Background: an optimization exercise with open tools, aiming at small area, a short achievable clock period and few clock cycles per item. Do not read the settings as production practice. Where RTL was checked, it was by simulation tests only, not by an equivalence proof against the original. Not every run is shown, and edits may drop behaviour that the tests do not exercise. The RTL of runs 3, 5 to 7 and 9 was laid out without a check of its function.

## flow/design.v in outline (module list and top-level ports)
// module knn_sqrt_pipeline: 59 lines
// module knn_distance: 1629 lines
// module k_nn: 143 lines
module k_nn #(
    parameter NUMBER_ELEMENTS = 6,
    parameter DATA_WIDTH = 32,
    parameter CLASS_WIDTH = 8
)(
    input  wire                     clk,
    input  wire                     rst,  
    output reg                      m_axis_tvalid,
    input  wire                     m_axis_tready,
    output wire [DATA_WIDTH-1:0]    m_axis_tdata,
    output reg                      m_axis_tlast,
    input  wire                     s_axis_tvalid,
    output wire                     s_axis_tready,
    input  wire [DATA_WIDTH-1:0]    s_axis_tdata,
    input  wire                     s_axis_tlast,
    output wire [DATA_WIDTH-1:0]    distance_result
);
  // ...
==> flow/flow/run.sh <==
#!/bin/bash
# Standard ORFS layout (standard.sh, unchanged synthesis), with the
# resizer's setup repair aimed below the 9 ns clock: repair_timing keeps
# working until setup slack reaches SETUP_SLACK_MARGIN.
set -euo pipefail
bash standard.sh SETUP_SLACK_MARGIN=${MARGIN:-5.9} finish > standard.log 2>&1
==> flow/standard.sh <==
#!/bin/bash
# synth_recipe.tcl (not shown) runs the flow's synth.tcl, then flattens the netlist and writes it again
# the make line also repeats each setting of config.mk as NAME=value (left out here)
make -C /OpenROAD-flow-scripts/flow DESIGN_CONFIG=/design/flow/config.mk WORK_HOME=/design/flow/orfs CLKGATE_MAP_FILE= SYNTH_SCRIPT=/design/flow/synth_recipe.tcl "${@:-finish}"
==> flow/config.mk <==
export PLATFORM = sky130hd
export DESIGN_NAME = k_nn
export DESIGN_NICKNAME = k_nn
export VERILOG_FILES = /design/flow/design.v
export SDC_FILE = /design/flow/constraint.sdc
export NUM_CORES = 4
export LEC_CHECK = 0
export ABC_CLOCK_PERIOD_IN_PS = 1900
export CAP_MARGIN = 20
export CORE_MARGIN = 2
export CORE_UTILIZATION = 40
export CTS_CLUSTER_DIAMETER = 120
export CTS_CLUSTER_SIZE = 26
export SLEW_MARGIN = 20
==> flow/constraint.sdc <==
create_clock -name core_clock -period 9.0 [get_ports {clk}]
set_input_delay 1.8000 -clock core_clock [delete_from_list [all_inputs] [get_ports {clk}]]
set_output_delay 1.8000 -clock core_clock [all_outputs]
set_load 0.01 [all_outputs]
run_1/ff_map.png
Other sequential cells in the stronger grey, the rest of the logic in the fainter grey.
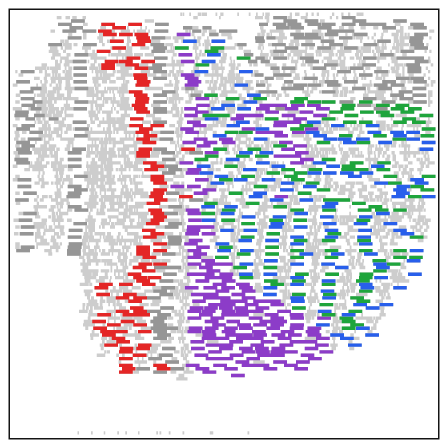
[blue] sqrt_calc.step.reg_s.rr | placed flops: 143
[green] sqrt_calc.step.reg_s.qr | placed flops: 147
[red] dist_calc.t4 | placed flops: 116
[purple] sqrt_calc.step.reg_s.sr | placed flops: 216
not coloured: 250

run_1/congestion_map.png
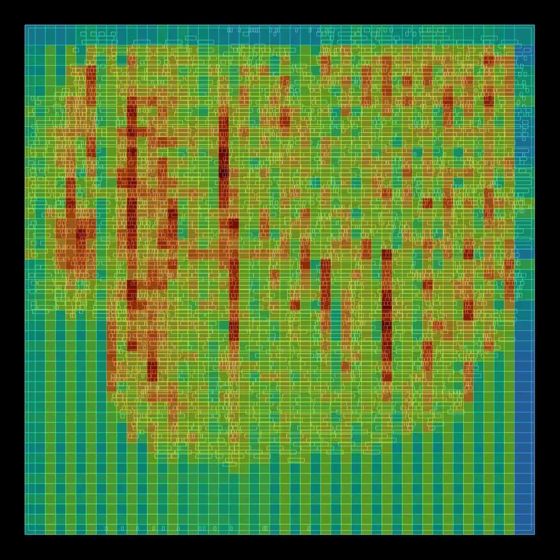
met3 track demand over resource: 1.65%
busiest metal layer after global routing: met2

run_1/floorplan.png
Pins as bars on the die edge.
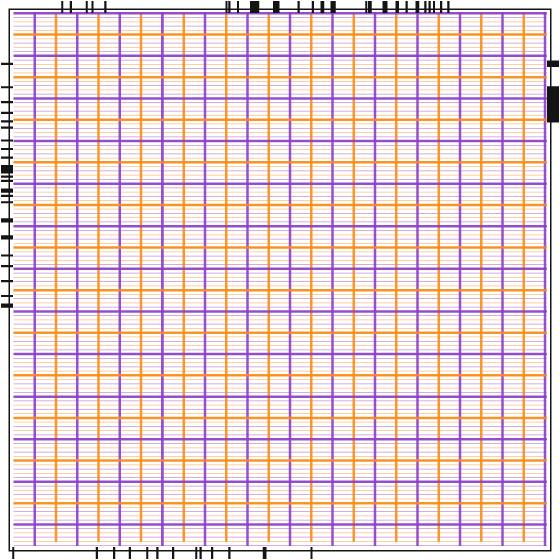
[purple] VSS
[orange] VDD
rows: 125
met1 rails: 126
met5 straps: 25

==> run notes, run 1 <==
- The flow ran to the end and the layout has no timing, DRC or antenna violations.
- Global routing used between 20% and 30% of the available met2 tracks.
- Synthesis handed over a netlist of 3,560 instances.
- The worst path meets setup with 5.90 ns of slack.
- The count of buffers added on input and output ports is 73.
- The worst setup path is launched from a register.
- Using the TritonRoute via totals, the vias-per-cell ratio works out to 4.94.
- The mean post-synth cell area is around 13 µm².
- Summing all non-filler instances in the final layout gives an area of roughly 50,000 µm².
- For this run, asynchronously set or reset flops after synthesis account for 0%.
- Counting flops with a built-in enable in the synthesized netlist gives ~840.
- In this run the worst path has a maximum fanout of 8.
- The routed design has roughly 84 mm of wire.
- The hold violation total from the final report is 0.
- The number of cells traversed by the worst hold path is 0.
- The number of synthesized register bits is between 800 and 900.
- The portion of synthesized cell area occupied by the leading cell type is approximately 54%.
- The slew at the pin closest to its max-slew limit is around 1.0 ns.
- The number of antenna violations at the first check in global routing is 0.
- Relative to the synthesized area, the layout overhead comes to 10.1%.
- The master cell of the clock root buffer is clkbuf_16.
- For this run, the post-layout net count is 4,221.
- STA puts the critical path data required time at about 9.4 ns.
- The worst reg2reg path depth is 14.
- The total iterations of the first detailed-routing run is 6.
- The first global-routing pass estimated 136 mm of wire.
- Clock skew on the completed layout was measured at 0.0212 ns.
- For this run, global-route usage on met1 was measured as between 10% and 20%.
- The maximum frequency from static timing analysis is 0.322 GHz.
- In this run the worst hold path is classified as register to register.
- After detailed routing, the average wire length per cell comes to about 16 µm.
- Of all cell types, the one taking the most synthesized area is edfxtp_1.
- The starting utilization of the core area is 40.1%.
- Setup repair after global routing could not meet its margin everywhere.
- The register with the most flip-flops in the layout has 216 of them.
- The most common cell in the synthesized netlist is edfxtp_1.
- Fill cells in the final layout number between 10,000 and 15,000.
- The post-cts hold buffer count is 0.
- Summing all placed instances gives a cell area of just under 50,000 µm².
- The floorplan step defined a die boundary enclosing approximately 120,000 µm².
- The arrival time at the worst endpoint is approximately 3.5 ns.
- The overall routing resource usage is ~14%.
- The start-to-end type of the worst setup path is register to register.
- The number of global-route vias before repair is 26,200.
- The row count is between 100 and 150.
- The routed layout has 26,000 vias.
- The number of distinct library cell variants in the gate-level netlist after synthesis is approximately 110.
- For this design the top-level I/O count stands at roughly 100.
- The maximum clock path buffer count is 3.
- OpenSTA, run right after detailed placement, puts the worst setup slack at 4.79 ns.
- Yosys attributes the largest share of cell area to edfxtp_1 (54%), fa_1 (8.5%), ha_1 (7.4%).
- The H-tree was split into 2 levels.
- The number of warning messages in the yosys log is 3.
- Across the run, the number of max-cap violations was 0.
- The minimum clock period is about 3.1 ns.
- The final critical path takes up approximately a third of the cycle.
- The routability congestion estimate is between 0.8 and 0.9.
- The worst hold slack after final layout is 0.412 ns.
- The number of clock buffers inserted by TritonCTS is 40.
- The width of the die is ~340 µm.
- The HPWL reported at the end of detailed placement is ~58 mm.
- The synthesized netlist occupies a cell area of ~46,000 µm².
- Entering global routing, the biggest net connects 87 pins.
- The remaining antenna violation count is 0.
- TritonCTS built the clock tree.
- For this run the aggregate overflow at the end of global routing stands at 0.
- The total inserted antenna cells is 0.
Testbench counts for the RTL of run 1, summed over its fixed seeds: cycles 7,840, queries 1,280.
run 1: logic make-up after synthesis:
logic type               Yosys count  synth area share, %
XOR/XNOR                         162                 3.05
multiplexers                     146                 3.49
adder cells (fa/ha/maj)          471                 15.9
buffers and inverters            537                 4.70
AND/OR/NAND/NOR                  775                 8.63
AO/OA/AOI/OAI                    596                 8.60
other                              1              0.00807
flip-flops                       872                 55.6
run 1: area by class of cell:
type / instances / area, µm² / share of cell area [%]
inverter: 424 / 1610 / 3.14
clock inverter: 5 / 66.3 / 0.130
clock buffer: 54 / 1050 / 2.06
sequential: 872 / 25900 / 50.5
tap: 1524 / 1910 / 3.73
timing repair inverter: 1 / 5.00 / 0.00978
timing repair buffer: 192 / 1670 / 3.26
multi-input combinational: 2182 / 19000 / 37.1
run 1: worst max-delay path, cell delays in order, from the launching register on:
cell,delay [ns]
dfxtp_4,0.38
nor2_4,0.14
nand2_4,0.08
or2_4,0.27
ha_2,0.21
fa_2,0.36
nor2b_2,0.13
o21ai_2,0.08
o21ai_2,0.21
a311oi_2,0.14
buf_6,0.18
mux2_2,0.29
a31oi_4,0.16
o21ai_1,0.09
xnor2_1,0.13
run 1: placed cells by master (no fill, tap or decap), drive strengths merged, types with 19 or more instances in the layout:
cell type / instances
a21boi: 26
a21o: 64
a21oi: 150
and2: 189
buf: 128
clkbuf: 69
clkdlybuf4s50: 35
conb: 30
dfxtp: 34
edfxtp: 838
fa: 197
ha: 274
inv: 423
mux2: 105
mux2i: 41
nand2: 168
nand2b: 28
nand3: 61
nor2: 154
nor2b: 56
nor3: 50
o21a: 61
o21ai: 149
o31ai: 19
xnor2: 115
xor2: 47
run 1: routing by layer:
metal	vias up	part of all wire [%]
met1	12700	43
met3	116	3.3
met2	385	51
li1	12700	-
met5	-	0
met4	0	2.9
run 1: stage by stage:
stage / TNS, ns / utilization (%) / std cells
2_1_floorplan: -2209.75 / - / 3589
3_3_place_gp: 0 / 42.2 / 5090
3_5_place_dp: 0 / 42.2 / 5090
4_1_cts: 0 / 43.9 / 5222
5_1_grt: 0 / 44.2 / 5254
6_report: 0 / 44.2 / 5254
run 1: repair_timing:
| item | CTS | global route |
|---|---|---|
| gates cloned | 6 | 0 |
| resized for setup | 172 | 66 |
| endpoints found under the setup margin | 734 | 111 |
| buffers inserted | 67 | 32 |
| pin swaps | 22 | 49 |
run_1/port_trees.png
Scale bar: 100 µm.
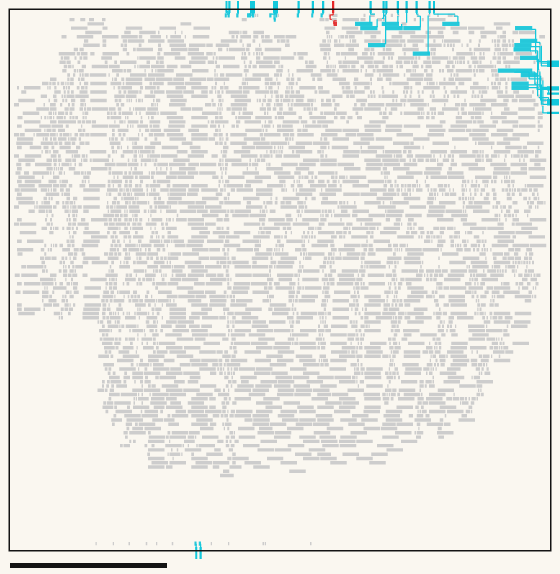

==> inputs of run 2 (changes only) <==
==> flow/flow/run.sh (replaced) <==
#!/bin/bash
# Standard ORFS layout (standard.sh, unchanged synthesis), with the
# resizer's setup repair aimed below the 9 ns clock: repair_timing keeps
# working until setup slack reaches SETUP_SLACK_MARGIN.
set -euo pipefail
bash standard.sh SETUP_SLACK_MARGIN=${MARGIN:-6.05} finish > standard.log 2>&1
run_2/port_trees.png
Scale bar: 100 µm.
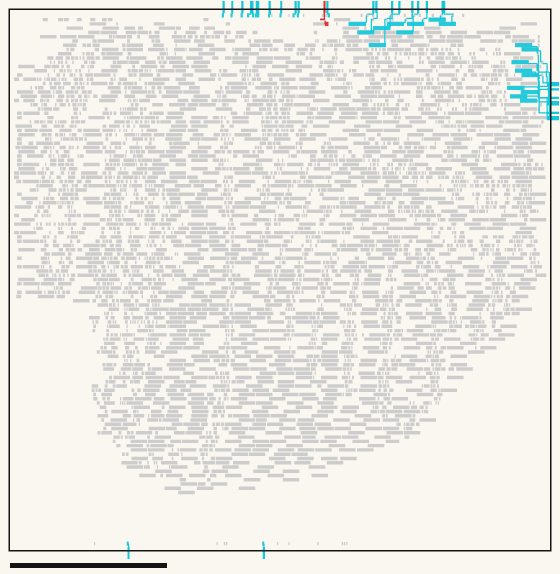
[red] m_axis_tready | bits: 1 | direction: input | end cells: 1 | buffers: 1 | wire: 10.4 µm
[cyan] distance_result | bits: 32 | direction: output | end cells: 32 | buffers: 18 | wire: 402 µm

run_2/placed.png
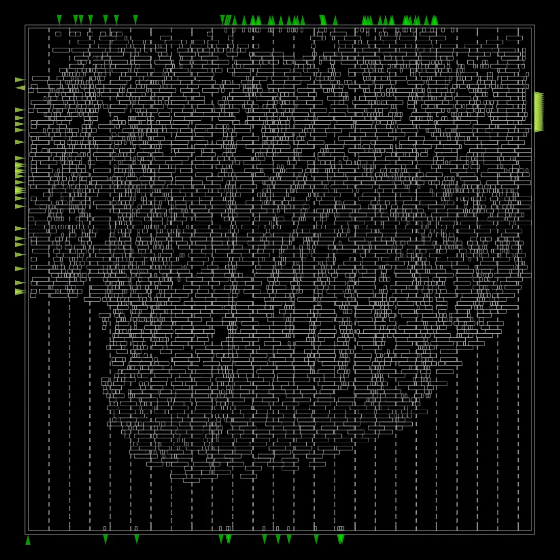
number of rows in the core area: 125
non-filler instance count after layout: 5,292
number of fill cells in the layout: 10,300
fraction of standard cell area that is sequential: 49.9%
final core area utilization: 44.8%

==> run notes, run 2 <==
- The flow ran to the end and the layout has no timing, DRC or antenna violations.
- Including well taps, the total number of placed cells is roughly 5,000.
- The hold violation total from the final report is 0.
- The layout overhead on the synthesized area is 11.7%.
- The count of mapped cells out of synthesis is between 3,000 and 4,000.
- The average wire length per cell after detail routing is approximately 16 µm.
- The largest total area in the synthesized netlist belongs to edfxtp_1.
- The number of clock buffers inserted by TritonCTS is 40.
- The maximum frequency from static timing analysis is roughly 0.32 GHz.
- The number of warning messages in the yosys log is 3.
- The die is approximately 340 µm wide.
- Setup violations remaining at the end of the flow were counted as 0.
- After detailed routing, the number of remaining DRC violations is 0.
- Once layout is done, the placed cells without fillers occupy a little over 50,000 µm².
- The initial utilization of the core area, before any placement, comes to roughly 40%.
- The HPWL reported at the end of detailed placement is ~60 mm.
- By area the synthesized netlist is led by edfxtp_1 (54%), fa_1 (8.5%), ha_1 (7.4%).
- The cell sitting at the root of the clock tree is a clkbuf_16.
- At the end of the flow, the number of nets in the layout was 4,257.
- The number of enable flip-flop cells after synthesis is around 840.
- The portion of synthesized cell area occupied by the leading cell type is 54.2%.
- The maximum clock path buffer count is 3.
- After floorplanning, the core was sized to cover 116,000 µm².
- The repair_antennas step left the layout with diodes totalling 0.
- The number of global-route vias before repair is around 27,000.
- The post-synthesis simple-gate area fraction is between 8 and 9%.
- The remaining antenna violation count is 0.
- The number of antenna violations at the first check in global routing is 1.
- The first-pass GRT wire length is roughly 140 mm.
- Summed over all layers, the routed wires come to approximately 84 mm.
- Entering global routing, the biggest net connects 190 pins.
- The clock reaches the later pin of the worst-skew pair after 0.62 ns.
- The worst setup path is launched from a register.
- Among cell families on the critical path, the largest total delay comes from compound AO/OA/AOI/OAI gates.
- Walking the worst path, the cells encountered are nor2_4, nand2_4, or2_4, ha_4, fa_2, nor2b_4, o21ai_4, o21ai_4, a311oi_2, buf_6, mux2_4, a31oi_4, o21ai_2, xnor2_1.
- The cell that appears most often on the critical path is o21ai_4.
- The top-level port count is roughly 100.
- The routed layout has about 26,000 vias.
- The worst hold slack after final layout is just over 0.4 ns.
- The die height is around 340 µm.
- The xor and xnor area share after synthesis is 3.05%.
- The class of the most critical hold timing path is register to register.
- Setup repair after global routing could not meet its margin everywhere.
- The port buffer count is 73.
- Summing all placed instances gives a cell area of 48,900 µm².
- For the pin with the worst max-slew slack, the measured transition is approximately 1.1 ns.
- The congestion estimate from routability-driven global placement came to about 0.85.
- The post-cts hold buffer count is 0.
- The clock tree skew after final layout is 0.0373 ns.
- Leaving out fill and tap cells, the most frequent cells in the layout are edfxtp_1 (838), inv_1 (407), ha_1 (258), fa_1 (186), and2_1 (178).
- The worst register-to-register path has a setup slack of slightly below 6 ns.
- The start-to-end type of the worst setup path is register to register.
- The ratio of final minimum period to clock period is approximately a third.
- The post-synthesis compound-gate area fraction is under 10%.
- The die footprint is 119,000 µm².
- Before antenna repair, the detailed router went through 7 iterations.
- The clock-pin transition on the worst setup and hold timing paths is between 0.1 and 0.15 ns.
- The worst reg2reg path depth is 14.
- The netlist area before placement is around 46,000 µm².
- The most common cell after layout, fill and taps aside is edfxtp_1.
- The fraction of the yosys area taken by sequential cells is approximately 56%.
- The slowest library cell on the worst path is dfxtp_4.
- The number of logic stages on the critical path including buffering is 14.
- The mean post-synth cell area is roughly 13 µm².
- STA puts the critical path data required time at 9.37 ns.
- The buffer and inverter count on the worst path is 1.
- The clock sink count is ~870.
- The dominant combinational cell family by area after synthesis is adder cells.
- Measured against the total synthesized area, the mux share comes to 3.49%.
- The most common cell in the synthesized netlist is edfxtp_1.
- Synthesis instantiated between 100 and 150 different standard cells from the library.
- The minimum clock period is a little over 3 ns.
- The number of max-slew violations in the final report is 0.
- The register with the most flip-flops in the layout has 216 of them.
- The most used flip-flop cell after synthesis is edfxtp_1.
- Summing the areas of all fa, ha and maj instances in the mapped netlist gives ~16% of the synthesized area.
- The tool flagged a number of max-cap violations equal to 0.
- After synthesis, the share of flip-flops with an asynchronous set or reset is 0%.
- The via density per instance is ~5.
- The overall routing resource usage is roughly 14%.
- Data on the critical path arrives at its endpoint at 3.47 ns.
- TritonCTS built the clock tree.
- The number of synthesized register bits is 872.
- The relative slew slack is a little over a quarter.
- The number of cells traversed by the worst hold path is 0.
- The H-tree was split into 2 levels.
- The largest single stage delay on the critical path is 0.38 ns.
- Of all nets on the critical path, the largest fanout is 7.
- The total overflow left after global routing is 0.
run_2/ff_map.png
Other sequential cells in the stronger grey, the rest of the logic in the fainter grey.
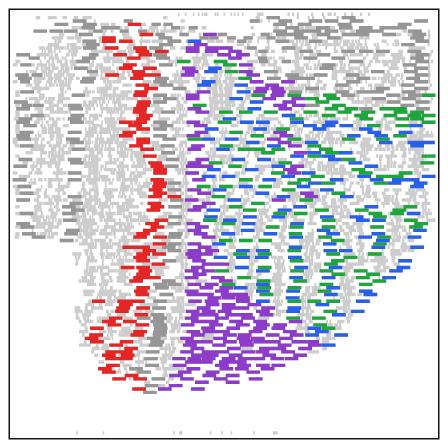
footprint of the flip-flops and latches: 25,900 µm²

run 2: what timing repair did:
action / 4_1_cts / 5_1_grt
pin swaps: 43 / 52
endpoints found under the setup margin: 379 / 369
resized for setup: 249 / 109
gates cloned: 2 / 2
setup buffers: 93 / 46
hold endpoints to repair: 0 / 0
run 2: per-layer routing:
layer | up-vias | track usage, % | wire length, µm
li1 | 12800 | - | -
met1 | 12800 | 17.4 | 35900
met2 | 381 | 25.6 | 43200
met3 | 135 | 1.53 | 2630
met4 | 0 | 4.70 | 2350
met5 | - | 0 | 0
run 2: final cells by class:
cell class | count | area, µm²
sequential | 872 | 25900
tap | 1524 | 1910
multi-input combinational | 2182 | 19300
clock inverter | 6 | 67.6
timing repair buffer | 229 | 2000
clock buffer | 55 | 1080
inverter | 424 | 1610
fill | 10300 | 63900
run 2: worst register-to-register path, cell delays in order, from the launching register on:
cell	delay, ns
dfxtp_4	0.38
nor2_4	0.16
nand2_4	0.06
or2_4	0.28
ha_4	0.18
fa_2	0.37
nor2b_4	0.15
o21ai_4	0.08
o21ai_4	0.18
a311oi_2	0.14
buf_6	0.18
mux2_4	0.32
a31oi_4	0.19
o21ai_2	0.09
xnor2_1	0.13
run 2: metrics by stage:
| step | setup WS [ns] | setup TNS [ns] |
|---|---|---|
| 3_5_place_dp | 5.02 | 0 |
| 4_1_cts | 5.87 | 0 |
| 5_1_grt | 5.78 | 0 |
| 6_report | 5.90 | 0 |
| 2_1_floorplan | -4.19 | -2209.75 |
| 3_3_place_gp | 5.09 | 0 |
run 2: cell families (layout without fill, tap and decap cells):
group | count (synthesis) | after routing
and+or+nand+nor | 775 | 776
adders and majority gates | 471 | 471
AOI/OAI and AO/OA | 596 | 597
buffers and inverters | 537 | 714
DFF | 872 | 872
xor gates and xnor gates | 162 | 162
muxes | 146 | 146
other | 1 | 30
==> inputs of run 3 (changes only) <==
--- a/flow/design.v
+++ b/flow/design.v
@@ -1,5 +1,5 @@
 module knn_sqrt_pipeline #(
-    parameter [16:0] CUT = 17'b11111111111110101
+    parameter [16:0] CUT = 17'b11111111111110100
 )(
     input  wire        clk,
     input  wire        rst,       
@@ -108,16 +108,6 @@
     always @(posedge clk) begin
         if (en) t4 <= t4_d;
     end
-    wire [61:0] t6_d;
-    reg  [61:0] t6;
-    reg        t6_v;
-    always @(posedge clk) begin
-        if (!rst) t6_v <= 1'b0;
-        else if (en) t6_v <= t4_v;
-    end
-    always @(posedge clk) begin
-        if (en) t6 <= t6_d;
-    end
     wire p1;
     wire p2;
     wire p3;
@@ -1618,73 +1608,20 @@
     assign c690 = (t4[111] & s631) | (t4[111] & c630) | (s631 & c630);
     assign s691 = t4[115] ^ s633 ^ c632;
     assign c692 = (t4[115] & s633) | (t4[115] & c632) | (s633 & c632);
-    assign t6_d[0] = t4[0];
-    assign t6_d[1] = t4[1];
-    assign t6_d[2] = s579;
-    assign t6_d[3] = s635;
-    assign t6_d[4] = s637;
-    assign t6_d[5] = c636;
-    assign t6_d[6] = s639;
-    assign t6_d[7] = c638;
-    assign t6_d[8] = s641;
-    assign t6_d[9] = c640;
-    assign t6_d[10] = s643;
-    assign t6_d[11] = c642;
-    assign t6_d[12] = s645;
-    assign t6_d[13] = c644;
-    assign t6_d[14] = s647;
-    assign t6_d[15] = c646;
-    assign t6_d[16] = s649;
-    assign t6_d[17] = c648;
-    assign t6_d[18] = s651;
-    assign t6_d[19] = c650;
-    assign t6_d[20] = s653;
-    assign t6_d[21] = c652;
-    assign t6_d[22] = s655;
-    assign t6_d[23] = c654;
-    assign t6_d[24] = s657;
-    assign t6_d[25] = c656;
-    assign t6_d[26] = s659;
-    assign t6_d[27] = c658;
-    assign t6_d[28] = s661;
-    assign t6_d[29] = c660;
-    assign t6_d[30] = s663;
-    assign t6_d[31] = c662;
-    assign t6_d[32] = s665;
-    assign t6_d[33] = c664;
-    assign t6_d[34] = s667;
-    assign t6_d[35] = c666;
-    assign t6_d[36] = s669;
-    assign t6_d[37] = c668;
-    assign t6_d[38] = s671;
-    assign t6_d[39] = c670;
-    assign t6_d[40] = s673;
-    assign t6_d[41] = c672;
-    assign t6_d[42] = s675;
-    assign t6_d[43] = c674;
-    assign t6_d[44] = s677;
-    assign t6_d[45] = c676;
-    assign t6_d[46] = s679;
-    assign t6_d[47] = c678;
-    assign t6_d[48] = s681;
-    assign t6_d[49] = c680;
-    assign t6_d[50] = s683;
-    assign t6_d[51] = c682;
-    assign t6_d[52] = s685;
-    assign t6_d[53] = c684;
-    assign t6_d[54] = s687;
-    assign t6_d[55] = c686;
-    assign t6_d[56] = s689;
-    assign t6_d[57] = c688;
-    assign t6_d[58] = s691;
-    assign t6_d[59] = c690;
-    assign t6_d[60] = c634;
-    assign t6_d[61] = c692;
-    wire [32:0] row_a = {1'b0, t6[60], t6[58], t6[56], t6[54], t6[52], t6[50], t6[48], t6[46], t6[44], t6[42], t6[40], t6[38], t6[36], t6[34], t6[32], t6[30], t6[28], t6[26], t6[24], t6[22], t6[20], t6[18], t6[16], t6[14], t6[12], t6[10], t6[8], t6[6], t6[4], t6[2], 1'b0, t6[0]};
-    wire [32:0] row_b = {1'b0, t6[61], t6[59], t6[57], t6[55], t6[53], t6[51], t6[49], t6[47], t6[45], t6[43], t6[41], t6[39], t6[37], t6[35], t6[33], t6[31], t6[29], t6[27], t6[25], t6[23], t6[21], t6[19], t6[17], t6[15], t6[13], t6[11], t6[9], t6[7], t6[5], t6[3], 1'b0, t6[1]};
+    wire [32:0] row_a = {1'b0, c634, s691, s689, s687, s685, s683, s681, s679, s677, s675, s673, s671, s669, s667, s665, s663, s661, s659, s657, s655, s653, s651, s649, s647, s645, s643, s641, s639, s637, s579, 1'b0, t4[0]};
+    wire [32:0] row_b = {1'b0, c692, c690, c688, c686, c684, c682, c680, c678, c676, c674, c672, c670, c668, c666, c664, c662, c660, c658, c656, c654, c652, c650, c648, c646, c644, c642, c640, c638, c636, s635, 1'b0, t4[1]};
     wire [32:0] sum = row_a + row_b;
-    assign sum_sq = sum;
-    assign vout = t6_v;
+    reg  [32:0] sum_r;
+    reg         sum_v;
+    always @(posedge clk) begin
+        if (!rst) sum_v <= 1'b0;
+        else if (en) sum_v <= t4_v;
+    end
+    always @(posedge clk) begin
+        if (en) sum_r <= sum;
+    end
+    assign sum_sq = sum_r;
+    assign vout = sum_v;
 endmodule
 module k_nn #(
     parameter NUMBER_ELEMENTS = 6,
==> flow/flow/run.sh (replaced) <==
#!/bin/bash
# Standard ORFS layout (standard.sh, unchanged synthesis), with the
# resizer's setup repair aimed below the 9 ns clock: repair_timing keeps
# working until setup slack reaches SETUP_SLACK_MARGIN.
set -euo pipefail
bash standard.sh SETUP_SLACK_MARGIN=${MARGIN:-5.9} finish > standard.log 2>&1
--- a/flow/config.mk
+++ b/flow/config.mk
@@ -9,6 +9,4 @@
 export CAP_MARGIN = 20
 export CORE_MARGIN = 2
 export CORE_UTILIZATION = 40
-export CTS_CLUSTER_DIAMETER = 120
-export CTS_CLUSTER_SIZE = 26
 export SLEW_MARGIN = 20
==> run notes, run 3 <==
- Leaving out fill and tap cells, the most frequent cell in the layout is edfxtp_1.
- The kind of start point of the critical path is a register.
- The first-pass GRT wire length is 144 mm.
- The count of nets left with antenna violations once routing finished came out at 0.
- The hold violation total from the final report is 0.
- For the pin with the worst max-slew slack, the measured transition is around 0.93 ns.
- In this run the register-to-register setup slack is about 5.4 ns.
- The latest clock arrival within the worst-skew pair is about 0.66 ns.
- In this run the cell area measured after placement is slightly below 50,000 µm².
- The width of the die is roughly 340 µm.
- The worst hold slack after final layout is just over 0.4 ns.
- On the final layout, the worst clock skew is between 0.03 and 0.04 ns.
- The number of antenna violations at the first check in global routing is 0.
- The library cells used most frequently in the layout, excluding fill and tap cells, are edfxtp_1 (775), inv_1 (525), ha_1 (243), and2_1 (195), fa_1 (190).
- The largest area contributor in the synthesized netlist is edfxtp_1.
- The post-route DRC violation count is 0.
- The initialized floorplan defines about 120 standard-cell rows.
- Along the worst path, the maximum fanout reaches 2.
- The routed design has 88.8 mm of wire.
- The register with the most flip-flops in the layout has approximately 180 of them.
- The ratio of final minimum period to clock period is roughly two fifths.
- The flow ran to the end and the layout has no timing, DRC or antenna violations.
- The routability congestion estimate is between 0.8 and 0.9.
- The net count of the finished layout is about 4,500.
- The proportion of synthesized flip-flops having asynchronous set or reset is 0%.
- The worst hold path passes through 0 cells.
- After detailed routing, the average wire length per cell comes to between 15 and 20 µm.
- Timing analysis after detailed placement gives a worst setup slack of just under 5 ns.
- The number of global-route vias before repair was approximately 28,000.
- Detailed placement finished with a half-perimeter wire length of 59.6 mm.
- Setup slack closes at ~5.4 ns.
- The synthesized design contains 775 enable-type register cells.
- The arrival time at the worst endpoint is ~4.2 ns.
- During I/O placement, the number of pins put on the boundary was between 100 and 150.
- The number of synthesized register bits is roughly 810.
- The class of the most critical hold timing path is register to register.
- For this configuration, the core starts out at a cell density of 40.2%.
-- run 3: cell count changes in the layout (fill, tap and decap cells not counted), moves of 26 or more --
cell / previous run / this run
clkbuf_16: 41 / 90
edfxtp_1: 838 / 775
inv_1: 407 / 525
inv_2: 10 / 36
mux2_2: 82 / 109
nand2b_1: 27 / 59
-- run 3: kinds of logic (layout without fill, tap and decap cells) --
family,count (synthesis),in the layout,synth area share [%]
compound gates,643,643,9.38
xor+xnor,155,155,2.95
fa+ha+maj,473,473,16.1
buf+inv,683,956,5.90
flops,808,808,52.1
mux,177,177,4.23
other cells,1,29,0.00816
simple gates,815,815,9.32
-- run 3: worst max-delay path: cells and delay by family, from the launching register on --
family                     cells  cell delay [ns]
adders and majority gates      3             1.22
AOI/OAI and AO/OA              3             0.51
buffers and inverters          3             0.31
DFF                            1             0.38
and+or+nand+nor                4             1.09
-- run 3: timing repair --
item                                    4_1_cts  5_1_grt
endpoints found under the setup margin      296      290
buffers inserted                             90       42
hold buffers                                  0        0
resized for setup                           273      120
pin swaps                                    63       62
gates cloned                                  1        1
-- run 3: cell type report --
type	instances	area, µm²
Fill cell	10300	60700
Sequential cell	808	23900
Multi-Input combinational cell	2292	20600
Clock buffer	114	2390
Inverter	564	2130
Timing Repair Buffer	232	1910
Tap cell	1512	1890
Clock inverter	46	583
-- run 3: metrics by stage --
step / TNS, ns / std cells
floorplan: -1263.36 / 3783
global placement: 0 / 5274
detailed placement: 0 / 5274
CTS: 0 / 5525
global route: 0 / 5568
finish: 0 / 5568
-- run 3: per-layer routing --
metal | vias to the layer above | part of all wire, % | global-route usage [%]
li1 | 13500 | - | -
met1 | 13400 | 43 | 18.4
met2 | 464 | 51 | 27.0
met3 | 183 | 3.7 | 2.61
met4 | 0 | 3.2 | 5.18
met5 | - | 0 | 0
run_3/ff_map.png
Other sequential cells in the stronger grey, the rest of the logic in the fainter grey.
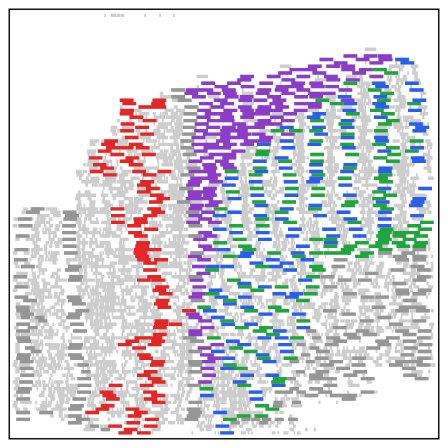
final core area utilization: 46.9%
fraction of standard cell area that is sequential: 44.8%

run_3/util_map.png
34 x 34 tiles, from white (low) to dark blue (high), 0 to 100% covered.
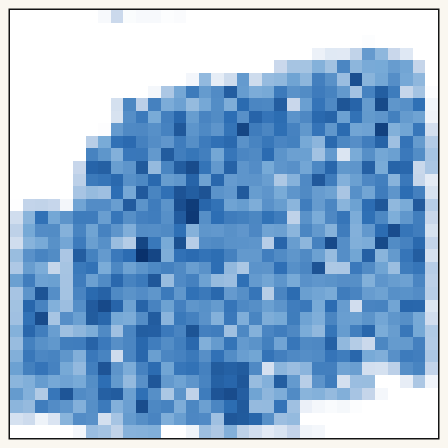
mean over tiles: 44%
tiles over 75% full: 11%
nearly empty tiles: 23%
emptiest ninth of the die: north-west
fullest tile: 100%

run_3/congestion_map.png
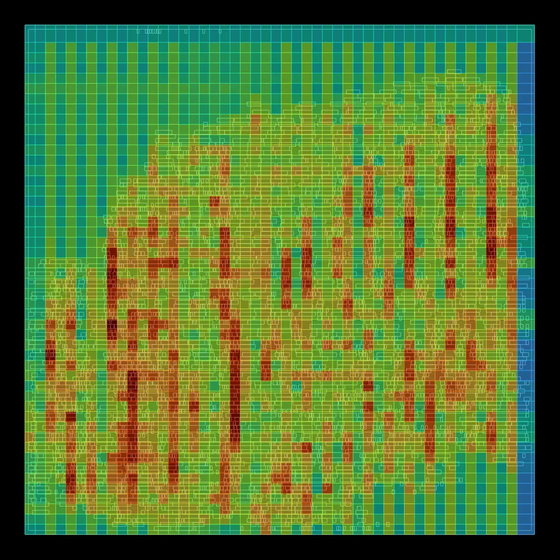
Tot GR Track Use: 15.1%
global-route track usage on met1: 18.4%
met3 track demand over resource: 2.61%

run_3/placed.png
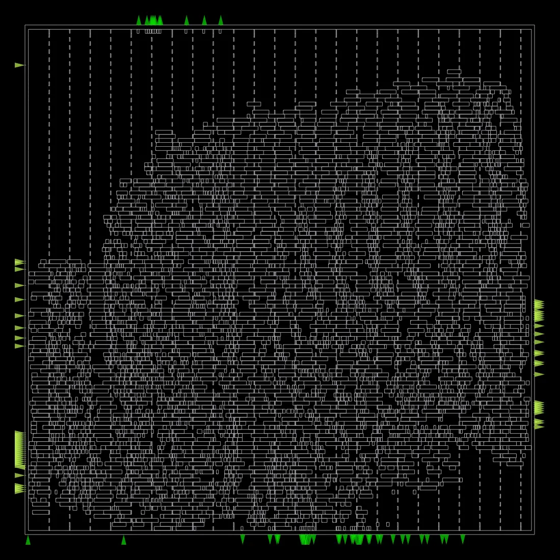

==> inputs of run 4 (changes only) <==
--- a/flow/design.v
+++ b/flow/design.v
@@ -1,9 +1,9 @@
 module knn_sqrt_pipeline #(
-    parameter [16:0] CUT = 17'b11111111111110100
+    parameter [16:0] CUT = 17'b11111111111110101
 )(
     input  wire        clk,
     input  wire        rst,       
-    input  wire        en,        
+    input  wire        flush,     
     input  wire        vin,
     input  wire [32:0] data_in,
     output wire        vout,
@@ -33,14 +33,12 @@
                 reg              vr;
                 always @(posedge clk) begin
                     if (!rst) vr <= 1'b0;
-                    else if (en) vr <= v_w[j];
+                    else vr <= v_w[j] & !flush;
                 end
                 always @(posedge clk) begin
-                    if (en) begin
-                        rr <= rn;
-                        qr <= qn;
-                        sr <= rad_w[j];
-                    end
+                    rr <= rn;
+                    qr <= qn;
+                    sr <= rad_w[j];
                 end
                 assign rem_w[j+1] = rr;
                 assign quo_w[j+1] = qr;
@@ -60,7 +58,7 @@
 module knn_distance (
     input  wire        clk,
     input  wire        rst,       
-    input  wire        en,        
+    input  wire        flush,     
     input  wire        vin,
     input  wire [5:0]  k,         
     input  wire [15:0] qx,
@@ -90,10 +88,10 @@
     reg [15:0] ax, ay;
     always @(posedge clk) begin
         if (!rst) v1 <= 1'b0;
-        else if (en) v1 <= vin;
+        else v1 <= vin & !flush;
     end
     always @(posedge clk) begin
-        if (en) begin
+        begin
             ax <= dx[16] ? nx : dx[15:0];
             ay <= dy[16] ? ny : dy[15:0];
         end
@@ -103,10 +101,20 @@
     reg        t4_v;
     always @(posedge clk) begin
         if (!rst) t4_v <= 1'b0;
-        else if (en) t4_v <= v1;
+        else t4_v <= v1 & !flush;
     end
     always @(posedge clk) begin
-        if (en) t4 <= t4_d;
+        t4 <= t4_d;
+    end
+    wire [61:0] t6_d;
+    reg  [61:0] t6;
+    reg        t6_v;
+    always @(posedge clk) begin
+        if (!rst) t6_v <= 1'b0;
+        else t6_v <= t4_v & !flush;
+    end
+    always @(posedge clk) begin
+        t6 <= t6_d;
     end
     wire p1;
     wire p2;
@@ -1608,25 +1616,79 @@
     assign c690 = (t4[111] & s631) | (t4[111] & c630) | (s631 & c630);
     assign s691 = t4[115] ^ s633 ^ c632;
     assign c692 = (t4[115] & s633) | (t4[115] & c632) | (s633 & c632);
-    wire [32:0] row_a = {1'b0, c634, s691, s689, s687, s685, s683, s681, s679, s677, s675, s673, s671, s669, s667, s665, s663, s661, s659, s657, s655, s653, s651, s649, s647, s645, s643, s641, s639, s637, s579, 1'b0, t4[0]};
-    wire [32:0] row_b = {1'b0, c692, c690, c688, c686, c684, c682, c680, c678, c676, c674, c672, c670, c668, c666, c664, c662, c660, c658, c656, c654, c652, c650, c648, c646, c644, c642, c640, c638, c636, s635, 1'b0, t4[1]};
+    assign t6_d[0] = t4[0];
+    assign t6_d[1] = t4[1];
+    assign t6_d[2] = s579;
+    assign t6_d[3] = s635;
+    assign t6_d[4] = s637;
+    assign t6_d[5] = c636;
+    assign t6_d[6] = s639;
+    assign t6_d[7] = c638;
+    assign t6_d[8] = s641;
+    assign t6_d[9] = c640;
+    assign t6_d[10] = s643;
+    assign t6_d[11] = c642;
+    assign t6_d[12] = s645;
+    assign t6_d[13] = c644;
+    assign t6_d[14] = s647;
+    assign t6_d[15] = c646;
+    assign t6_d[16] = s649;
+    assign t6_d[17] = c648;
+    assign t6_d[18] = s651;
+    assign t6_d[19] = c650;
+    assign t6_d[20] = s653;
+    assign t6_d[21] = c652;
+    assign t6_d[22] = s655;
+    assign t6_d[23] = c654;
+    assign t6_d[24] = s657;
+    assign t6_d[25] = c656;
+    assign t6_d[26] = s659;
+    assign t6_d[27] = c658;
+    assign t6_d[28] = s661;
+    assign t6_d[29] = c660;
+    assign t6_d[30] = s663;
+    assign t6_d[31] = c662;
+    assign t6_d[32] = s665;
+    assign t6_d[33] = c664;
+    assign t6_d[34] = s667;
+    assign t6_d[35] = c666;
+    assign t6_d[36] = s669;
+    assign t6_d[37] = c668;
+    assign t6_d[38] = s671;
+    assign t6_d[39] = c670;
+    assign t6_d[40] = s673;
+    assign t6_d[41] = c672;
+    assign t6_d[42] = s675;
+    assign t6_d[43] = c674;
+    assign t6_d[44] = s677;
+    assign t6_d[45] = c676;
+    assign t6_d[46] = s679;
+    assign t6_d[47] = c678;
+    assign t6_d[48] = s681;
+    assign t6_d[49] = c680;
+    assign t6_d[50] = s683;
+    assign t6_d[51] = c682;
+    assign t6_d[52] = s685;
+    assign t6_d[53] = c684;
+    assign t6_d[54] = s687;
+    assign t6_d[55] = c686;
+    assign t6_d[56] = s689;
+    assign t6_d[57] = c688;
+    assign t6_d[58] = s691;
+    assign t6_d[59] = c690;
+    assign t6_d[60] = c634;
+    assign t6_d[61] = c692;
+    wire [32:0] row_a = {1'b0, t6[60], t6[58], t6[56], t6[54], t6[52], t6[50], t6[48], t6[46], t6[44], t6[42], t6[40], t6[38], t6[36], t6[34], t6[32], t6[30], t6[28], t6[26], t6[24], t6[22], t6[20], t6[18], t6[16], t6[14], t6[12], t6[10], t6[8], t6[6], t6[4], t6[2], 1'b0, t6[0]};
+    wire [32:0] row_b = {1'b0, t6[61], t6[59], t6[57], t6[55], t6[53], t6[51], t6[49], t6[47], t6[45], t6[43], t6[41], t6[39], t6[37], t6[35], t6[33], t6[31], t6[29], t6[27], t6[25], t6[23], t6[21], t6[19], t6[17], t6[15], t6[13], t6[11], t6[9], t6[7], t6[5], t6[3], 1'b0, t6[1]};
     wire [32:0] sum = row_a + row_b;
-    reg  [32:0] sum_r;
-    reg         sum_v;
-    always @(posedge clk) begin
-        if (!rst) sum_v <= 1'b0;
-        else if (en) sum_v <= t4_v;
-    end
-    always @(posedge clk) begin
-        if (en) sum_r <= sum;
-    end
-    assign sum_sq = sum_r;
-    assign vout = sum_v;
+    assign sum_sq = sum;
+    assign vout = t6_v;
 endmodule
 module k_nn #(
     parameter NUMBER_ELEMENTS = 6,
     parameter DATA_WIDTH = 32,
-    parameter CLASS_WIDTH = 8
+    parameter CLASS_WIDTH = 8,
+    parameter NS = 5
 )(
     input  wire                     clk,
     input  wire                     rst,  
@@ -1640,106 +1702,119 @@
     input  wire                     s_axis_tlast,
     output wire [DATA_WIDTH-1:0]    distance_result
 );
-    reg         sk_v;
-    wire        en = !sk_v;
+    function [2:0] inc (input [2:0] p);
+        inc = (p == NS-1) ? 3'd0 : p + 3'd1;
+    endfunction
     wire        p_v;
     wire [16:0] p_d;
+    reg  [16:0] m_d;
     reg  [5:0]  ko;           
-    reg  [16:0] m_d, sk_d;
-    reg         sk_l;
-    wire        take     = en && p_v;
     wire        out_free = !m_axis_tvalid || m_axis_tready;
-    wire        sk_v_n   = out_free ? 1'b0 : (sk_v || take);
+    wire        commit   = p_v && out_free;
+    wire        flush    = p_v && !out_free;
     always @(posedge clk) begin
-        if (!rst) begin
+        if (!rst)
             m_axis_tvalid <= 1'b0;
-            sk_v          <= 1'b0;
-        end else begin
-            if (out_free)
-                m_axis_tvalid <= sk_v || take;
-            sk_v <= sk_v_n;
-        end
+        else if (out_free)
+            m_axis_tvalid <= p_v;
     end
     always @(posedge clk) begin
-        if (take && !out_free) begin
-            sk_d <= p_d;
-            sk_l <= ko[5];
-        end
-        if (out_free) begin
-            if (sk_v) begin
-                m_d          <= sk_d;
-                m_axis_tlast <= sk_l;
-            end else if (take) begin
-                m_d          <= p_d;
-                m_axis_tlast <= ko[5];
-            end
+        if (commit) begin
+            m_d          <= p_d;
+            m_axis_tlast <= ko[5];
         end
     end
     assign m_axis_tdata = {{(DATA_WIDTH-17){1'b0}}, m_d};
-    reg         busy;
-    reg  [5:0]  kx;
-    reg  [15:0] qx, qy;
+    reg  [31:0] slot [0:NS-1];
+    reg  [2:0]  wr, com, iss, ia, used;
+    reg  [5:0]  ik;
     reg         s_rdy;
-    wire        accept = s_axis_tvalid && s_rdy;
-    reg         busy_n;
-    reg  [5:0]  kx_n;
+    reg  [31:0] cur;          
+    wire        accept   = s_axis_tvalid && s_rdy;
+    wire        can_iss  = ia < used;
+    wire        issue    = can_iss && !flush;
+    wire        q_done   = commit && ko[5];
+    reg  [2:0]  iss_n, ia_n, used_n;
+    wire [2:0]  iss_nf = (can_iss && ik[5]) ? inc(iss) : iss;
+    reg  [5:0]  ik_n;
     always @(*) begin
-        busy_n = busy;
-        kx_n   = kx;
-        if (accept) begin
-            busy_n = 1'b1;
-            kx_n   = 6'b000001;
-        end else if (en && busy) begin
-            if (kx[5])
-                busy_n = 1'b0;
-            else
-                kx_n = {kx[4:0], 1'b0};
+        iss_n  = iss;
+        ia_n   = ia;
+        ik_n   = ik;
+        if (flush) begin
+            iss_n = com;
+            ia_n  = 3'd0;
+            ik_n  = ko;
+        end else begin
+            if (issue) begin
+                if (ik[5]) begin
+                    iss_n = inc(iss);
+                    ia_n  = ia + 3'd1;
+                    ik_n  = 6'b000001;
+                end else begin
+                    ik_n  = {ik[4:0], 1'b0};
+                end
+            end
+            if (q_done)
+                ia_n = ia_n - 3'd1;
         end
+        used_n = used + {2'b00, accept} - {2'b00, q_done};
     end
     always @(posedge clk) begin
         if (!rst) begin
-            busy  <= 1'b0;
-            kx    <= 6'b000001;
+            wr    <= 3'd0;
+            com   <= 3'd0;
+            iss   <= 3'd0;
+            ia    <= 3'd0;
+            used  <= 3'd0;
+            ik    <= 6'b000001;
+            ko    <= 6'b000001;
             s_rdy <= 1'b0;
         end else begin
-            busy  <= busy_n;
-            kx    <= kx_n;
-            s_rdy <= !sk_v_n && (!busy_n || kx_n[5]);
+            if (accept)
+                wr <= inc(wr);
+            if (q_done)
+                com <= inc(com);
+            if (commit)
+                ko <= {ko[4:0], ko[5]};
+            iss   <= iss_n;
+            ia    <= ia_n;
+            ik    <= ik_n;
+            used  <= used_n;
+            s_rdy <= q_done || (accept ? (used < NS-1) : (used < NS));
         end
     end
     assign s_axis_tready = s_rdy;
+    integer i;
     always @(posedge clk) begin
-        if (s_rdy) begin
-            qx <= s_axis_tdata[15:0];
-            qy <= s_axis_tdata[31:16];
-        end
+        for (i = 0; i < NS; i = i + 1)
+            if (s_rdy && wr == i)
+                slot[i] <= s_axis_tdata;
+        if (flush)
+            cur <= slot[com];
+        else if (s_rdy && iss_nf == wr)
+            cur <= s_axis_tdata;
+        else
+            cur <= slot[iss_nf];
     end
     wire        sq_v;
     wire [32:0] sum_sq;
     knn_distance dist_calc (
-        .clk(clk), .rst(rst), .en(en),
-        .vin(busy), .k(kx), .qx(qx), .qy(qy),
+        .clk(clk), .rst(rst), .flush(flush),
+        .vin(issue), .k(ik), .qx(cur[15:0]), .qy(cur[31:16]),
         .vout(sq_v), .sum_sq(sum_sq)
     );
     knn_sqrt_pipeline sqrt_calc (
-        .clk(clk), .rst(rst), .en(en),
+        .clk(clk), .rst(rst), .flush(flush),
         .vin(sq_v), .data_in(sum_sq),
         .vout(p_v), .data_out(p_d)
     );
     reg  [16:0] nd, sd;
     reg  [1:0]  cnt;
-    reg  [16:0] res_d;
-    reg         res_c;
     wire        lt_n = p_d < nd;
     wire        lt_s = p_d < sd;
     always @(posedge clk) begin
-        if (!rst)
-            ko <= 6'b000001;
-        else if (take)
-            ko <= {ko[4:0], ko[5]};
-    end
-    always @(posedge clk) begin
-        if (take) begin
+        if (commit) begin
             if (ko[0]) begin
                 nd  <= p_d;
                 sd  <= 17'h1ffff;
@@ -1757,12 +1832,8 @@
                 if (lt_s)
                     cnt <= cnt + 2'd1;
             end
-            if (ko[5]) begin
-                res_d <= lt_n ? p_d : nd;
-                res_c <= cnt[1] || (cnt[0] && lt_s);
-            end
         end
     end
-    assign distance_result = {{(CLASS_WIDTH-1){1'b0}}, res_c,
-                              {(DATA_WIDTH-CLASS_WIDTH-17){1'b0}}, res_d};
+    assign distance_result = {{(CLASS_WIDTH-1){1'b0}}, cnt[1],
+                              {(DATA_WIDTH-CLASS_WIDTH-17){1'b0}}, nd};
 endmodule
--- a/flow/config.mk
+++ b/flow/config.mk
@@ -9,4 +9,6 @@
 export CAP_MARGIN = 20
 export CORE_MARGIN = 2
 export CORE_UTILIZATION = 40
+export CTS_CLUSTER_DIAMETER = 120
+export CTS_CLUSTER_SIZE = 26
 export SLEW_MARGIN = 20
run_4/placed.png
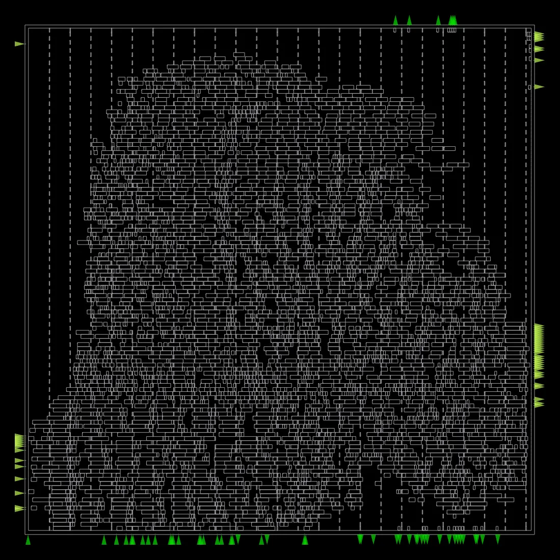
count of sequential standard cells: 1,009
floorplan core area: 112,000 µm²
non-filler instance count after layout: 5,742
fraction of standard cell area that is sequential: 45.1%
number of rows in the core area: 123

run_4/floorplan.png
Pins as bars on the die edge.
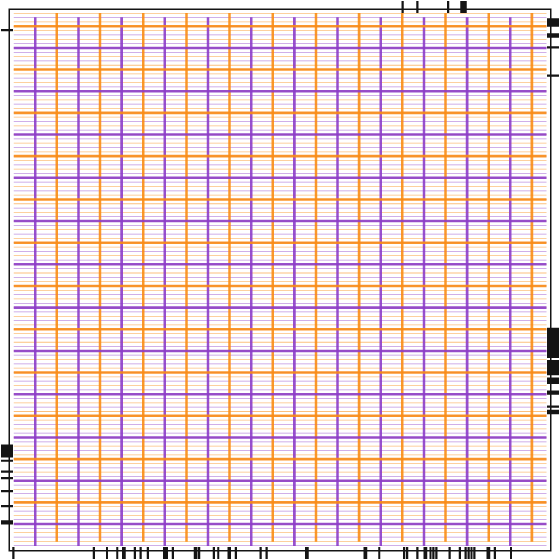
[orange] VDD
[purple] VSS
signal pins: 104
rows: 123
met5 straps: 24

==> run notes, run 4 <==
- The netlist area before placement is between 40,000 and 50,000 µm².
- The slew at the pin closest to its max-slew limit is 1.08 ns.
- The number of nets at the end of the flow is roughly 4,800.
- In this run the number of cells on the critical path is 1.
- The filler cells instantiated in the layout total about 11,000.
- The number of antenna violations at the first check in global routing is 0.
- The detailed-route via count is a little under 30,000.
- The final setup violation count is 0.
- The CTS tree is built.
- The H-tree depth is 2.
- The hold violation total from the final report is 0.
- After detailed routing, the total wire length is 97.8 mm.
- After technology mapping, the gate count stands at approximately 4,100.
- The start-to-end type of the worst setup path is register to primary output.
- The post-cts hold buffer count is 0.
- The slowest library cell on the worst path is edfxtp_1.
- The largest area contributor in the synthesized netlist is dfxtp_1.
- The port buffer count is 73.
- The die height is 339 µm.
- OpenSTA, run right after detailed placement, puts the worst setup slack at roughly 4.2 ns.
- In the synthesized netlist the dominant register cell turns out to be dfxtp_1.
- The via density per instance is just over 5.
- Clock-pin slew was measured on the worst setup and hold paths at approximately 0.11 ns.
- Before antenna repair, the detailed router went through 6 iterations.
- For the worst setup path, the data arrival time is about 1.3 ns.
- The number of max-slew violations in the final report is 0.
- The number of clock buffers inserted by TritonCTS is 45.
- The remaining antenna violation count is 0.
- The mean post-synth cell area is about 11 µm².
- The most common cell in the synthesized netlist is dfxtp_1.
- The least setup slack across all paths after layout is 5.92 ns.
- The average wire length per cell after detail routing is approximately 17 µm.
- The clock passes through at most 3 buffers.
- The number of global-route vias before repair was 28,700.
- Yosys mapped a number of flops with a built-in enable equal to 214.
- The maximum cell stage delay along the critical path is between 0.4 and 0.5 ns.
- Across the run, the number of max-cap violations was 0.
- The portion of synthesized cell area occupied by the leading cell type is approximately 35%.
- Timing would allow up to 0.325 GHz.
- Setup repair after global routing could not meet its margin everywhere.
- Global routing used between 10% and 20% of the available tracks across all layers.
- The ratio of final minimum period to clock period is 34.2%.
- The maximum fanout along the worst path is 2.
- The accumulated negative setup slack is 0 ns.
- In the layout the commonest cells are dfxtp_1 (775), inv_1 (429), ha_1 (287), nor2_1 (230), nand2_1 (221).
- Traced cell by cell, the critical path runs through buf_6.
- The master cell of the clock root buffer is clkbuf_16.
- Entering global routing, the biggest net connects 71 pins.
- On the final layout, the worst clock skew is 0.0526 ns.
- For the worst-skew pair, the clock arrives at the later sink with an insertion delay of approximately 0.66 ns.
- The worst reg2reg path depth is 11.
- The first global-routing pass estimated approximately 150 mm of wire.
- In the routed design, unresolved DRC markers number 0.
- The remaining global-route overflow is 0.
- The worst path in the final design needs a cycle of slightly above 3 ns, including I/O delays and setup.
- The worst pin sits at a relative slew slack of about 28%.
- The top-level port count is approximately 100.
- Broken down by cell family, the worst path's largest delay share belongs to flip-flops.
- The HPWL reported at the end of detailed placement is around 65 mm.
- The class of the most critical hold timing path is register to register.
- The number of antenna diodes in the final layout is 0.
- The data required time at the worst endpoint is between 7 and 8 ns.
- Synthesis instantiated 94 different standard cells from the library.
- Routability-driven placement finished with a final weighted congestion of approximately 0.83.
- The number of warning messages in the yosys log is 4.
- The layout overhead on the synthesized area is 10.3%.
- The kind of start point of the critical path is a register.
- The clock sink count is 1,009.
- Across all register-to-register paths, the minimum setup slack is roughly 6.0 ns.
- The die covers ~120,000 µm².
- Of all flip-flops after synthesis, the portion carrying an async set or reset was 0%.
- Once placement completed, the tool counted placed cells totaling roughly 5,600.
- The die is 339 µm wide.
- The run finished with no timing, DRC or antenna violations.
- Sorting the synthesized cells by area gives the leading types as dfxtp_1 (35%), edfxtp_1 (14%), fa_1 (8.8%).
- The number of cells traversed by the worst hold path is 0.
Testbench counts for the RTL of run 4, summed over its fixed seeds: cycles 7,840, queries 1,280.
run_4/util_map.png
34 x 34 tiles, from white (low) to dark blue (high), 0 to 100% covered.
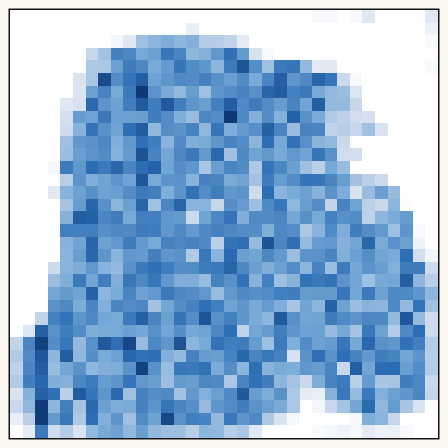
Initial Utilization: 40.2%
final core area utilization: 44.3%

-- run 4: changes by cell type after synthesis, sizes merged, moves of 63 or more --
cell	change
nor2	+70
a22oi	+63
nand2	+84
a21oi	+63
inv	-122
dfxtp	+762
edfxtp	-561
-- run 4: cell type report --
type | count | area (µm²) | share of cell area [%]
multi-input combinational | 2547 | 20900 | 42.1
tap | 1500 | 1880 | 3.78
timing repair inverter | 2 | 13.8 | 0.0277
sequential | 1009 | 22400 | 45.1
inverter | 442 | 1690 | 3.41
clock inverter | 5 | 77.6 | 0.156
timing repair buffer | 178 | 1510 | 3.04
clock buffer | 59 | 1180 | 2.37
-- run 4: timing repair --
| item | 4_1_cts | 5_1_grt |
|---|---|---|
| setup endpoints to repair | 191 | 146 |
| resized for setup | 222 | 86 |
| setup buffers | 40 | 29 |
| pin swaps | 18 | 23 |
| gates cloned | 4 | 3 |
-- run 4: logic make-up (layout without fill, tap and decap cells) --
group | count (synthesis) | in the layout | synth area share, %
flops | 1009 | 1009 | 49.7
fa+ha+maj | 492 | 492 | 17.0
simple gates | 936 | 939 | 10.3
other cells | 1 | 30 | 0.00834
compound gates | 812 | 812 | 11.8
buf+inv | 599 | 686 | 5.36
xor+xnor | 175 | 175 | 3.41
mux | 99 | 99 | 2.45
-- run 4: per-layer routing --
layer	track usage, %	vias to the layer above	part of all wire [%]
met5	0	-	0
met1	21.8	14000	44
met3	2.68	135	6.0
met4	4.23	0	2.1
li1	-	14100	-
met2	28.6	736	48
-- run 4: through the flow --
stage	hold slack, ns	instance area (µm²)	utilization [%]
finish	0.307	49600	44.3
CTS	0.304	49100	43.9
floorplan	0.310	45200	-
global placement	0.310	47300	42.2
global route	0.323	49600	44.3
detailed placement	0.312	47300	42.2
## Run 5: large edit since run 4, in outline
flow/design.v: 1839 -> 1689 lines; modules unchanged: 0
  knn_sqrt_pipeline: edited, 57 -> 59 lines
  knn_distance: edited, 1629 -> 1500 lines
  k_nn: edited, 153 -> 130 lines
==> module k_nn as of run 5 <==
module k_nn #(
    parameter NUMBER_ELEMENTS = 6,
    parameter DATA_WIDTH = 32,
    parameter CLASS_WIDTH = 8
)(
    input  wire                     clk,
    input  wire                     rst,  
    output reg                      m_axis_tvalid,
    input  wire                     m_axis_tready,
    output wire [DATA_WIDTH-1:0]    m_axis_tdata,
    output reg                      m_axis_tlast,
    input  wire                     s_axis_tvalid,
    output wire                     s_axis_tready,
    input  wire [DATA_WIDTH-1:0]    s_axis_tdata,
    input  wire                     s_axis_tlast,
    output wire [DATA_WIDTH-1:0]    distance_result
);
    reg         sk_v;
    wire        en = !sk_v;
    wire        p_v;
    wire [16:0] p_d;
    reg  [16:0] m_d, sk_d;
    wire        take     = en && p_v;
    wire        out_free = !m_axis_tvalid || m_axis_tready;
    wire        load_m   = out_free && (sk_v || take);
    wire [16:0] din      = sk_v ? sk_d : p_d;
    wire        sk_v_n   = out_free ? 1'b0 : (sk_v || take);
    always @(posedge clk) begin
        if (!rst) begin
            m_axis_tvalid <= 1'b0;
            sk_v          <= 1'b0;
        end else begin
            if (out_free)
                m_axis_tvalid <= sk_v || take;
            sk_v <= sk_v_n;
        end
    end
    always @(posedge clk) begin
        if (take && !out_free)
            sk_d <= p_d;
        if (load_m)
            m_d <= din;
    end
    assign m_axis_tdata = {{(DATA_WIDTH-17){1'b0}}, m_d};
    reg         busy;
    reg  [2:0]  idx;
    reg  [15:0] qx, qy;
    reg         s_rdy;
    wire        accept = s_axis_tvalid && s_rdy;
    reg         busy_n;
    reg  [2:0]  idx_n;
    always @(*) begin
        busy_n = busy;
        idx_n  = idx;
        if (accept) begin
            busy_n = 1'b1;
            idx_n  = 3'd0;
        end else if (en && busy) begin
            if (idx == NUMBER_ELEMENTS-1)
                busy_n = 1'b0;
            else
                idx_n = idx + 3'd1;
        end
    end
    always @(posedge clk) begin
        if (!rst) begin
            busy  <= 1'b0;
            idx   <= 3'd0;
            s_rdy <= 1'b0;
        end else begin
            busy  <= busy_n;
            idx   <= idx_n;
            s_rdy <= !sk_v_n && (!busy_n || idx_n == NUMBER_ELEMENTS-1);
        end
    end
    assign s_axis_tready = s_rdy;
    always @(posedge clk) begin
        if (s_rdy) begin
            qx <= s_axis_tdata[15:0];
            qy <= s_axis_tdata[31:16];
        end
    end
    wire        sq_v;
    wire [32:0] sum_sq;
    knn_distance dist_calc (
        .clk(clk), .rst(rst), .en(en),
        .vin(busy), .k(idx), .qx(qx), .qy(qy),
        .vout(sq_v), .sum_sq(sum_sq)
    );
    knn_sqrt_pipeline sqrt_calc (
        .clk(clk), .rst(rst), .en(en),
        .vin(sq_v), .data_in(sum_sq),
        .vout(p_v), .data_out(p_d)
    );
    reg  [2:0]  ko;
    reg  [16:0] nd, sd;
    reg  [1:0]  cnt;
    wire        lt_n = din < nd;
    wire        lt_s = din < sd;
    always @(posedge clk) begin
        if (!rst)
            ko <= 3'd0;
        else if (load_m)
            ko <= (ko == NUMBER_ELEMENTS-1) ? 3'd0 : ko + 3'd1;
    end
    always @(posedge clk) begin
        if (load_m) begin
            m_axis_tlast <= (ko == NUMBER_ELEMENTS-1);
            if (ko == 3'd0) begin
                nd  <= din;
                sd  <= 17'h1ffff;
                cnt <= 2'd0;
            end else if (ko < 3'd3) begin
                if (lt_n) begin
                    nd <= din;
                    sd <= nd;
                end else if (lt_s) begin
                    sd <= din;
                end
            end else begin
                if (lt_n)
                    nd <= din;
                if (lt_s)
                    cnt <= cnt + 2'd1;
            end
        end
    end
    assign distance_result = {{(CLASS_WIDTH-1){1'b0}}, cnt[1],
                              {(DATA_WIDTH-CLASS_WIDTH-17){1'b0}}, nd};
endmodule
==> module knn_sqrt_pipeline as of run 5 <==
module knn_sqrt_pipeline #(
    parameter [16:0] CUT = 17'b10101010101010100
)(
    input  wire        clk,
    input  wire        rst,       
    input  wire        en,        
    input  wire        vin,
    input  wire [32:0] data_in,
    output wire        vout,
    output wire [16:0] data_out
);
    wire [35:0] rem_w [0:17];
    wire [35:0] quo_w [0:17];
    wire [35:0] rad_w [0:17];
    wire        v_w   [0:17];
    assign rem_w[0] = 36'd0;
    assign quo_w[0] = 36'd0;
    assign rad_w[0] = {3'b000, data_in};
    assign v_w[0]   = vin;
    genvar j;
    generate
        for (j = 0; j < 17; j = j + 1) begin : step
            wire [j+2:0] r2 = {rem_w[j][j:0], rad_w[j][33-2*j:32-2*j]};
            wire [j+2:0] d  = {quo_w[j][j:0], 2'b01};
            wire [j+3:0] t  = {1'b0, r2} - {1'b0, d};
            wire         ok = !t[j+3];
            wire [j+1:0] rn = ok ? t[j+1:0] : r2[j+1:0];
            wire [j:0]   qn = {quo_w[j][j:0], ok};
            if (CUT[j]) begin : reg_s
                reg [j+1:0]      rr;
                reg [j:0]        qr;
                reg [35:0]       sr;
                reg              vr;
                always @(posedge clk) begin
                    if (!rst) vr <= 1'b0;
                    else if (en) vr <= v_w[j];
                end
                always @(posedge clk) begin
                    if (en) begin
                        rr <= rn;
                        qr <= qn;
                        sr <= rad_w[j];
                    end
                end
                assign rem_w[j+1] = rr;
                assign quo_w[j+1] = qr;
                assign rad_w[j+1] = sr;
                assign v_w[j+1]   = vr;
            end else begin : wire_s
                assign rem_w[j+1] = rn;
                assign quo_w[j+1] = qn;
                assign rad_w[j+1] = rad_w[j];
                assign v_w[j+1]   = v_w[j];
            end
        end
    endgenerate
    assign data_out = quo_w[17][16:0];
    assign vout     = v_w[17];
endmodule
==> flow/run.sh (new file) <==
#!/bin/bash
# synth_recipe.tcl (not shown) runs the flow's synth.tcl, then flattens the netlist and writes it again
# the make line also repeats each setting of config.mk as NAME=value (left out here)
make -C /OpenROAD-flow-scripts/flow DESIGN_CONFIG=/design/flow/config.mk WORK_HOME=/design/flow/orfs CLKGATE_MAP_FILE= SYNTH_SCRIPT=/design/flow/synth_recipe.tcl finish
--- a/flow/config.mk
+++ b/flow/config.mk
@@ -6,9 +6,8 @@
 export NUM_CORES = 4
 export LEC_CHECK = 0
-export ABC_CLOCK_PERIOD_IN_PS = 1900
+export ABC_CLOCK_PERIOD_IN_PS = 3000
 export CAP_MARGIN = 20
 export CORE_MARGIN = 2
 export CORE_UTILIZATION = 40
-export CTS_CLUSTER_DIAMETER = 120
-export CTS_CLUSTER_SIZE = 26
+export SETUP_SLACK_MARGIN = 5
 export SLEW_MARGIN = 20
removed: flow/flow/run.sh
removed: flow/standard.sh
==> run notes, run 5 <==
- The flow ran to the end and the layout has no timing, DRC or antenna violations.
- The post-cts hold buffer count is 0.
- Entering global routing, the biggest net connects roughly 170 pins.
- The first-pass GRT wire length is 119 mm.
- The routed design uses approximately 38 mm of met2 wire.
- The instance area after placement is ~36,000 µm².
- The maximum clock path buffer count is 3.
- After detailed routing, the met3 layer carries around 2.2 mm of wire.
- The start-to-end type of the worst setup path is register to register.
- The number of warning messages in the yosys log is 3.
- The total inserted antenna cells is 0.
- The HPWL reported at the end of detailed placement is ~50 mm.
- The routability congestion estimate is slightly above 0.8.
- The overall routing resource usage is between 10% and 20%.
- The maximum cell stage delay along the critical path is about 0.54 ns.
- The clock tree skew after final layout is 0.0359 ns.
- On the critical path, the stage with the largest delay is an instance of or4_4.
- The cell count after placement is roughly 4,300.
- A synthesized cell averages around 11 µm².
- For this run, the register share of the synthesized area comes to about two fifths.
- The accumulated negative setup slack is 0 ns.
- Leaving out fill and tap cells, the most frequent cell in the layout is edfxtp_1.
- Of all nets on the critical path, the largest fanout is 6.
- The clock net in this run drives a total of approximately 480 sinks.
- The pre-antenna-repair detailed-routing pass consisted of 5 iterations.
- The number of nets at the end of the flow is ~4,000.
- The port buffer count is 73.
- Counting flops with a built-in enable in the synthesized netlist gives 459.
- Setup repair after global routing could not meet its margin everywhere.
- The detailed-route wire length on metal 1 is roughly 31 mm.
- The number of clock buffers inserted by TritonCTS is 54.
- The biggest area contributor in the post-synthesis netlist is edfxtp_1.
- The H-tree was split into 2 levels.
- Across the run, the number of max-cap violations was 0.
- The worst path uses 52.4% of the clock period.
- The count of mapped cells out of synthesis is 3,108.
- After synthesis, the largest area contributor takes up between 40% and 50% of total cell area.
- The flip-flop count of the largest register, all copies and words added is between 100 and 150.
- The cell sitting at the root of the clock tree is a clkbuf_16.
- The total length of routed wires is about 74 mm.
- The number of max-slew violations in the final report is 0.
- The row count is ~110.
- The minimum clock period is ~4.7 ns.
- The arrival time at the worst endpoint is 5.10 ns.
- The number of cells traversed by the worst hold path is 0.
- The hold violation total from the final report is 0.
- The data required time at the worst endpoint is 9.38 ns.
- The kind of start point of the critical path is a register.
- The detailed-route via count is about 23,000.
- Measured against its own limit, the worst slew margin works out to 19.3%.
- Measured in cells, the most critical reg-to-reg path has a length of 20.
- The number of global-route vias before repair came to around 24,000.
- In the final layout, the multi-input gates occupy 19,700 µm².
- Dividing the detail-routed via count by the number of cells gives about 5.
- The final setup violation count is 0.
- Synthesis inferred 479 register bits.
- The finished cells cover 41,800 µm².
- Leaving out fill and tap cells, the most frequent cells in the layout are edfxtp_1 (459), inv_1 (385), ha_1 (225), buf_4 (219), nand2_1 (203).
- For this run the aggregate overflow at the end of global routing stands at 0.
- Pin placement for this block handled 104 I/O pins.
==> run 5: cell count changes after synthesis, sizes merged, moves of 20 or more <==
cell	before	now
a31oi	51	19
o22ai	37	4
a211oi	63	21
edfxtp	214	459
a21oi	218	145
o21ai	123	146
a22oi	65	0
ha	294	274
mux2i	24	47
clkbuf	99	54
o31ai	42	15
dfxtp	795	20
inv	441	413
nor2	237	143
==> run 5: area by class of cell <==
cell class	count	share of cell area, %
Clock buffer	57	3.26
Timing Repair inverter	3	0.0538
Inverter	414	3.82
Clock inverter	44	1.28
Sequential cell	479	33.9
Multi-Input combinational cell	2145	47.0
Timing Repair Buffer	340	7.28
Tap cell	1134	3.39
==> run 5: per-layer routing <==
metal / GRT usage, % / vias to the layer above
met5: 0 / -
met4: 7.07 / 0
met3: 2.04 / 179
met2: 30.9 / 364
met1: 19.7 / 11300
li1: - / 11300
==> run 5: cells by family after synthesis <==
family	synth area share [%]
and+or+nand+nor	12.0
AOI/OAI and AO/OA	10.9
buffers and inverters	6.10
DFF	41.7
adders and majority gates	21.6
xor gates and xnor gates	4.40
muxes	3.25
other	0.0110
==> run 5: timing repair <==
item,CTS,global route
pin swaps,119,116
endpoints found under the setup margin,142,233
cloned,6,1
gates resized for setup,202,173
setup buffers,167,84
==> run 5: critical path, delay by kind of cell, from the launching register on <==
kind	cells	cell delay, ns
AOI/OAI and AO/OA	10	1.73
buffers and inverters	3	0.33
muxes	1	0.29
and+or+nand+nor	4	1.18
DFF	1	0.43
adders and majority gates	2	0.49
==> run 5: stage by stage <==
| step | utilization (%) | setup WS (ns) | hold WS (ns) |
|---|---|---|---|
| after detailed placement | 43.2 | 3.24 | 0.405 |
| after CTS | 48.1 | 4.31 | 0.385 |
| final | 49.8 | 4.28 | 0.399 |
| after global placement | 43.1 | 3.28 | 0.400 |
| after global routing | 49.8 | 4.17 | 0.416 |
| after floorplan | - | 2.81 | 0.400 |
run_5/congestion_map.png
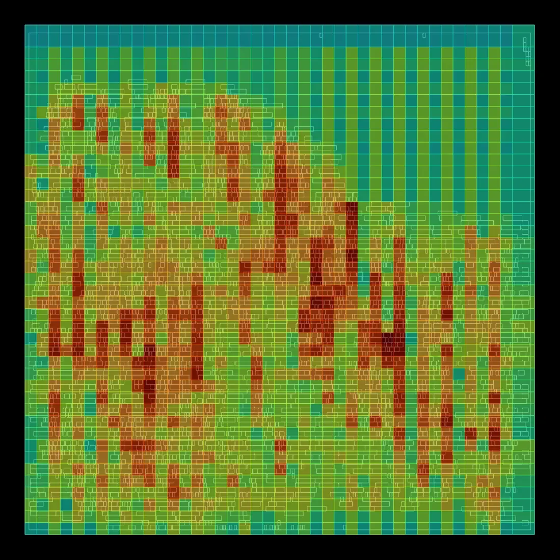
met3 track demand over resource: 2.04%
final core area utilization: 49.8%
average wire length per cell after detail routing: 15.9 µm
global-route track usage on met1: 19.7%
GRT met2 Usage: 30.9%

run_5/util_map.png
30 x 30 tiles, from white (low) to dark blue (high), 0 to 100% covered.
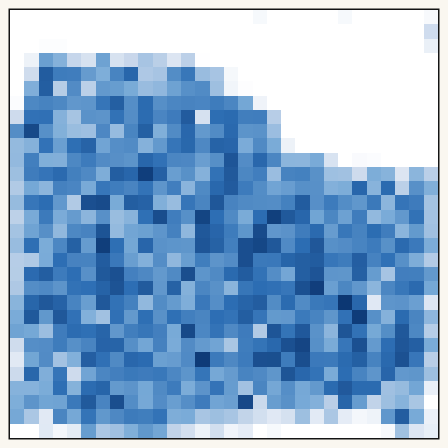
floorplan core area: 84,000 µm²
Initial Utilization: 40.5%

run_5/floorplan.png
Pins as bars on the die edge.
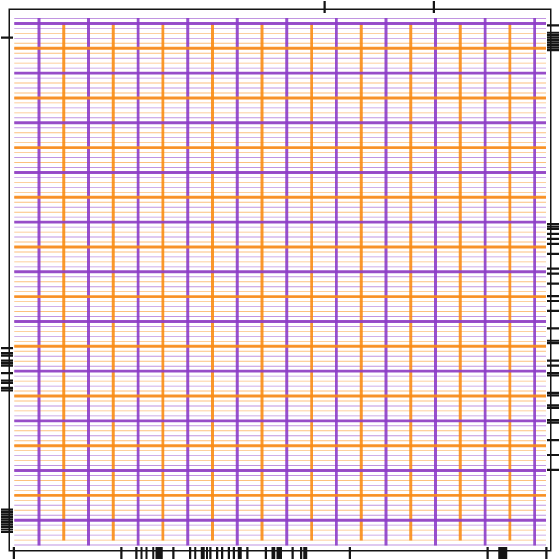
Chip Width: 296 µm
chip height: 296 µm

--- run 6: outline of the changes from run 5 ---
flow/design.v: 1689 -> 2027 lines; modules unchanged: 0
  knn_sqrt_pipeline: edited, 59 -> 59 lines
  knn_distance: edited, 1500 -> 1825 lines
  k_nn: edited, 130 -> 143 lines
==> module knn_sqrt_pipeline as of run 6 <==
module knn_sqrt_pipeline #(
    parameter [16:0] CUT = 17'b11111111111110101
)(
    input  wire        clk,
    input  wire        rst,       
    input  wire        en,        
    input  wire        vin,
    input  wire [32:0] data_in,
    output wire        vout,
    output wire [16:0] data_out
);
    wire [35:0] rem_w [0:17];
    wire [35:0] quo_w [0:17];
    wire [35:0] rad_w [0:17];
    wire        v_w   [0:17];
    assign rem_w[0] = 36'd0;
    assign quo_w[0] = 36'd0;
    assign rad_w[0] = {3'b000, data_in};
    assign v_w[0]   = vin;
    genvar j;
    generate
        for (j = 0; j < 17; j = j + 1) begin : step
            wire [j+2:0] r2 = {rem_w[j][j:0], rad_w[j][33-2*j:32-2*j]};
            wire [j+2:0] d  = {quo_w[j][j:0], 2'b01};
            wire [j+3:0] t  = {1'b0, r2} - {1'b0, d};
            wire         ok = !t[j+3];
            wire [j+1:0] rn = ok ? t[j+1:0] : r2[j+1:0];
            wire [j:0]   qn = {quo_w[j][j:0], ok};
            if (CUT[j]) begin : reg_s
                reg [j+1:0]      rr;
                reg [j:0]        qr;
                reg [35:0]       sr;
                reg              vr;
                always @(posedge clk) begin
                    if (!rst) vr <= 1'b0;
                    else if (en) vr <= v_w[j];
                end
                always @(posedge clk) begin
                    if (en) begin
                        rr <= rn;
                        qr <= qn;
                        sr <= rad_w[j];
                    end
                end
                assign rem_w[j+1] = rr;
                assign quo_w[j+1] = qr;
                assign rad_w[j+1] = sr;
                assign v_w[j+1]   = vr;
            end else begin : wire_s
                assign rem_w[j+1] = rn;
                assign quo_w[j+1] = qn;
                assign rad_w[j+1] = rad_w[j];
                assign v_w[j+1]   = v_w[j];
            end
        end
    endgenerate
    assign data_out = quo_w[17][16:0];
    assign vout     = v_w[17];
endmodule
==> module k_nn as of run 6 <==
module k_nn #(
    parameter NUMBER_ELEMENTS = 6,
    parameter DATA_WIDTH = 32,
    parameter CLASS_WIDTH = 8
)(
    input  wire                     clk,
    input  wire                     rst,  
    output reg                      m_axis_tvalid,
    input  wire                     m_axis_tready,
    output wire [DATA_WIDTH-1:0]    m_axis_tdata,
    output reg                      m_axis_tlast,
    input  wire                     s_axis_tvalid,
    output wire                     s_axis_tready,
    input  wire [DATA_WIDTH-1:0]    s_axis_tdata,
    input  wire                     s_axis_tlast,
    output wire [DATA_WIDTH-1:0]    distance_result
);
    reg         sk_v;
    wire        en = !sk_v;
    wire        p_v;
    wire [16:0] p_d;
    reg  [5:0]  ko;           
    reg  [16:0] m_d, sk_d;
    reg         sk_l;
    wire        take     = en && p_v;
    wire        out_free = !m_axis_tvalid || m_axis_tready;
    wire        sk_v_n   = out_free ? 1'b0 : (sk_v || take);
    always @(posedge clk) begin
        if (!rst) begin
            m_axis_tvalid <= 1'b0;
            sk_v          <= 1'b0;
        end else begin
            if (out_free)
                m_axis_tvalid <= sk_v || take;
            sk_v <= sk_v_n;
        end
    end
    always @(posedge clk) begin
        if (take && !out_free) begin
            sk_d <= p_d;
            sk_l <= ko[5];
        end
        if (out_free) begin
            if (sk_v) begin
                m_d          <= sk_d;
                m_axis_tlast <= sk_l;
            end else if (take) begin
                m_d          <= p_d;
                m_axis_tlast <= ko[5];
            end
        end
    end
    assign m_axis_tdata = {{(DATA_WIDTH-17){1'b0}}, m_d};
    reg         busy;
    reg  [5:0]  kx;
    reg  [15:0] qx, qy;
    reg         s_rdy;
    wire        accept = s_axis_tvalid && s_rdy;
    reg         busy_n;
    reg  [5:0]  kx_n;
    always @(*) begin
        busy_n = busy;
        kx_n   = kx;
        if (accept) begin
            busy_n = 1'b1;
            kx_n   = 6'b000001;
        end else if (en && busy) begin
            if (kx[5])
                busy_n = 1'b0;
            else
                kx_n = {kx[4:0], 1'b0};
        end
    end
    always @(posedge clk) begin
        if (!rst) begin
            busy  <= 1'b0;
            kx    <= 6'b000001;
            s_rdy <= 1'b0;
        end else begin
            busy  <= busy_n;
            kx    <= kx_n;
            s_rdy <= !sk_v_n && (!busy_n || kx_n[5]);
        end
    end
    assign s_axis_tready = s_rdy;
    always @(posedge clk) begin
        if (s_rdy) begin
            qx <= s_axis_tdata[15:0];
            qy <= s_axis_tdata[31:16];
        end
    end
    wire        sq_v;
    wire [32:0] sum_sq;
    knn_distance dist_calc (
        .clk(clk), .rst(rst), .en(en),
        .vin(busy), .k(kx), .qx(qx), .qy(qy),
        .vout(sq_v), .sum_sq(sum_sq)
    );
    knn_sqrt_pipeline sqrt_calc (
        .clk(clk), .rst(rst), .en(en),
        .vin(sq_v), .data_in(sum_sq),
        .vout(p_v), .data_out(p_d)
    );
    reg  [16:0] nd, sd;
    reg  [1:0]  cnt;
    reg  [16:0] res_d;
    reg         res_c;
    wire        lt_n = p_d < nd;
    wire        lt_s = p_d < sd;
    always @(posedge clk) begin
        if (!rst)
            ko <= 6'b000001;
        else if (take)
            ko <= {ko[4:0], ko[5]};
    end
    always @(posedge clk) begin
        if (take) begin
            if (ko[0]) begin
                nd  <= p_d;
                sd  <= 17'h1ffff;
                cnt <= 2'd0;
            end else if (ko[1] || ko[2]) begin
                if (lt_n) begin
                    nd <= p_d;
                    sd <= nd;
                end else if (lt_s) begin
                    sd <= p_d;
                end
            end else begin
                if (lt_n)
                    nd <= p_d;
                if (lt_s)
                    cnt <= cnt + 2'd1;
            end
            if (ko[5]) begin
                res_d <= lt_n ? p_d : nd;
                res_c <= cnt[1] || (cnt[0] && lt_s);
            end
        end
    end
    assign distance_result = {{(CLASS_WIDTH-1){1'b0}}, res_c,
                              {(DATA_WIDTH-CLASS_WIDTH-17){1'b0}}, res_d};
endmodule
==> flow/flow/run.sh (new file) <==
#!/bin/bash
# Standard ORFS layout (standard.sh, unchanged synthesis), with the
# resizer's setup repair aimed below the 9 ns clock: repair_timing keeps
# working until setup slack reaches SETUP_SLACK_MARGIN.
set -euo pipefail
bash standard.sh SETUP_SLACK_MARGIN=${MARGIN:-5.9} finish > standard.log 2>&1
==> flow/standard.sh (new file) <==
#!/bin/bash
# synth_recipe.tcl (not shown) runs the flow's synth.tcl, then flattens the netlist and writes it again
# the make line also repeats each setting of config.mk as NAME=value (left out here)
make -C /OpenROAD-flow-scripts/flow DESIGN_CONFIG=/design/flow/config.mk WORK_HOME=/design/flow/orfs CLKGATE_MAP_FILE= SYNTH_SCRIPT=/design/flow/synth_recipe.tcl "${@:-finish}"
--- a/flow/config.mk
+++ b/flow/config.mk
@@ -6,8 +6,7 @@
 export NUM_CORES = 4
 export LEC_CHECK = 0
-export ABC_CLOCK_PERIOD_IN_PS = 3000
+export ABC_CLOCK_PERIOD_IN_PS = 1900
 export CAP_MARGIN = 20
 export CORE_MARGIN = 2
 export CORE_UTILIZATION = 40
-export SETUP_SLACK_MARGIN = 5
 export SLEW_MARGIN = 20
removed: flow/run.sh
run_6/ff_map.png
Other sequential cells in the stronger grey, the rest of the logic in the fainter grey.
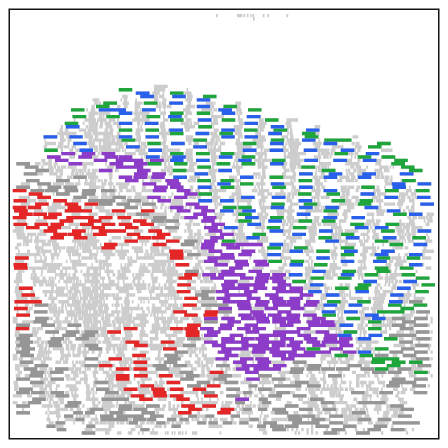
[green] sqrt_calc.step.reg_s.qr | placed flops: 147
[purple] sqrt_calc.step.reg_s.sr | placed flops: 216
[red] dist_calc.t4 | placed flops: 124
[blue] sqrt_calc.step.reg_s.rr | placed flops: 143
not coloured: 254

run_6/floorplan.png
Pins as bars on the die edge.
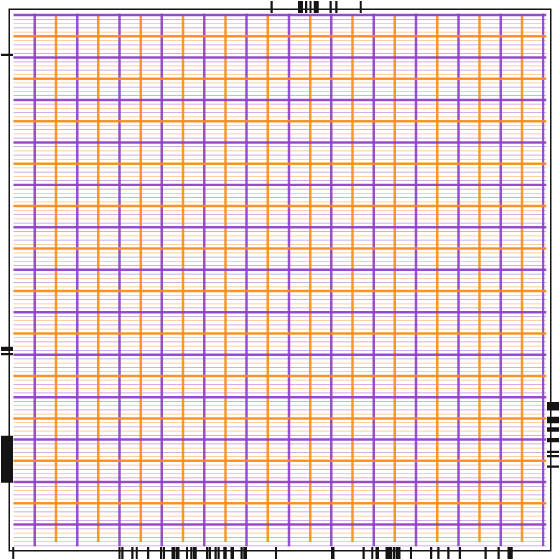
floorplan core area: 116,000 µm²
chip height: 346 µm

run_6/port_trees.png
Scale bar: 100 µm.
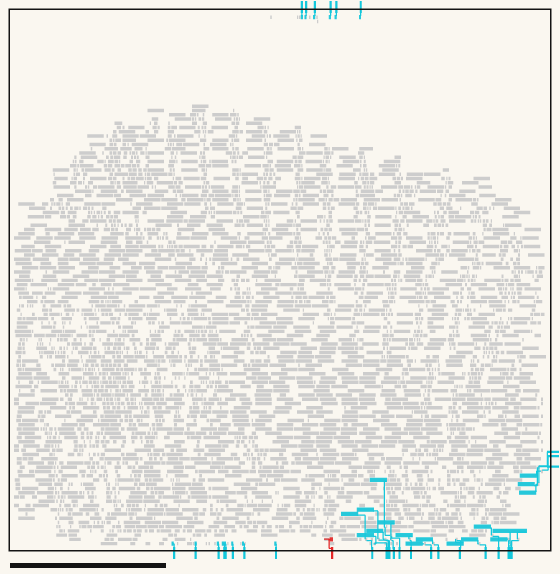
[red] m_axis_tready | bits: 1 | direction: input | end cells: 1 | buffers: 1 | wire: 12.8 µm
[cyan] distance_result | bits: 32 | direction: output | end cells: 32 | buffers: 18 | wire: 397 µm

==> run notes, run 6 <==
- 0 antenna diodes ended up in the layout.
- The maximum cell stage delay along the critical path is 0.55 ns.
- The maximum fanout along the worst path is 4.
- STA classifies the critical path startpoint as a register.
- Clock-pin slew was measured on the worst setup and hold paths at 0.06 ns.
- The relative slew slack is approximately 25%.
- Data on the critical path is required at its endpoint by about 9.4 ns.
- The overall routing resource usage is around 15%.
- The maximum frequency from static timing analysis is roughly 0.32 GHz.
- Sorting the synthesized cells by area gives the leading types as edfxtp_1 (55%), fa_1 (9.5%), ha_1 (6.8%).
- The start-to-end type of the worst setup path is register to register.
- Registers take roughly 26,000 µm².
- The minimum clock period is ~3.1 ns.
- For this design the top-level I/O count stands at around 100.
- The floorplan has between 100 and 150 rows.
- After the flow finishes, the layout carries non-filler instances totaling roughly 5,400.
- The number of antenna violations at the first check in global routing is 1.
- Hold repair after CTS inserted 0 buffers.
- Among the stages of the critical path, the cell type that occurs most often is fa_1.
- The H-tree depth is 3.
- The mean post-synth cell area is 13.2 µm².
- The net count of the finished layout is 4,287.
- The total overflow left after global routing is 0.
- Buffers inserted during clock tree synthesis total 94.
- The dominant register cell in the synthesized netlist is edfxtp_1.
- The tool flagged a number of max-cap violations equal to 0.
- In the routed layout, each cell is associated on average with a via count of about 5.0.
- The class of the most critical hold timing path is register to register.
- The number of max-slew violations in the final report is 0.
- Walking the worst path, the cells encountered are buf_4, and2_1, fa_1, inv_1, fa_1, fa_1, inv_1, fa_1.
- The layout overhead on the synthesized area is 14.5%.
- The buffer and inverter count on the worst path is 3.
- The ratio of final minimum period to clock period is a little over a third.
- During synthesis, Yosys emitted a total of 3 warnings.
- The die covers ~120,000 µm².
- The multi-input combinational cell area is roughly 19,000 µm².
- CTS placed an instance of clkbuf_16 at the clock tree root.
- The fraction of the yosys area taken by sequential cells is 56.0%.
- The total of fill cells in the finished design is between 10,000 and 15,000.
- The first global-routing pass estimated around 140 mm of wire.
- The flow ran to the end and the layout has no timing, DRC or antenna violations.
- Counting cells, the worst reg-to-reg path comes to 8.
- The flip-flop count of the largest register, all copies and words added is about 220.
- Including well taps, the total number of placed cells is 5,077.
- Entering global routing, the biggest net connects just over 200 pins.
- The synthesized design devotes to its leading area cell type 54.6% of total area.
- The total length of routed wires is between 80 and 90 mm.
- The routability congestion estimate is a little over 0.8.
- The netlist area before placement is roughly 47,000 µm².
- The slew at the pin closest to its max-slew limit is about 1.1 ns.
- Between clock sinks in the finished design, the worst skew comes to between 0.03 and 0.04 ns.
- The number of global-route vias before repair was 27,800.
- The starting utilization of the core area is between 40% and 50%.
- The slowest library cell on the worst path is fa_1.
- The most common cell after layout, fill and taps aside is edfxtp_1.
- The post-route DRC violation count is 0.
- Counting instances, the worst hold path has a depth of 0.
- The detailed-route via count is between 20,000 and 30,000.
- In this run the horizontal extent of the chip is between 300 and 400 µm.
- The hold violation total from the final report was 0.
- The average wire length per cell after detail routing is about 16 µm.
- Synthesis instantiated 84 different standard cells from the library.
- The port buffer count is 73.
- The finished layout cell area is 53,500 µm².
- The largest total area in the synthesized netlist belongs to edfxtp_1.
- The CTS tree is built.
- In this run the remaining antenna-violating nets after routing total 0.
- The instance area after placement is between 40,000 and 50,000 µm².
- In this design, the largest share of critical-path delay is due to adder cells.
- The HPWL reported at the end of detailed placement is 57.6 mm.
- The top cell types in the final layout, fill and taps aside, are edfxtp_1 (850), inv_1 (399), ha_1 (251), fa_1 (220), nand2_1 (185).
- Setup repair after global routing could not meet its margin everywhere.
- The number of enable flip-flop cells after synthesis is between 800 and 900.
- The setup slack on the worst flop-to-flop path is ~5.9 ns.
- In the final timing run, aggregate negative setup slack is 0 ns.
[run 6: cell count changes after synthesis, moves of 16 or more]
cell	delta
mux2_2	+56
fa_1	+27
ha_1	-18
o21ai_0	-30
nand2b_1	-16
xnor2_1	-17
nand2_1	-22
edfxtp_1	+391
[run 6: what timing repair did]
action / in CTS / in global routing
buffers inserted: 96 / 23
pin swaps: 30 / 28
endpoints found under the setup margin: 664 / 467
gates resized for setup: 200 / 60
cloned: 2 / 1
[run 6: cells by family after synthesis]
logic type | synth area share [%]
other | 0.00802
multiplexers | 3.70
flip-flops | 56.0
buffers and inverters | 4.51
AO/OA/AOI/OAI | 8.00
XOR/XNOR | 2.86
adder cells (fa/ha/maj) | 16.4
AND/OR/NAND/NOR | 8.50
[run 6: metal layers]
metal | share of wire (%) | global-route usage, % | wire length (µm)
met3 | 2.9 | 2.08 | 2550
met4 | 3.4 | 5.45 | 2910
met2 | 52 | 26.5 | 44600
met5 | 0 | 0 | 0
met1 | 42 | 17.6 | 36500
[run 6: per-stage QoR]
stage | setup slack (ns) | utilization [%] | hold slack [ns]
floorplan | -4.47 | - | 0.400
global placement | 5.16 | 42.4 | 0.401
detailed placement | 5.15 | 42.4 | 0.405
CTS | 5.85 | 45.8 | 0.389
global route | 5.81 | 46.1 | 0.394
finish | 5.88 | 46.1 | 0.395
[run 6: worst register-to-register path: stages (launching register included)]
cell and delay, ns:
edfxtp_1 0.45, buf_4 0.18, and2_1 0.16, fa_1 0.48
inv_1 0.05, fa_1 0.47, fa_1 0.55, inv_1 0.06
fa_1 0.45
[run 6: layout make-up]
cell class	count	area share (%)
clock buffers	118	4.70
clock inverters	57	1.20
inverters	414	2.93
multi-input cells	2162	35.3
flip-flops and latches	884	48.9
well taps	1524	3.56
repair buffers	213	3.30
repair inverters	2	0.0187
==> inputs of run 7 (changes only) <==
--- a/flow/design.v
+++ b/flow/design.v
@@ -3,7 +3,7 @@
 )(
     input  wire        clk,
     input  wire        rst,       
-    input  wire        en,        
+    input  wire        flush,     
     input  wire        vin,
     input  wire [32:0] data_in,
     output wire        vout,
@@ -33,14 +33,12 @@
                 reg              vr;
                 always @(posedge clk) begin
                     if (!rst) vr <= 1'b0;
-                    else if (en) vr <= v_w[j];
+                    else vr <= v_w[j] & !flush;
                 end
                 always @(posedge clk) begin
-                    if (en) begin
-                        rr <= rn;
-                        qr <= qn;
-                        sr <= rad_w[j];
-                    end
+                    rr <= rn;
+                    qr <= qn;
+                    sr <= rad_w[j];
                 end
                 assign rem_w[j+1] = rr;
                 assign quo_w[j+1] = qr;
@@ -60,7 +58,7 @@
 module knn_distance (
     input  wire        clk,
     input  wire        rst,       
-    input  wire        en,        
+    input  wire        flush,     
     input  wire        vin,
     input  wire [5:0]  k,         
     input  wire [15:0] qx,
@@ -88,10 +86,10 @@
     reg [16:0] ax, ay;      
     always @(posedge clk) begin
         if (!rst) v1 <= 1'b0;
-        else if (en) v1 <= vin;
+        else v1 <= vin & !flush;
     end
     always @(posedge clk) begin
-        if (en) begin
+        begin
             ax <= dx;
             ay <= dy;
         end
@@ -101,20 +99,20 @@
     reg        t4_v;
     always @(posedge clk) begin
         if (!rst) t4_v <= 1'b0;
-        else if (en) t4_v <= v1;
+        else t4_v <= v1 & !flush;
     end
     always @(posedge clk) begin
-        if (en) t4 <= t4_d;
+        t4 <= t4_d;
     end
     wire [63:0] t6_d;
     reg  [63:0] t6;
     reg        t6_v;
     always @(posedge clk) begin
         if (!rst) t6_v <= 1'b0;
-        else if (en) t6_v <= t4_v;
+        else t6_v <= t4_v & !flush;
     end
     always @(posedge clk) begin
-        if (en) t6 <= t6_d;
+        t6 <= t6_d;
     end
     wire p1;
     wire p2;
@@ -1885,7 +1883,8 @@
 module k_nn #(
     parameter NUMBER_ELEMENTS = 6,
     parameter DATA_WIDTH = 32,
-    parameter CLASS_WIDTH = 8
+    parameter CLASS_WIDTH = 8,
+    parameter NS = 5
 )(
     input  wire                     clk,
     input  wire                     rst,  
@@ -1899,106 +1898,112 @@
     input  wire                     s_axis_tlast,
     output wire [DATA_WIDTH-1:0]    distance_result
 );
-    reg         sk_v;
-    wire        en = !sk_v;
+    function [2:0] inc (input [2:0] p);
+        inc = (p == NS-1) ? 3'd0 : p + 3'd1;
+    endfunction
     wire        p_v;
     wire [16:0] p_d;
+    reg  [16:0] m_d;
     reg  [5:0]  ko;           
-    reg  [16:0] m_d, sk_d;
-    reg         sk_l;
-    wire        take     = en && p_v;
     wire        out_free = !m_axis_tvalid || m_axis_tready;
-    wire        sk_v_n   = out_free ? 1'b0 : (sk_v || take);
+    wire        commit   = p_v && out_free;
+    wire        flush    = p_v && !out_free;
     always @(posedge clk) begin
-        if (!rst) begin
+        if (!rst)
             m_axis_tvalid <= 1'b0;
-            sk_v          <= 1'b0;
-        end else begin
-            if (out_free)
-                m_axis_tvalid <= sk_v || take;
-            sk_v <= sk_v_n;
-        end
+        else if (out_free)
+            m_axis_tvalid <= p_v;
     end
     always @(posedge clk) begin
-        if (take && !out_free) begin
-            sk_d <= p_d;
-            sk_l <= ko[5];
-        end
-        if (out_free) begin
-            if (sk_v) begin
-                m_d          <= sk_d;
-                m_axis_tlast <= sk_l;
-            end else if (take) begin
-                m_d          <= p_d;
-                m_axis_tlast <= ko[5];
-            end
+        if (commit) begin
+            m_d          <= p_d;
+            m_axis_tlast <= ko[5];
         end
     end
     assign m_axis_tdata = {{(DATA_WIDTH-17){1'b0}}, m_d};
-    reg         busy;
-    reg  [5:0]  kx;
-    reg  [15:0] qx, qy;
+    reg  [31:0] slot [0:NS-1];
+    reg  [2:0]  wr, com, iss, ia, used;
+    reg  [5:0]  ik;
     reg         s_rdy;
-    wire        accept = s_axis_tvalid && s_rdy;
-    reg         busy_n;
-    reg  [5:0]  kx_n;
+    wire [31:0] cur = slot[iss];
+    wire        accept   = s_axis_tvalid && s_rdy;
+    wire        can_iss  = ia < used;
+    wire        issue    = can_iss && !flush;
+    wire        q_done   = commit && ko[5];
+    reg  [2:0]  iss_n, ia_n, used_n;
+    reg  [5:0]  ik_n;
     always @(*) begin
-        busy_n = busy;
-        kx_n   = kx;
-        if (accept) begin
-            busy_n = 1'b1;
-            kx_n   = 6'b000001;
-        end else if (en && busy) begin
-            if (kx[5])
-                busy_n = 1'b0;
-            else
-                kx_n = {kx[4:0], 1'b0};
+        iss_n  = iss;
+        ia_n   = ia;
+        ik_n   = ik;
+        if (flush) begin
+            iss_n = com;
+            ia_n  = 3'd0;
+            ik_n  = ko;
+        end else begin
+            if (issue) begin
+                if (ik[5]) begin
+                    iss_n = inc(iss);
+                    ia_n  = ia + 3'd1;
+                    ik_n  = 6'b000001;
+                end else begin
+                    ik_n  = {ik[4:0], 1'b0};
+                end
+            end
+            if (q_done)
+                ia_n = ia_n - 3'd1;
         end
+        used_n = used + {2'b00, accept} - {2'b00, q_done};
     end
     always @(posedge clk) begin
         if (!rst) begin
-            busy  <= 1'b0;
-            kx    <= 6'b000001;
+            wr    <= 3'd0;
+            com   <= 3'd0;
+            iss   <= 3'd0;
+            ia    <= 3'd0;
+            used  <= 3'd0;
+            ik    <= 6'b000001;
+            ko    <= 6'b000001;
             s_rdy <= 1'b0;
         end else begin
-            busy  <= busy_n;
-            kx    <= kx_n;
-            s_rdy <= !sk_v_n && (!busy_n || kx_n[5]);
+            if (accept)
+                wr <= inc(wr);
+            if (q_done)
+                com <= inc(com);
+            if (commit)
+                ko <= {ko[4:0], ko[5]};
+            iss   <= iss_n;
+            ia    <= ia_n;
+            ik    <= ik_n;
+            used  <= used_n;
+            s_rdy <= q_done || (accept ? (used < NS-1) : (used < NS));
         end
     end
     assign s_axis_tready = s_rdy;
+    integer i;
     always @(posedge clk) begin
-        if (s_rdy) begin
-            qx <= s_axis_tdata[15:0];
-            qy <= s_axis_tdata[31:16];
-        end
+        for (i = 0; i < NS; i = i + 1)
+            if (s_rdy && wr == i)
+                slot[i] <= s_axis_tdata;
     end
     wire        sq_v;
     wire [32:0] sum_sq;
     knn_distance dist_calc (
-        .clk(clk), .rst(rst), .en(en),
-        .vin(busy), .k(kx), .qx(qx), .qy(qy),
+        .clk(clk), .rst(rst), .flush(flush),
+        .vin(issue), .k(ik), .qx(cur[15:0]), .qy(cur[31:16]),
         .vout(sq_v), .sum_sq(sum_sq)
     );
     knn_sqrt_pipeline sqrt_calc (
-        .clk(clk), .rst(rst), .en(en),
+        .clk(clk), .rst(rst), .flush(flush),
         .vin(sq_v), .data_in(sum_sq),
         .vout(p_v), .data_out(p_d)
     );
     reg  [16:0] nd, sd;
     reg  [1:0]  cnt;
-    reg  [16:0] res_d;
-    reg         res_c;
     wire        lt_n = p_d < nd;
     wire        lt_s = p_d < sd;
     always @(posedge clk) begin
-        if (!rst)
-            ko <= 6'b000001;
-        else if (take)
-            ko <= {ko[4:0], ko[5]};
-    end
-    always @(posedge clk) begin
-        if (take) begin
+        if (commit) begin
             if (ko[0]) begin
                 nd  <= p_d;
                 sd  <= 17'h1ffff;
@@ -2016,12 +2021,8 @@
                 if (lt_s)
                     cnt <= cnt + 2'd1;
             end
-            if (ko[5]) begin
-                res_d <= lt_n ? p_d : nd;
-                res_c <= cnt[1] || (cnt[0] && lt_s);
-            end
         end
     end
-    assign distance_result = {{(CLASS_WIDTH-1){1'b0}}, res_c,
-                              {(DATA_WIDTH-CLASS_WIDTH-17){1'b0}}, res_d};
+    assign distance_result = {{(CLASS_WIDTH-1){1'b0}}, cnt[1],
+                              {(DATA_WIDTH-CLASS_WIDTH-17){1'b0}}, nd};
 endmodule
--- a/flow/config.mk
+++ b/flow/config.mk
@@ -9,4 +9,6 @@
 export CAP_MARGIN = 20
 export CORE_MARGIN = 2
 export CORE_UTILIZATION = 40
+export CTS_CLUSTER_DIAMETER = 120
+export CTS_CLUSTER_SIZE = 26
 export SLEW_MARGIN = 20
run_7/ff_map.png
Other sequential cells in the stronger grey, the rest of the logic in the fainter grey.
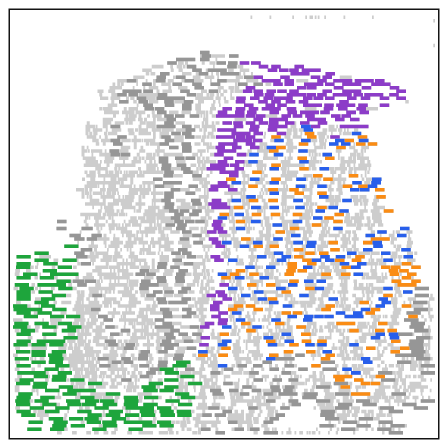
[purple] sqrt_calc.step.reg_s.sr | placed flops: 216
[orange] sqrt_calc.step.reg_s.qr | placed flops: 147
[blue] sqrt_calc.step.reg_s.rr | placed flops: 143
[green] slot | placed flops: 160 | where: south-west
not coloured: 323

run_7/port_trees.png
Scale bar: 100 µm.
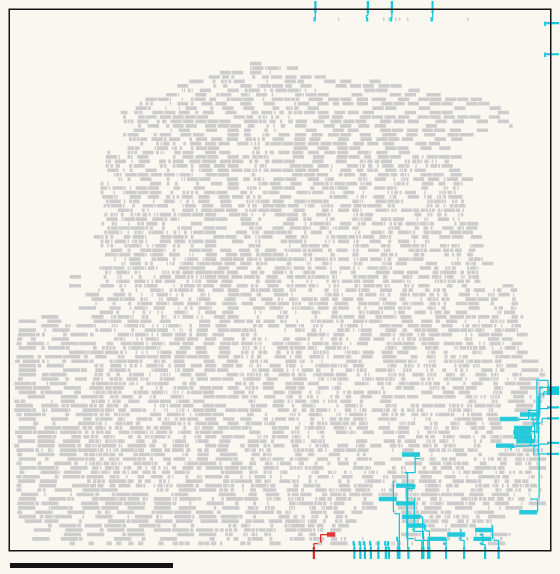
[red] m_axis_tready | bits: 1 | direction: input | end cells: 1 | buffers: 1 | wire: 15.8 µm
[cyan] distance_result | bits: 32 | direction: output | end cells: 32 | buffers: 20 | wire: 653 µm

==> run notes, run 7 <==
- After routing, the total negative slack on setup checks comes to 0 ns.
- During synthesis, Yosys emitted a total of 4 warnings.
- The total of fill cells in the finished design is 9,718.
- The flip-flop count of the largest register, all copies and words added is around 220.
- The master cell of the clock root buffer is clkbuf_16.
- The clock-pin transition on the worst setup and hold timing paths is about 0.10 ns.
- TritonCTS built the clock tree.
- In the layout the commonest cells are dfxtp_1 (751), inv_1 (406), ha_1 (268), fa_1 (221), edfxtp_1 (214).
- Of all cell types, the one taking the most synthesized area is dfxtp_1.
- The number of nets at the end of the flow is approximately 4,400.
- The netlist uses 80 different library cells.
- Global routing consumed, on the met1 layer, about a fifth of the routing resources.
- The maximum frequency from static timing analysis is 0.281 GHz.
- The dominant register cell in the synthesized netlist is dfxtp_1.
- Summed over all nets, the half-perimeter wirelength after detailed placement is roughly 58 mm.
- The die footprint is ~110,000 µm².
- After detailed routing, the total wire length is between 80 and 90 mm.
- The placeable core region is roughly 110,000 µm².
- The number of cells traversed by the worst hold path is 0.
- The die height is 331 µm.
- The worst setup path is launched from a register.
- Registers take between 20,000 and 25,000 µm².
- The number of synthesized register bits is between 900 and 1,000.
- The maximum clock path buffer count is 3.
- The post-route DRC violation count is 0.
- In the routed layout, each cell is associated on average with a via count of approximately 4.8.
- In the post-synthesis netlist, the biggest area contributors are dfxtp_1 (36%), edfxtp_1 (15%), fa_1 (11%).
- For this design the top-level I/O count stands at 104.
- For the pin with the worst max-slew slack, the measured transition is 0.930 ns.
- In the final layout, the multi-input gates occupy between 15,000 and 20,000 µm².
- The run finished with no timing, DRC or antenna violations.
- The number of enable flip-flop cells after synthesis is 214.
- After synthesis, flip-flops and latches occupy between 50% and 60% of the total area.
- The synthesized netlist occupies a cell area of roughly 43,000 µm².
- The number of global-route vias before repair is 25,800.
- From synthesis to final layout, the design area changed by 10.9%.
- Data on the critical path arrives at its endpoint at between 4 and 5 ns.
- The max-capacitance violation count is 0.
- During placement, the flow inserted port buffers numbering 73.
- The portion of synthesized cell area occupied by the leading cell type is between 30% and 40%.
- Measured along the x axis, the die boundary spans between 300 and 400 µm.
- The most common cell in the synthesized netlist is dfxtp_1.
- Setup repair after global routing could not meet its margin everywhere.
- The pin count of the biggest net entering global routing is 46.
- The cell count after synthesis came out at between 3,000 and 4,000.
- Setup violations remaining at the end of the flow were counted as 0.
- The relative slew slack is between 30% and 40%.
- The mean post-synth cell area is 11.4 µm².
- The clock sink count is 989.
- The minimum clock period is about 3.6 ns.
- The number of antenna violations at the first check in global routing is 0.
- The hold violation total from the final report is 0.
- The class of the most critical hold timing path is register to register.
run_7/placed.png
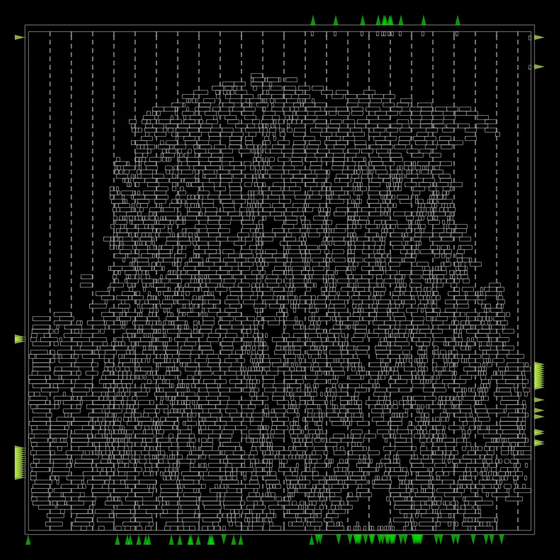
number of rows in the core area: 119
non-filler instance count after layout: 5,291

[run 7: layout make-up]
type                            count  area share [%]
Tap cell                         1391            3.67
Timing Repair Buffer              183            3.34
Clock buffer                       59            2.49
Inverter                          415            3.33
Multi-Input combinational cell   2248            40.6
Antenna cell                        1         0.00528
Clock inverter                      4           0.143
Timing Repair inverter              1          0.0185
Sequential cell                   989            46.5
[run 7: through the flow]
| stage | hold WS (ns) | cell area (µm²) | cells | utilization, % |
|---|---|---|---|---|
| final | 0.300 | 47400 | 5291 | 44.9 |
| after global routing | 0.311 | 47400 | 5290 | 44.9 |
| after CTS | 0.294 | 47000 | 5272 | 44.5 |
| after detailed placement | 0.312 | 45100 | 5143 | 42.7 |
| after global placement | 0.310 | 45100 | 5143 | 42.7 |
| after floorplan | 0.310 | 43100 | 3785 | - |
[run 7: timing repair]
action / in CTS / in global routing
setup endpoints to repair: 148 / 128
hold buffers: 0 / 0
gates resized for setup: 201 / 80
buffers inserted: 63 / 14
pin swaps: 30 / 27
gates cloned: 3 / 4
[run 7: metal layers]
metal	wire length (µm)	part of all wire, %
met5	0	0
met4	1740	2.1
met3	2330	2.8
met2	42100	51
met1	37100	45
[run 7: cells by family after synthesis]
logic type	after synthesis	share of synthesized area [%]
flops	989	51.4
mux	44	1.20
xor+xnor	172	3.53
compound gates	649	10.0
fa+ha+maj	501	18.6
other cells	1	0.00878
simple gates	851	10.1
buf+inv	549	5.17
[run 7: worst max-delay path: stages, from the launching register on]
cell	delay, ns
dfxtp_4	0.41
inv_4	0.05
ha_4	0.16
or3_4	0.38
a21o_4	0.24
buf_12	0.14
buf_4	0.17
a31oi_4	0.20
ha_4	0.25
nor2b_1	0.13
o21ai_1	0.18
a21boi_1	0.12
o21ai_2	0.18
a21boi_2	0.10
o21ai_2	0.17
nand2_2	0.11
a311oi_2	0.30
xor2_1	0.16
==> inputs of run 8 (changes only) <==
--- a/flow/design.v
+++ b/flow/design.v
@@ -1898,8 +1898,8 @@
     input  wire                     s_axis_tlast,
     output wire [DATA_WIDTH-1:0]    distance_result
 );
-    function [2:0] inc (input [2:0] p);
-        inc = (p == NS-1) ? 3'd0 : p + 3'd1;
+    function [NS-1:0] rot (input [NS-1:0] p);
+        rot = {p[NS-2:0], p[NS-1]};
     endfunction
     wire        p_v;
     wire [16:0] p_d;
@@ -1922,15 +1922,23 @@
     end
     assign m_axis_tdata = {{(DATA_WIDTH-17){1'b0}}, m_d};
     reg  [31:0] slot [0:NS-1];
-    reg  [2:0]  wr, com, iss, ia, used;
+    reg  [NS-1:0] wr, com, iss;
+    reg  [2:0]  ia, used;
     reg  [5:0]  ik;
     reg         s_rdy;
-    wire [31:0] cur = slot[iss];
+    reg  [31:0] cur;
+    integer c;
+    always @(*) begin
+        cur = 32'd0;
+        for (c = 0; c < NS; c = c + 1)
+            cur = cur | ({32{iss[c]}} & slot[c]);
+    end
     wire        accept   = s_axis_tvalid && s_rdy;
     wire        can_iss  = ia < used;
     wire        issue    = can_iss && !flush;
     wire        q_done   = commit && ko[5];
-    reg  [2:0]  iss_n, ia_n, used_n;
+    reg  [NS-1:0] iss_n;
+    reg  [2:0]  ia_n, used_n;
     reg  [5:0]  ik_n;
     always @(*) begin
         iss_n  = iss;
@@ -1943,7 +1951,7 @@
         end else begin
             if (issue) begin
                 if (ik[5]) begin
-                    iss_n = inc(iss);
+                    iss_n = rot(iss);
                     ia_n  = ia + 3'd1;
                     ik_n  = 6'b000001;
                 end else begin
@@ -1957,9 +1965,9 @@
     end
     always @(posedge clk) begin
         if (!rst) begin
-            wr    <= 3'd0;
-            com   <= 3'd0;
-            iss   <= 3'd0;
+            wr    <= {{(NS-1){1'b0}}, 1'b1};
+            com   <= {{(NS-1){1'b0}}, 1'b1};
+            iss   <= {{(NS-1){1'b0}}, 1'b1};
             ia    <= 3'd0;
             used  <= 3'd0;
             ik    <= 6'b000001;
@@ -1967,9 +1975,9 @@
             s_rdy <= 1'b0;
         end else begin
             if (accept)
-                wr <= inc(wr);
+                wr <= rot(wr);
             if (q_done)
-                com <= inc(com);
+                com <= rot(com);
             if (commit)
                 ko <= {ko[4:0], ko[5]};
             iss   <= iss_n;
@@ -1983,7 +1991,7 @@
     integer i;
     always @(posedge clk) begin
         for (i = 0; i < NS; i = i + 1)
-            if (s_rdy && wr == i)
+            if (s_rdy && wr[i])
                 slot[i] <= s_axis_tdata;
     end
     wire        sq_v;
==> run notes, run 8 <==
- The H-tree generated during clock tree synthesis spans 2 levels.
- For this run, the total global-route usage over all layers was measured as between 10% and 20%.
- The worst pin sits at a relative slew slack of a little over two fifths.
- The portion of synthesized cell area occupied by the leading cell type is a little over a third.
- TritonCTS built the clock tree.
- From bottom edge to top edge, the die measures ~330 µm.
- The placeable core region is 106,000 µm².
- Clock latency on the worst-skew pair, taken at its later pin, is 0.64 ns.
- The kind of start point of the critical path is an input pin.
- The biggest area contributor in the post-synthesis netlist is dfxtp_1.
- The dominant register cell in the synthesized netlist is dfxtp_1.
- The top-level port count is ~100.
- Clock-pin slew was measured on the worst setup and hold paths at 0.10 ns.
- The global-route track usage on met2 is a little over a quarter.
- In this run, synthesis inferred ~210 flip-flops with an integrated enable.
- After synthesis, the netlist uses just under 90 different library cells.
- The number of global-route vias before repair came to between 20,000 and 30,000.
- Max-cap violations in this run came to 0.
- The via density per instance is about 4.9.
- The total inserted antenna cells is 0.
- The number of nets at the end of the flow is around 4,300.
- The setup slack on the worst flop-to-flop path is 5.98 ns.
- The met3 global-route usage is approximately 1.6%.
- The most common cell after layout, fill and taps aside is dfxtp_1.
- The number of hold buffers added after CTS was 0.
- The pin count of the biggest net entering global routing is between 50 and 60.
- Each instance of the synthesized netlist takes up on average approximately 12 µm².
- The starting utilization of the core area is between 40% and 50%.
- The flow ran to the end and the layout has no timing, DRC or antenna violations.
- The average wire length per cell after detail routing is around 16 µm.
- The start-to-end type of the worst setup path is input pin to register.
- Final hold analysis gives a worst-case slack of between 0.3 and 0.4 ns.
- Between clock sinks in the finished design, the worst skew comes to 0.0316 ns.
- The instance area after placement is ~45,000 µm².
- The accumulated negative setup slack is 0 ns.
- met2 is the most crowded layer.
- Of all flip-flops after synthesis, the portion carrying an async set or reset was 0%.
- The first-pass GRT wire length is roughly 130 mm.
- The number of antenna violations at the first check in global routing is 0.
- Row generation in the floorplan step produced 119 rows.
- For the worst setup path, the data arrival time is around 3.6 ns.
- The maximum clock path buffer count is 3.
- The netlist area before placement is between 40,000 and 50,000 µm².
- Measured on the finished design, the core utilization comes to between 40% and 50%.
- The data required time at the worst endpoint is 9.54 ns.
- For this design, the sink count on the clock tree is between 900 and 1,000.
- The fraction of the yosys area taken by sequential cells is 51.6%.
- Once detail routing completed, the nets flagged for antenna violations numbered 0.
- At the end of routability-driven placement, the weighted congestion stood at approximately 0.83.
- The global routing usage on met1 is about 20%.
- The slew at the pin closest to its max-slew limit is between 0.8 and 0.9 ns.
- During placement, the flow inserted port buffers numbering 73.
- Of the cells placed in the final design, the portion with a size suffix greater than 1 is roughly 8.4%.
- After routing the design area is 46,800 µm².
- The floorplan step defined a die boundary enclosing roughly 110,000 µm².
- The count of mapped cells out of synthesis is between 3,000 and 4,000.
- The number of warning messages in the yosys log is 4.
- The number of max-slew violations in the final report is 0.
- The detailed-route via count is about 25,000.
- The worst path uses 34.0% of the clock period.
- The first TritonRoute pass finished after 5 iterations.
- The final setup violation count is 0.
- The class of the most critical hold timing path is register to register.
- In this run the clock root is driven by a clkbuf_16.
- The maximum frequency from static timing analysis is 0.326 GHz.
- After synthesis, the cell types taking the most area are dfxtp_1 (37%), edfxtp_1 (15%), fa_1 (10%).
- Synthesis inferred about 1,000 register bits.
- In this run the worst path has a maximum fanout of 8.
- The wire-length estimate of the detail-placed layout is about 58 mm.
- The remaining global-route overflow is 0.
- Counting the buffers created by CTS gives 44.
- The hold violation total from the final report came to 0.
- The top cell types in the final layout, fill and taps aside, are dfxtp_1 (758), inv_1 (398), ha_1 (259), nand2_1 (255), fa_1 (221).
- The kind of end point of the critical path is a register.
- By count the netlist is led by dfxtp_1 (781), inv_1 (402), ha_1 (264), nand2_1 (257), fa_1 (224).
- The clock period could shrink to 3.06 ns.
- Wires add up to 82.3 mm.
- The number of cells traversed by the worst hold path is 0.
- In the post-synthesis netlist, the cell with the most instances is dfxtp_1.
- The layout overhead on the synthesized area is 9.50%.
- Measured along the x axis, the die boundary spans about 330 µm.
- The worst reg2reg path depth is 8.
- The flip-flop count of the largest register, all copies and words added is ~220.
- The first-iteration detailed-routing DRC count is 1,373.
- After detailed routing, the number of remaining DRC violations is 0.
- Setup repair after global routing could not meet its margin everywhere.
Testbench counts for the RTL of run 8, summed over its fixed seeds: cycles 7,840, queries 1,280.
## run 8: changes by cell type after synthesis, sizes merged, moves of 11 or more
cell,change
a222oi,+30
nor2,-25
nand2b,-12
a21boi,+14
or2,-11
and2,-16
a22oi,-33
a21oi,-35
mux2,+25
nand2,+53
a31oi,-14
ha,-13
## run 8: cell families (layout without fill, tap and decap cells)
| family | after synthesis | after routing | synth area share [%] |
|---|---|---|---|
| DFF | 995 | 995 | 51.6 |
| xor gates and xnor gates | 165 | 165 | 3.38 |
| and+or+nand+nor | 839 | 839 | 9.73 |
| adders and majority gates | 488 | 488 | 18.2 |
| muxes | 76 | 76 | 2.02 |
| buffers and inverters | 539 | 613 | 5.13 |
| other | 1 | 30 | 0.00877 |
| AOI/OAI and AO/OA | 612 | 612 | 9.94 |
## run 8: repair_timing
| action | in CTS | in global routing |
|---|---|---|
| pin swaps | 12 | 17 |
| resized for setup | 189 | 54 |
| buffers inserted | 28 | 10 |
| cloned | 4 | 0 |
| endpoints found under the setup margin | 119 | 62 |
## run 8: per-layer routing
layer / vias up / wire, µm / share of wire, %
met5: - / 0 / 0
met3: 129 / 2900 / 3.5
met4: 0 / 2260 / 2.7
li1: 12500 / - / -
met2: 419 / 40400 / 49
met1: 12200 / 36800 / 45
## run 8: layout make-up
cell class / instances / area (µm²)
clock inverters: 4 / 92.6
clock buffers: 58 / 1170
inverters: 406 / 1560
repair buffers: 144 / 1260
flip-flops and latches: 995 / 22100
well taps: 1391 / 1740
multi-input cells: 2210 / 18900
repair inverters: 1 / 8.76
fillers: 9892 / 58900
## run 8: through the flow
step                      std cells  setup slack (ns)
after floorplan                3744              5.49
after global placement         5104              4.88
after detailed placement       5104              4.89
after CTS                      5198              5.90
after global routing           5209              5.81
final                          5209              5.94
## run 8: critical path, stage by stage
cell           delay, ns
dlygate4sd2_1       0.26
nor2b_4             0.12
nand2b_4            0.20
inv_16              0.05
nand2_8             0.08
clkinv_8            0.07
ha_4                0.21
inv_2               0.06
ha_4                0.11
inv_2               0.03
fa_2                0.34
xnor2_1             0.12
and2_1              0.14
run_8/port_trees.png
Scale bar: 100 µm.
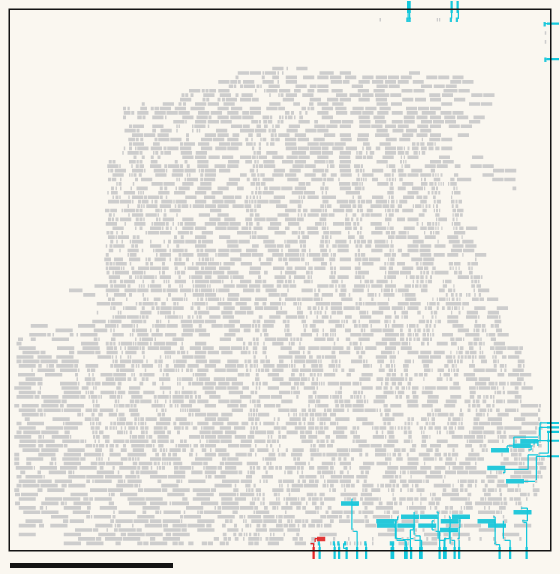
[red] m_axis_tready | bits: 1 | direction: input | end cells: 1 | buffers: 1 | wire: 9.30 µm
[cyan] distance_result | bits: 32 | direction: output | end cells: 32 | buffers: 18 | wire: 560 µm

run_8/placed.png
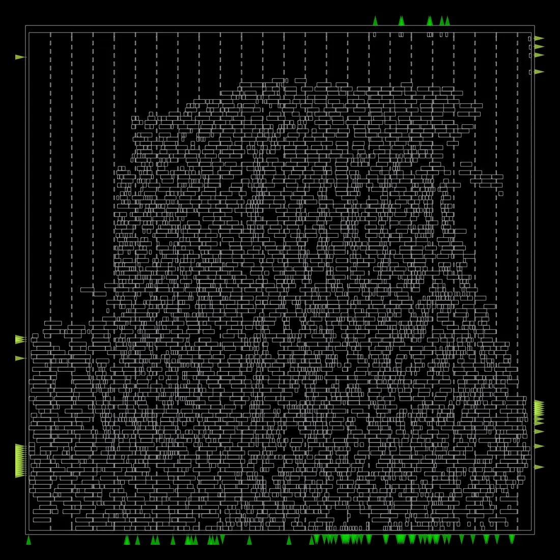
non-filler instance count after layout: 5,209
count of inserted tapcells: 1,391

run_8/ff_map.png
Other sequential cells in the stronger grey, the rest of the logic in the fainter grey.
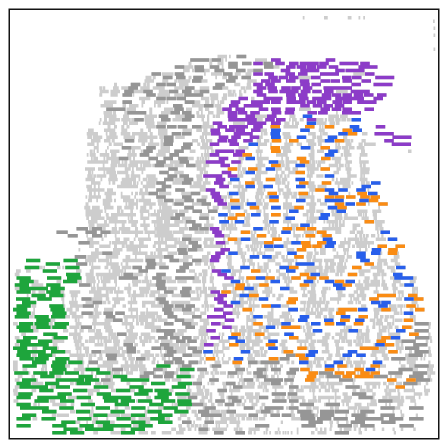
[purple] sqrt_calc.step.reg_s.sr | placed flops: 216
[orange] sqrt_calc.step.reg_s.qr | placed flops: 147
[green] slot | placed flops: 160 | where: south-west
[blue] sqrt_calc.step.reg_s.rr | placed flops: 143
not coloured: 329

==> inputs of run 9 (changes only) <==
--- a/flow/design.v
+++ b/flow/design.v
@@ -14,18 +14,20 @@
     wire [35:0] rad_w [0:17];
     wire        v_w   [0:17];
     assign rem_w[0] = 36'd0;
-    assign quo_w[0] = 36'd0;
+    assign quo_w[0] = 36'd0;          
     assign rad_w[0] = {3'b000, data_in};
     assign v_w[0]   = vin;
     genvar j;
     generate
         for (j = 0; j < 17; j = j + 1) begin : step
             wire [j+2:0] r2 = {rem_w[j][j:0], rad_w[j][33-2*j:32-2*j]};
-            wire [j+2:0] d  = {quo_w[j][j:0], 2'b01};
+            localparam [35:0] QMASK = (36'd1 << j) - 36'd1;    
+            wire [j:0]   qp = ~quo_w[j][j:0] & QMASK[j:0];
+            wire [j+2:0] d  = {qp, 2'b01};
             wire [j+3:0] t  = {1'b0, r2} - {1'b0, d};
             wire         ok = !t[j+3];
             wire [j+1:0] rn = ok ? t[j+1:0] : r2[j+1:0];
-            wire [j:0]   qn = {quo_w[j][j:0], ok};
+            wire [j:0]   qn = {quo_w[j][j:0], !ok};
             if (CUT[j]) begin : reg_s
                 reg [j+1:0]      rr;
                 reg [j:0]        qr;
@@ -52,7 +54,7 @@
             end
         end
     endgenerate
-    assign data_out = quo_w[17][16:0];
+    assign data_out = ~quo_w[17][16:0];
     assign vout     = v_w[17];
 endmodule
 module knn_distance (
==> run notes, run 9 <==
- STA puts the critical path data arrival time at roughly 1.3 ns.
- The max-capacitance violation count is 0.
- The number of global-route vias before repair is approximately 25,000.
- In this run, CTS created clock tree buffers numbering 44.
- The start-to-end type of the worst setup path is register to primary output.
- For this configuration, the core starts out at a cell density of 40.4%.
- The class of the most critical hold timing path is register to register.
- Buffers placed on the I/O ports in this run total 73.
- 0 antenna diodes ended up in the layout.
- The largest area contributor in the synthesized netlist is dfxtp_1.
- The clock-pin transition on the worst setup and hold timing paths is around 0.11 ns.
- In the final routed layout, each cell accounts on average for approximately 16 µm.
- The number of max-slew violations in the final report came to 0.
- Yosys printed 4 warnings.
- Of all nets on the critical path, the largest fanout is 2.
- For the pin with the worst max-slew slack, the measured transition is ~1.0 ns.
- Wires add up to just over 80 mm.
- The clock sink count is 995.
- The first-pass GRT wire length is approximately 130 mm.
- The buffer and inverter count on the worst path is 2.
- Global routing used roughly 15% of the available tracks.
- The CTS tree is built.
- In this run the cell area of the synthesized design comes to ~43,000 µm².
- The worst hold slack after final layout is around 0.31 ns.
- The final critical path takes up 34.5% of the cycle.
- The library cells used most frequently in the layout, excluding fill and tap cells, are dfxtp_1 (757), nand2_1 (297), inv_1 (293), ha_1 (260), fa_1 (221).
- The floorplan step set the die height to about 330 µm.
- The minimum clock period is roughly 3.1 ns.
- The most common cell after layout, fill and taps aside is dfxtp_1.
- Setup total negative slack on the finished layout was measured at 0 ns.
- After synthesis the netlist holds a flip-flop and latch count of about 1,000.
- The HPWL reported at the end of detailed placement is between 50 and 60 mm.
- Clock latency on the worst-skew pair, taken at its later pin, is 0.64 ns.
- The hold violation total from the final report is 0.
- The routability congestion estimate is approximately 0.8.
- The number of antenna violations at the first check in global routing is 1.
- For this block, the initial DRC count from the detailed router was approximately 1,500.
- The pin count of the biggest net entering global routing is 52.
- The clock passes through at most 3 buffers.
- The setup slack on the worst flop-to-flop path is around 6.0 ns.
- In this run the number of H-tree levels came out at 2.
- Timing would allow up to approximately 0.32 GHz.
- STA classifies the critical path startpoint as a register.
- In the synthesized netlist, the cells that appear most often are dfxtp_1 (781), nand2_1 (299), inv_1 (296), ha_1 (264), fa_1 (224).
- In the post-synthesis netlist, the biggest area contributors are dfxtp_1 (37%), edfxtp_1 (15%), fa_1 (11%).
- The flow ran to the end and the layout has no timing, DRC or antenna violations.
- The count of mapped cells out of synthesis is about 3,700.
run 9: metrics by stage:
step | setup WS [ns] | cell area [µm²] | utilization, % | cells
CTS | 5.84 | 46300 | 43.9 | 5149
global placement | 4.80 | 44800 | 42.5 | 5061
floorplan | 5.44 | 42800 | - | 3704
detailed placement | 4.78 | 44800 | 42.5 | 5061
finish | 5.89 | 46500 | 44.1 | 5160
global route | 5.84 | 46500 | 44.1 | 5160
run 9: per-layer routing:
metal | GRT usage (%) | share of wire [%] | wire [µm]
met2 | 26.6 | 49 | 40200
met3 | 1.89 | 3.9 | 3180
met5 | 0 | 0 | 0
met1 | 19.4 | 44 | 36500
met4 | 5.19 | 3.0 | 2510
run 9: cell families (layout without fill, tap and decap cells):
| kind of cell | count (synthesis) | in the layout | synth area share [%] |
|---|---|---|---|
| and+or+nand+nor | 903 | 903 | 10.5 |
| adders and majority gates | 488 | 488 | 18.3 |
| muxes | 92 | 92 | 2.34 |
| AOI/OAI and AO/OA | 592 | 592 | 9.42 |
| DFF | 995 | 995 | 51.8 |
| xor gates and xnor gates | 170 | 170 | 3.50 |
| other | 1 | 30 | 0.00881 |
| buffers and inverters | 434 | 499 | 4.14 |
run 9: area by class of cell:
cell class,instances,area (µm²),area share (%)
clock buffers,58,1150,2.48
repair buffers,137,1140,2.45
inverters,299,1150,2.47
clock inverters,4,86.3,0.186
well taps,1391,1740,3.74
flip-flops and latches,995,22100,47.6
multi-input cells,2275,19100,41.1
repair inverters,1,8.76,0.0188
run 9: what timing repair did:
| action | 4_1_cts | 5_1_grt |
|---|---|---|
| hold buffers | 0 | 0 |
| gates resized for setup | 165 | 70 |
| gates cloned | 1 | 1 |
| endpoints found under the setup margin | 120 | 104 |
| pin swaps | 2 | 18 |
| setup buffers | 25 | 10 |
run_9/placed.png
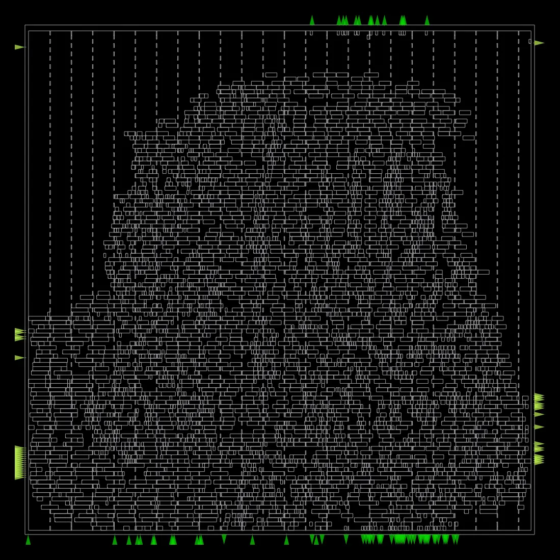
number of fill cells in the layout: 9,784
fraction of standard cell area that is sequential: 47.6%

run_9/util_map.png
33 x 33 tiles, from white (low) to dark blue (high), 0 to 100% covered.
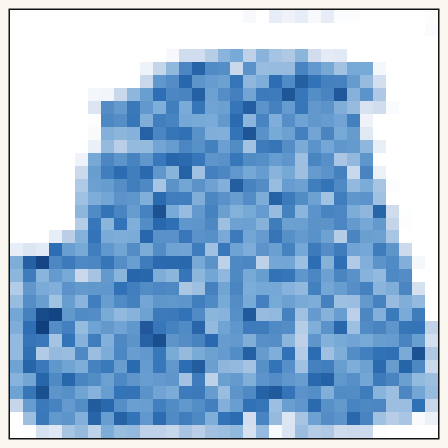
emptiest ninth of the die: north-west
fullest tile: 94%
mean over tiles: 41%
nearly empty tiles: 24%
tiles over 75% full: 6.2%

run_9/port_trees.png
Scale bar: 100 µm.
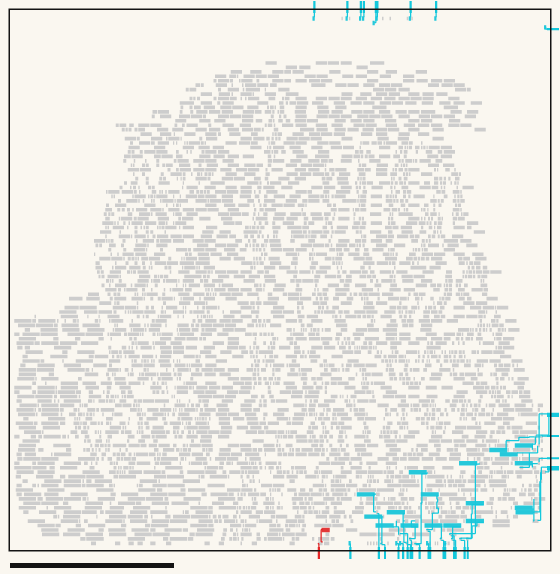
[red] m_axis_tready | bits: 1 | direction: input | end cells: 1 | buffers: 1 | wire: 13.4 µm
[cyan] distance_result | bits: 32 | direction: output | end cells: 32 | buffers: 19 | wire: 697 µm


==> layout pictures side by side <==
Cell outlines without signal wires.
panel A
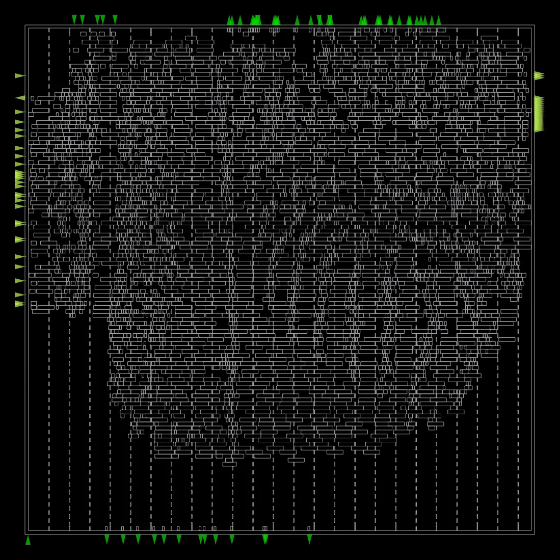
panel B
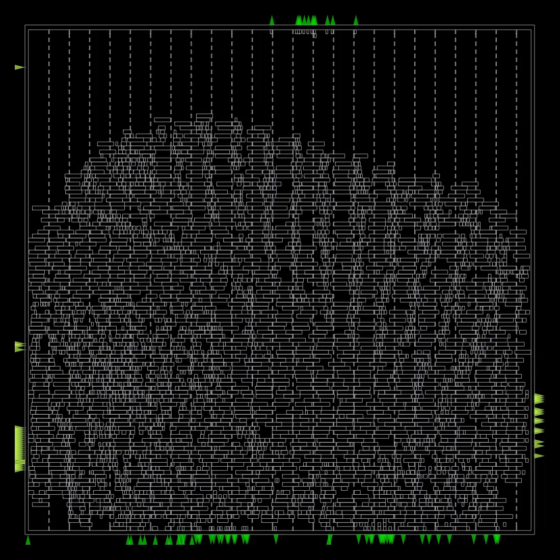
panel C
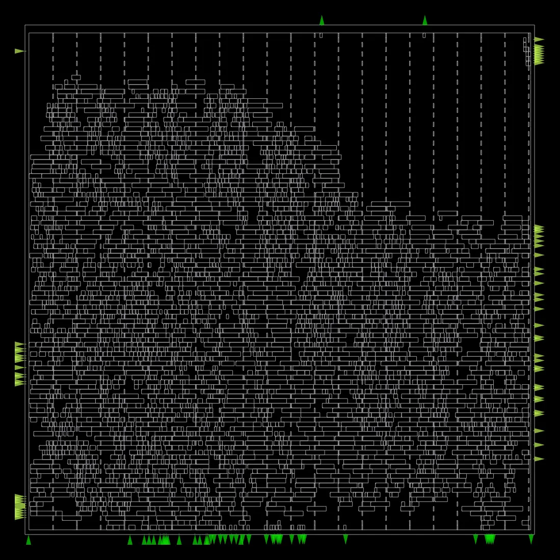
Panel A comes from run 1.
Panel B comes from run 6.
Panel C comes from run 5.
The one with the fewest sequential cells is panel C.


==> notes/layouts.md <==
Pictures saved along the way, in no particular order.

Power grid.
Pins as bars on the die edge.
picture 1
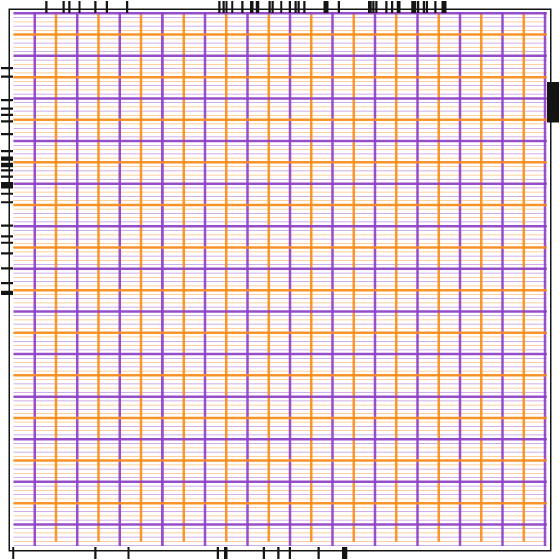
picture 2
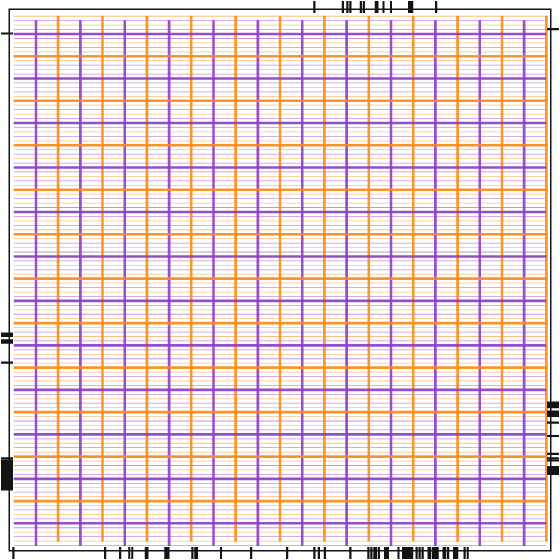
picture 3
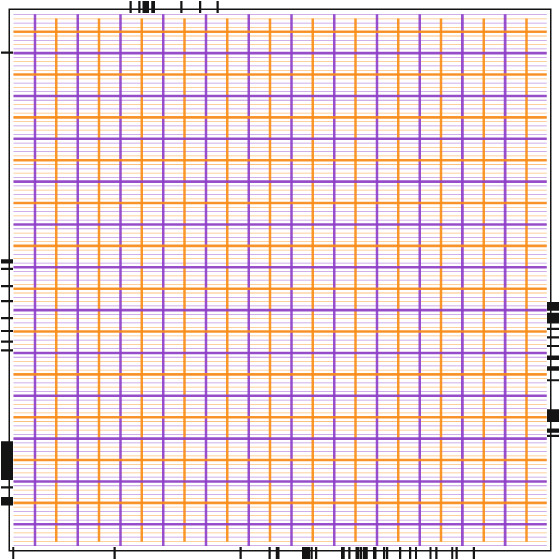
Picture 1 is run 2.
Picture 2 is run 9.
Picture 3 is run 3.

## re-timing with driven ports
The flow's constraints put no driver on any port. The routed layouts listed below were extracted and timed again, unchanged, in two steps.
Step 1 sets driving cells, clkbuf_16 on the clock port and buf_2 on the other inputs (assumed; they add their load-dependent delay and slew).
Step 2, shift: input delay + t, output delay - t, t = (earliest + latest rising clock arrival at the registers) / 2. This alone moves slack from input paths to output paths.
Slacks: ideal ports / drivers / drivers and shift; pairs: ideal ports / drivers.
| run | shift t [ns] | setup WS [ns] | hold WS [ns] | worst slew at a driven data input, ns |
|---|---|---|---|---|
| run 1 | 0.665 | 5.897 / 5.897 / 5.388 | 0.412 / 0.412 / 0.412 | 0.04 |
| run 2 | 0.674 | 5.895 / 5.895 / 5.657 | 0.405 / 0.405 / 0.405 | 0.04 |
| run 3 | 0.710 | 5.360 / 5.360 / 5.360 | 0.408 / 0.408 / 0.408 | 0.06 |
| run 4 | 0.709 | 5.920 / 5.849 / 5.311 | 0.307 / 0.307 / 0.307 | 0.05 |
| run 5 | 0.679 | 4.284 / 4.284 / 4.284 | 0.399 / 0.399 / 0.399 | 0.04 |
| run 6 | 0.720 | 5.879 / 5.879 / 5.482 | 0.395 / 0.395 / 0.395 | 0.05 |
| run 7 | 0.692 | 5.443 / 5.443 / 5.312 | 0.300 / 0.300 / 0.300 | 0.07 |
| run 8 | 0.684 | 5.936 / 5.898 / 5.297 | 0.308 / 0.308 / 0.308 | 0.05 |
| run 9 | 0.685 | 5.895 / 5.831 / 5.312 | 0.315 / 0.315 / 0.315 | 0.07 |
After both steps every run listed still meets setup and hold. For run 8, which loses most, drivers alone change the setup slack by -0.038 ns; drivers and shift together by -0.639 ns.
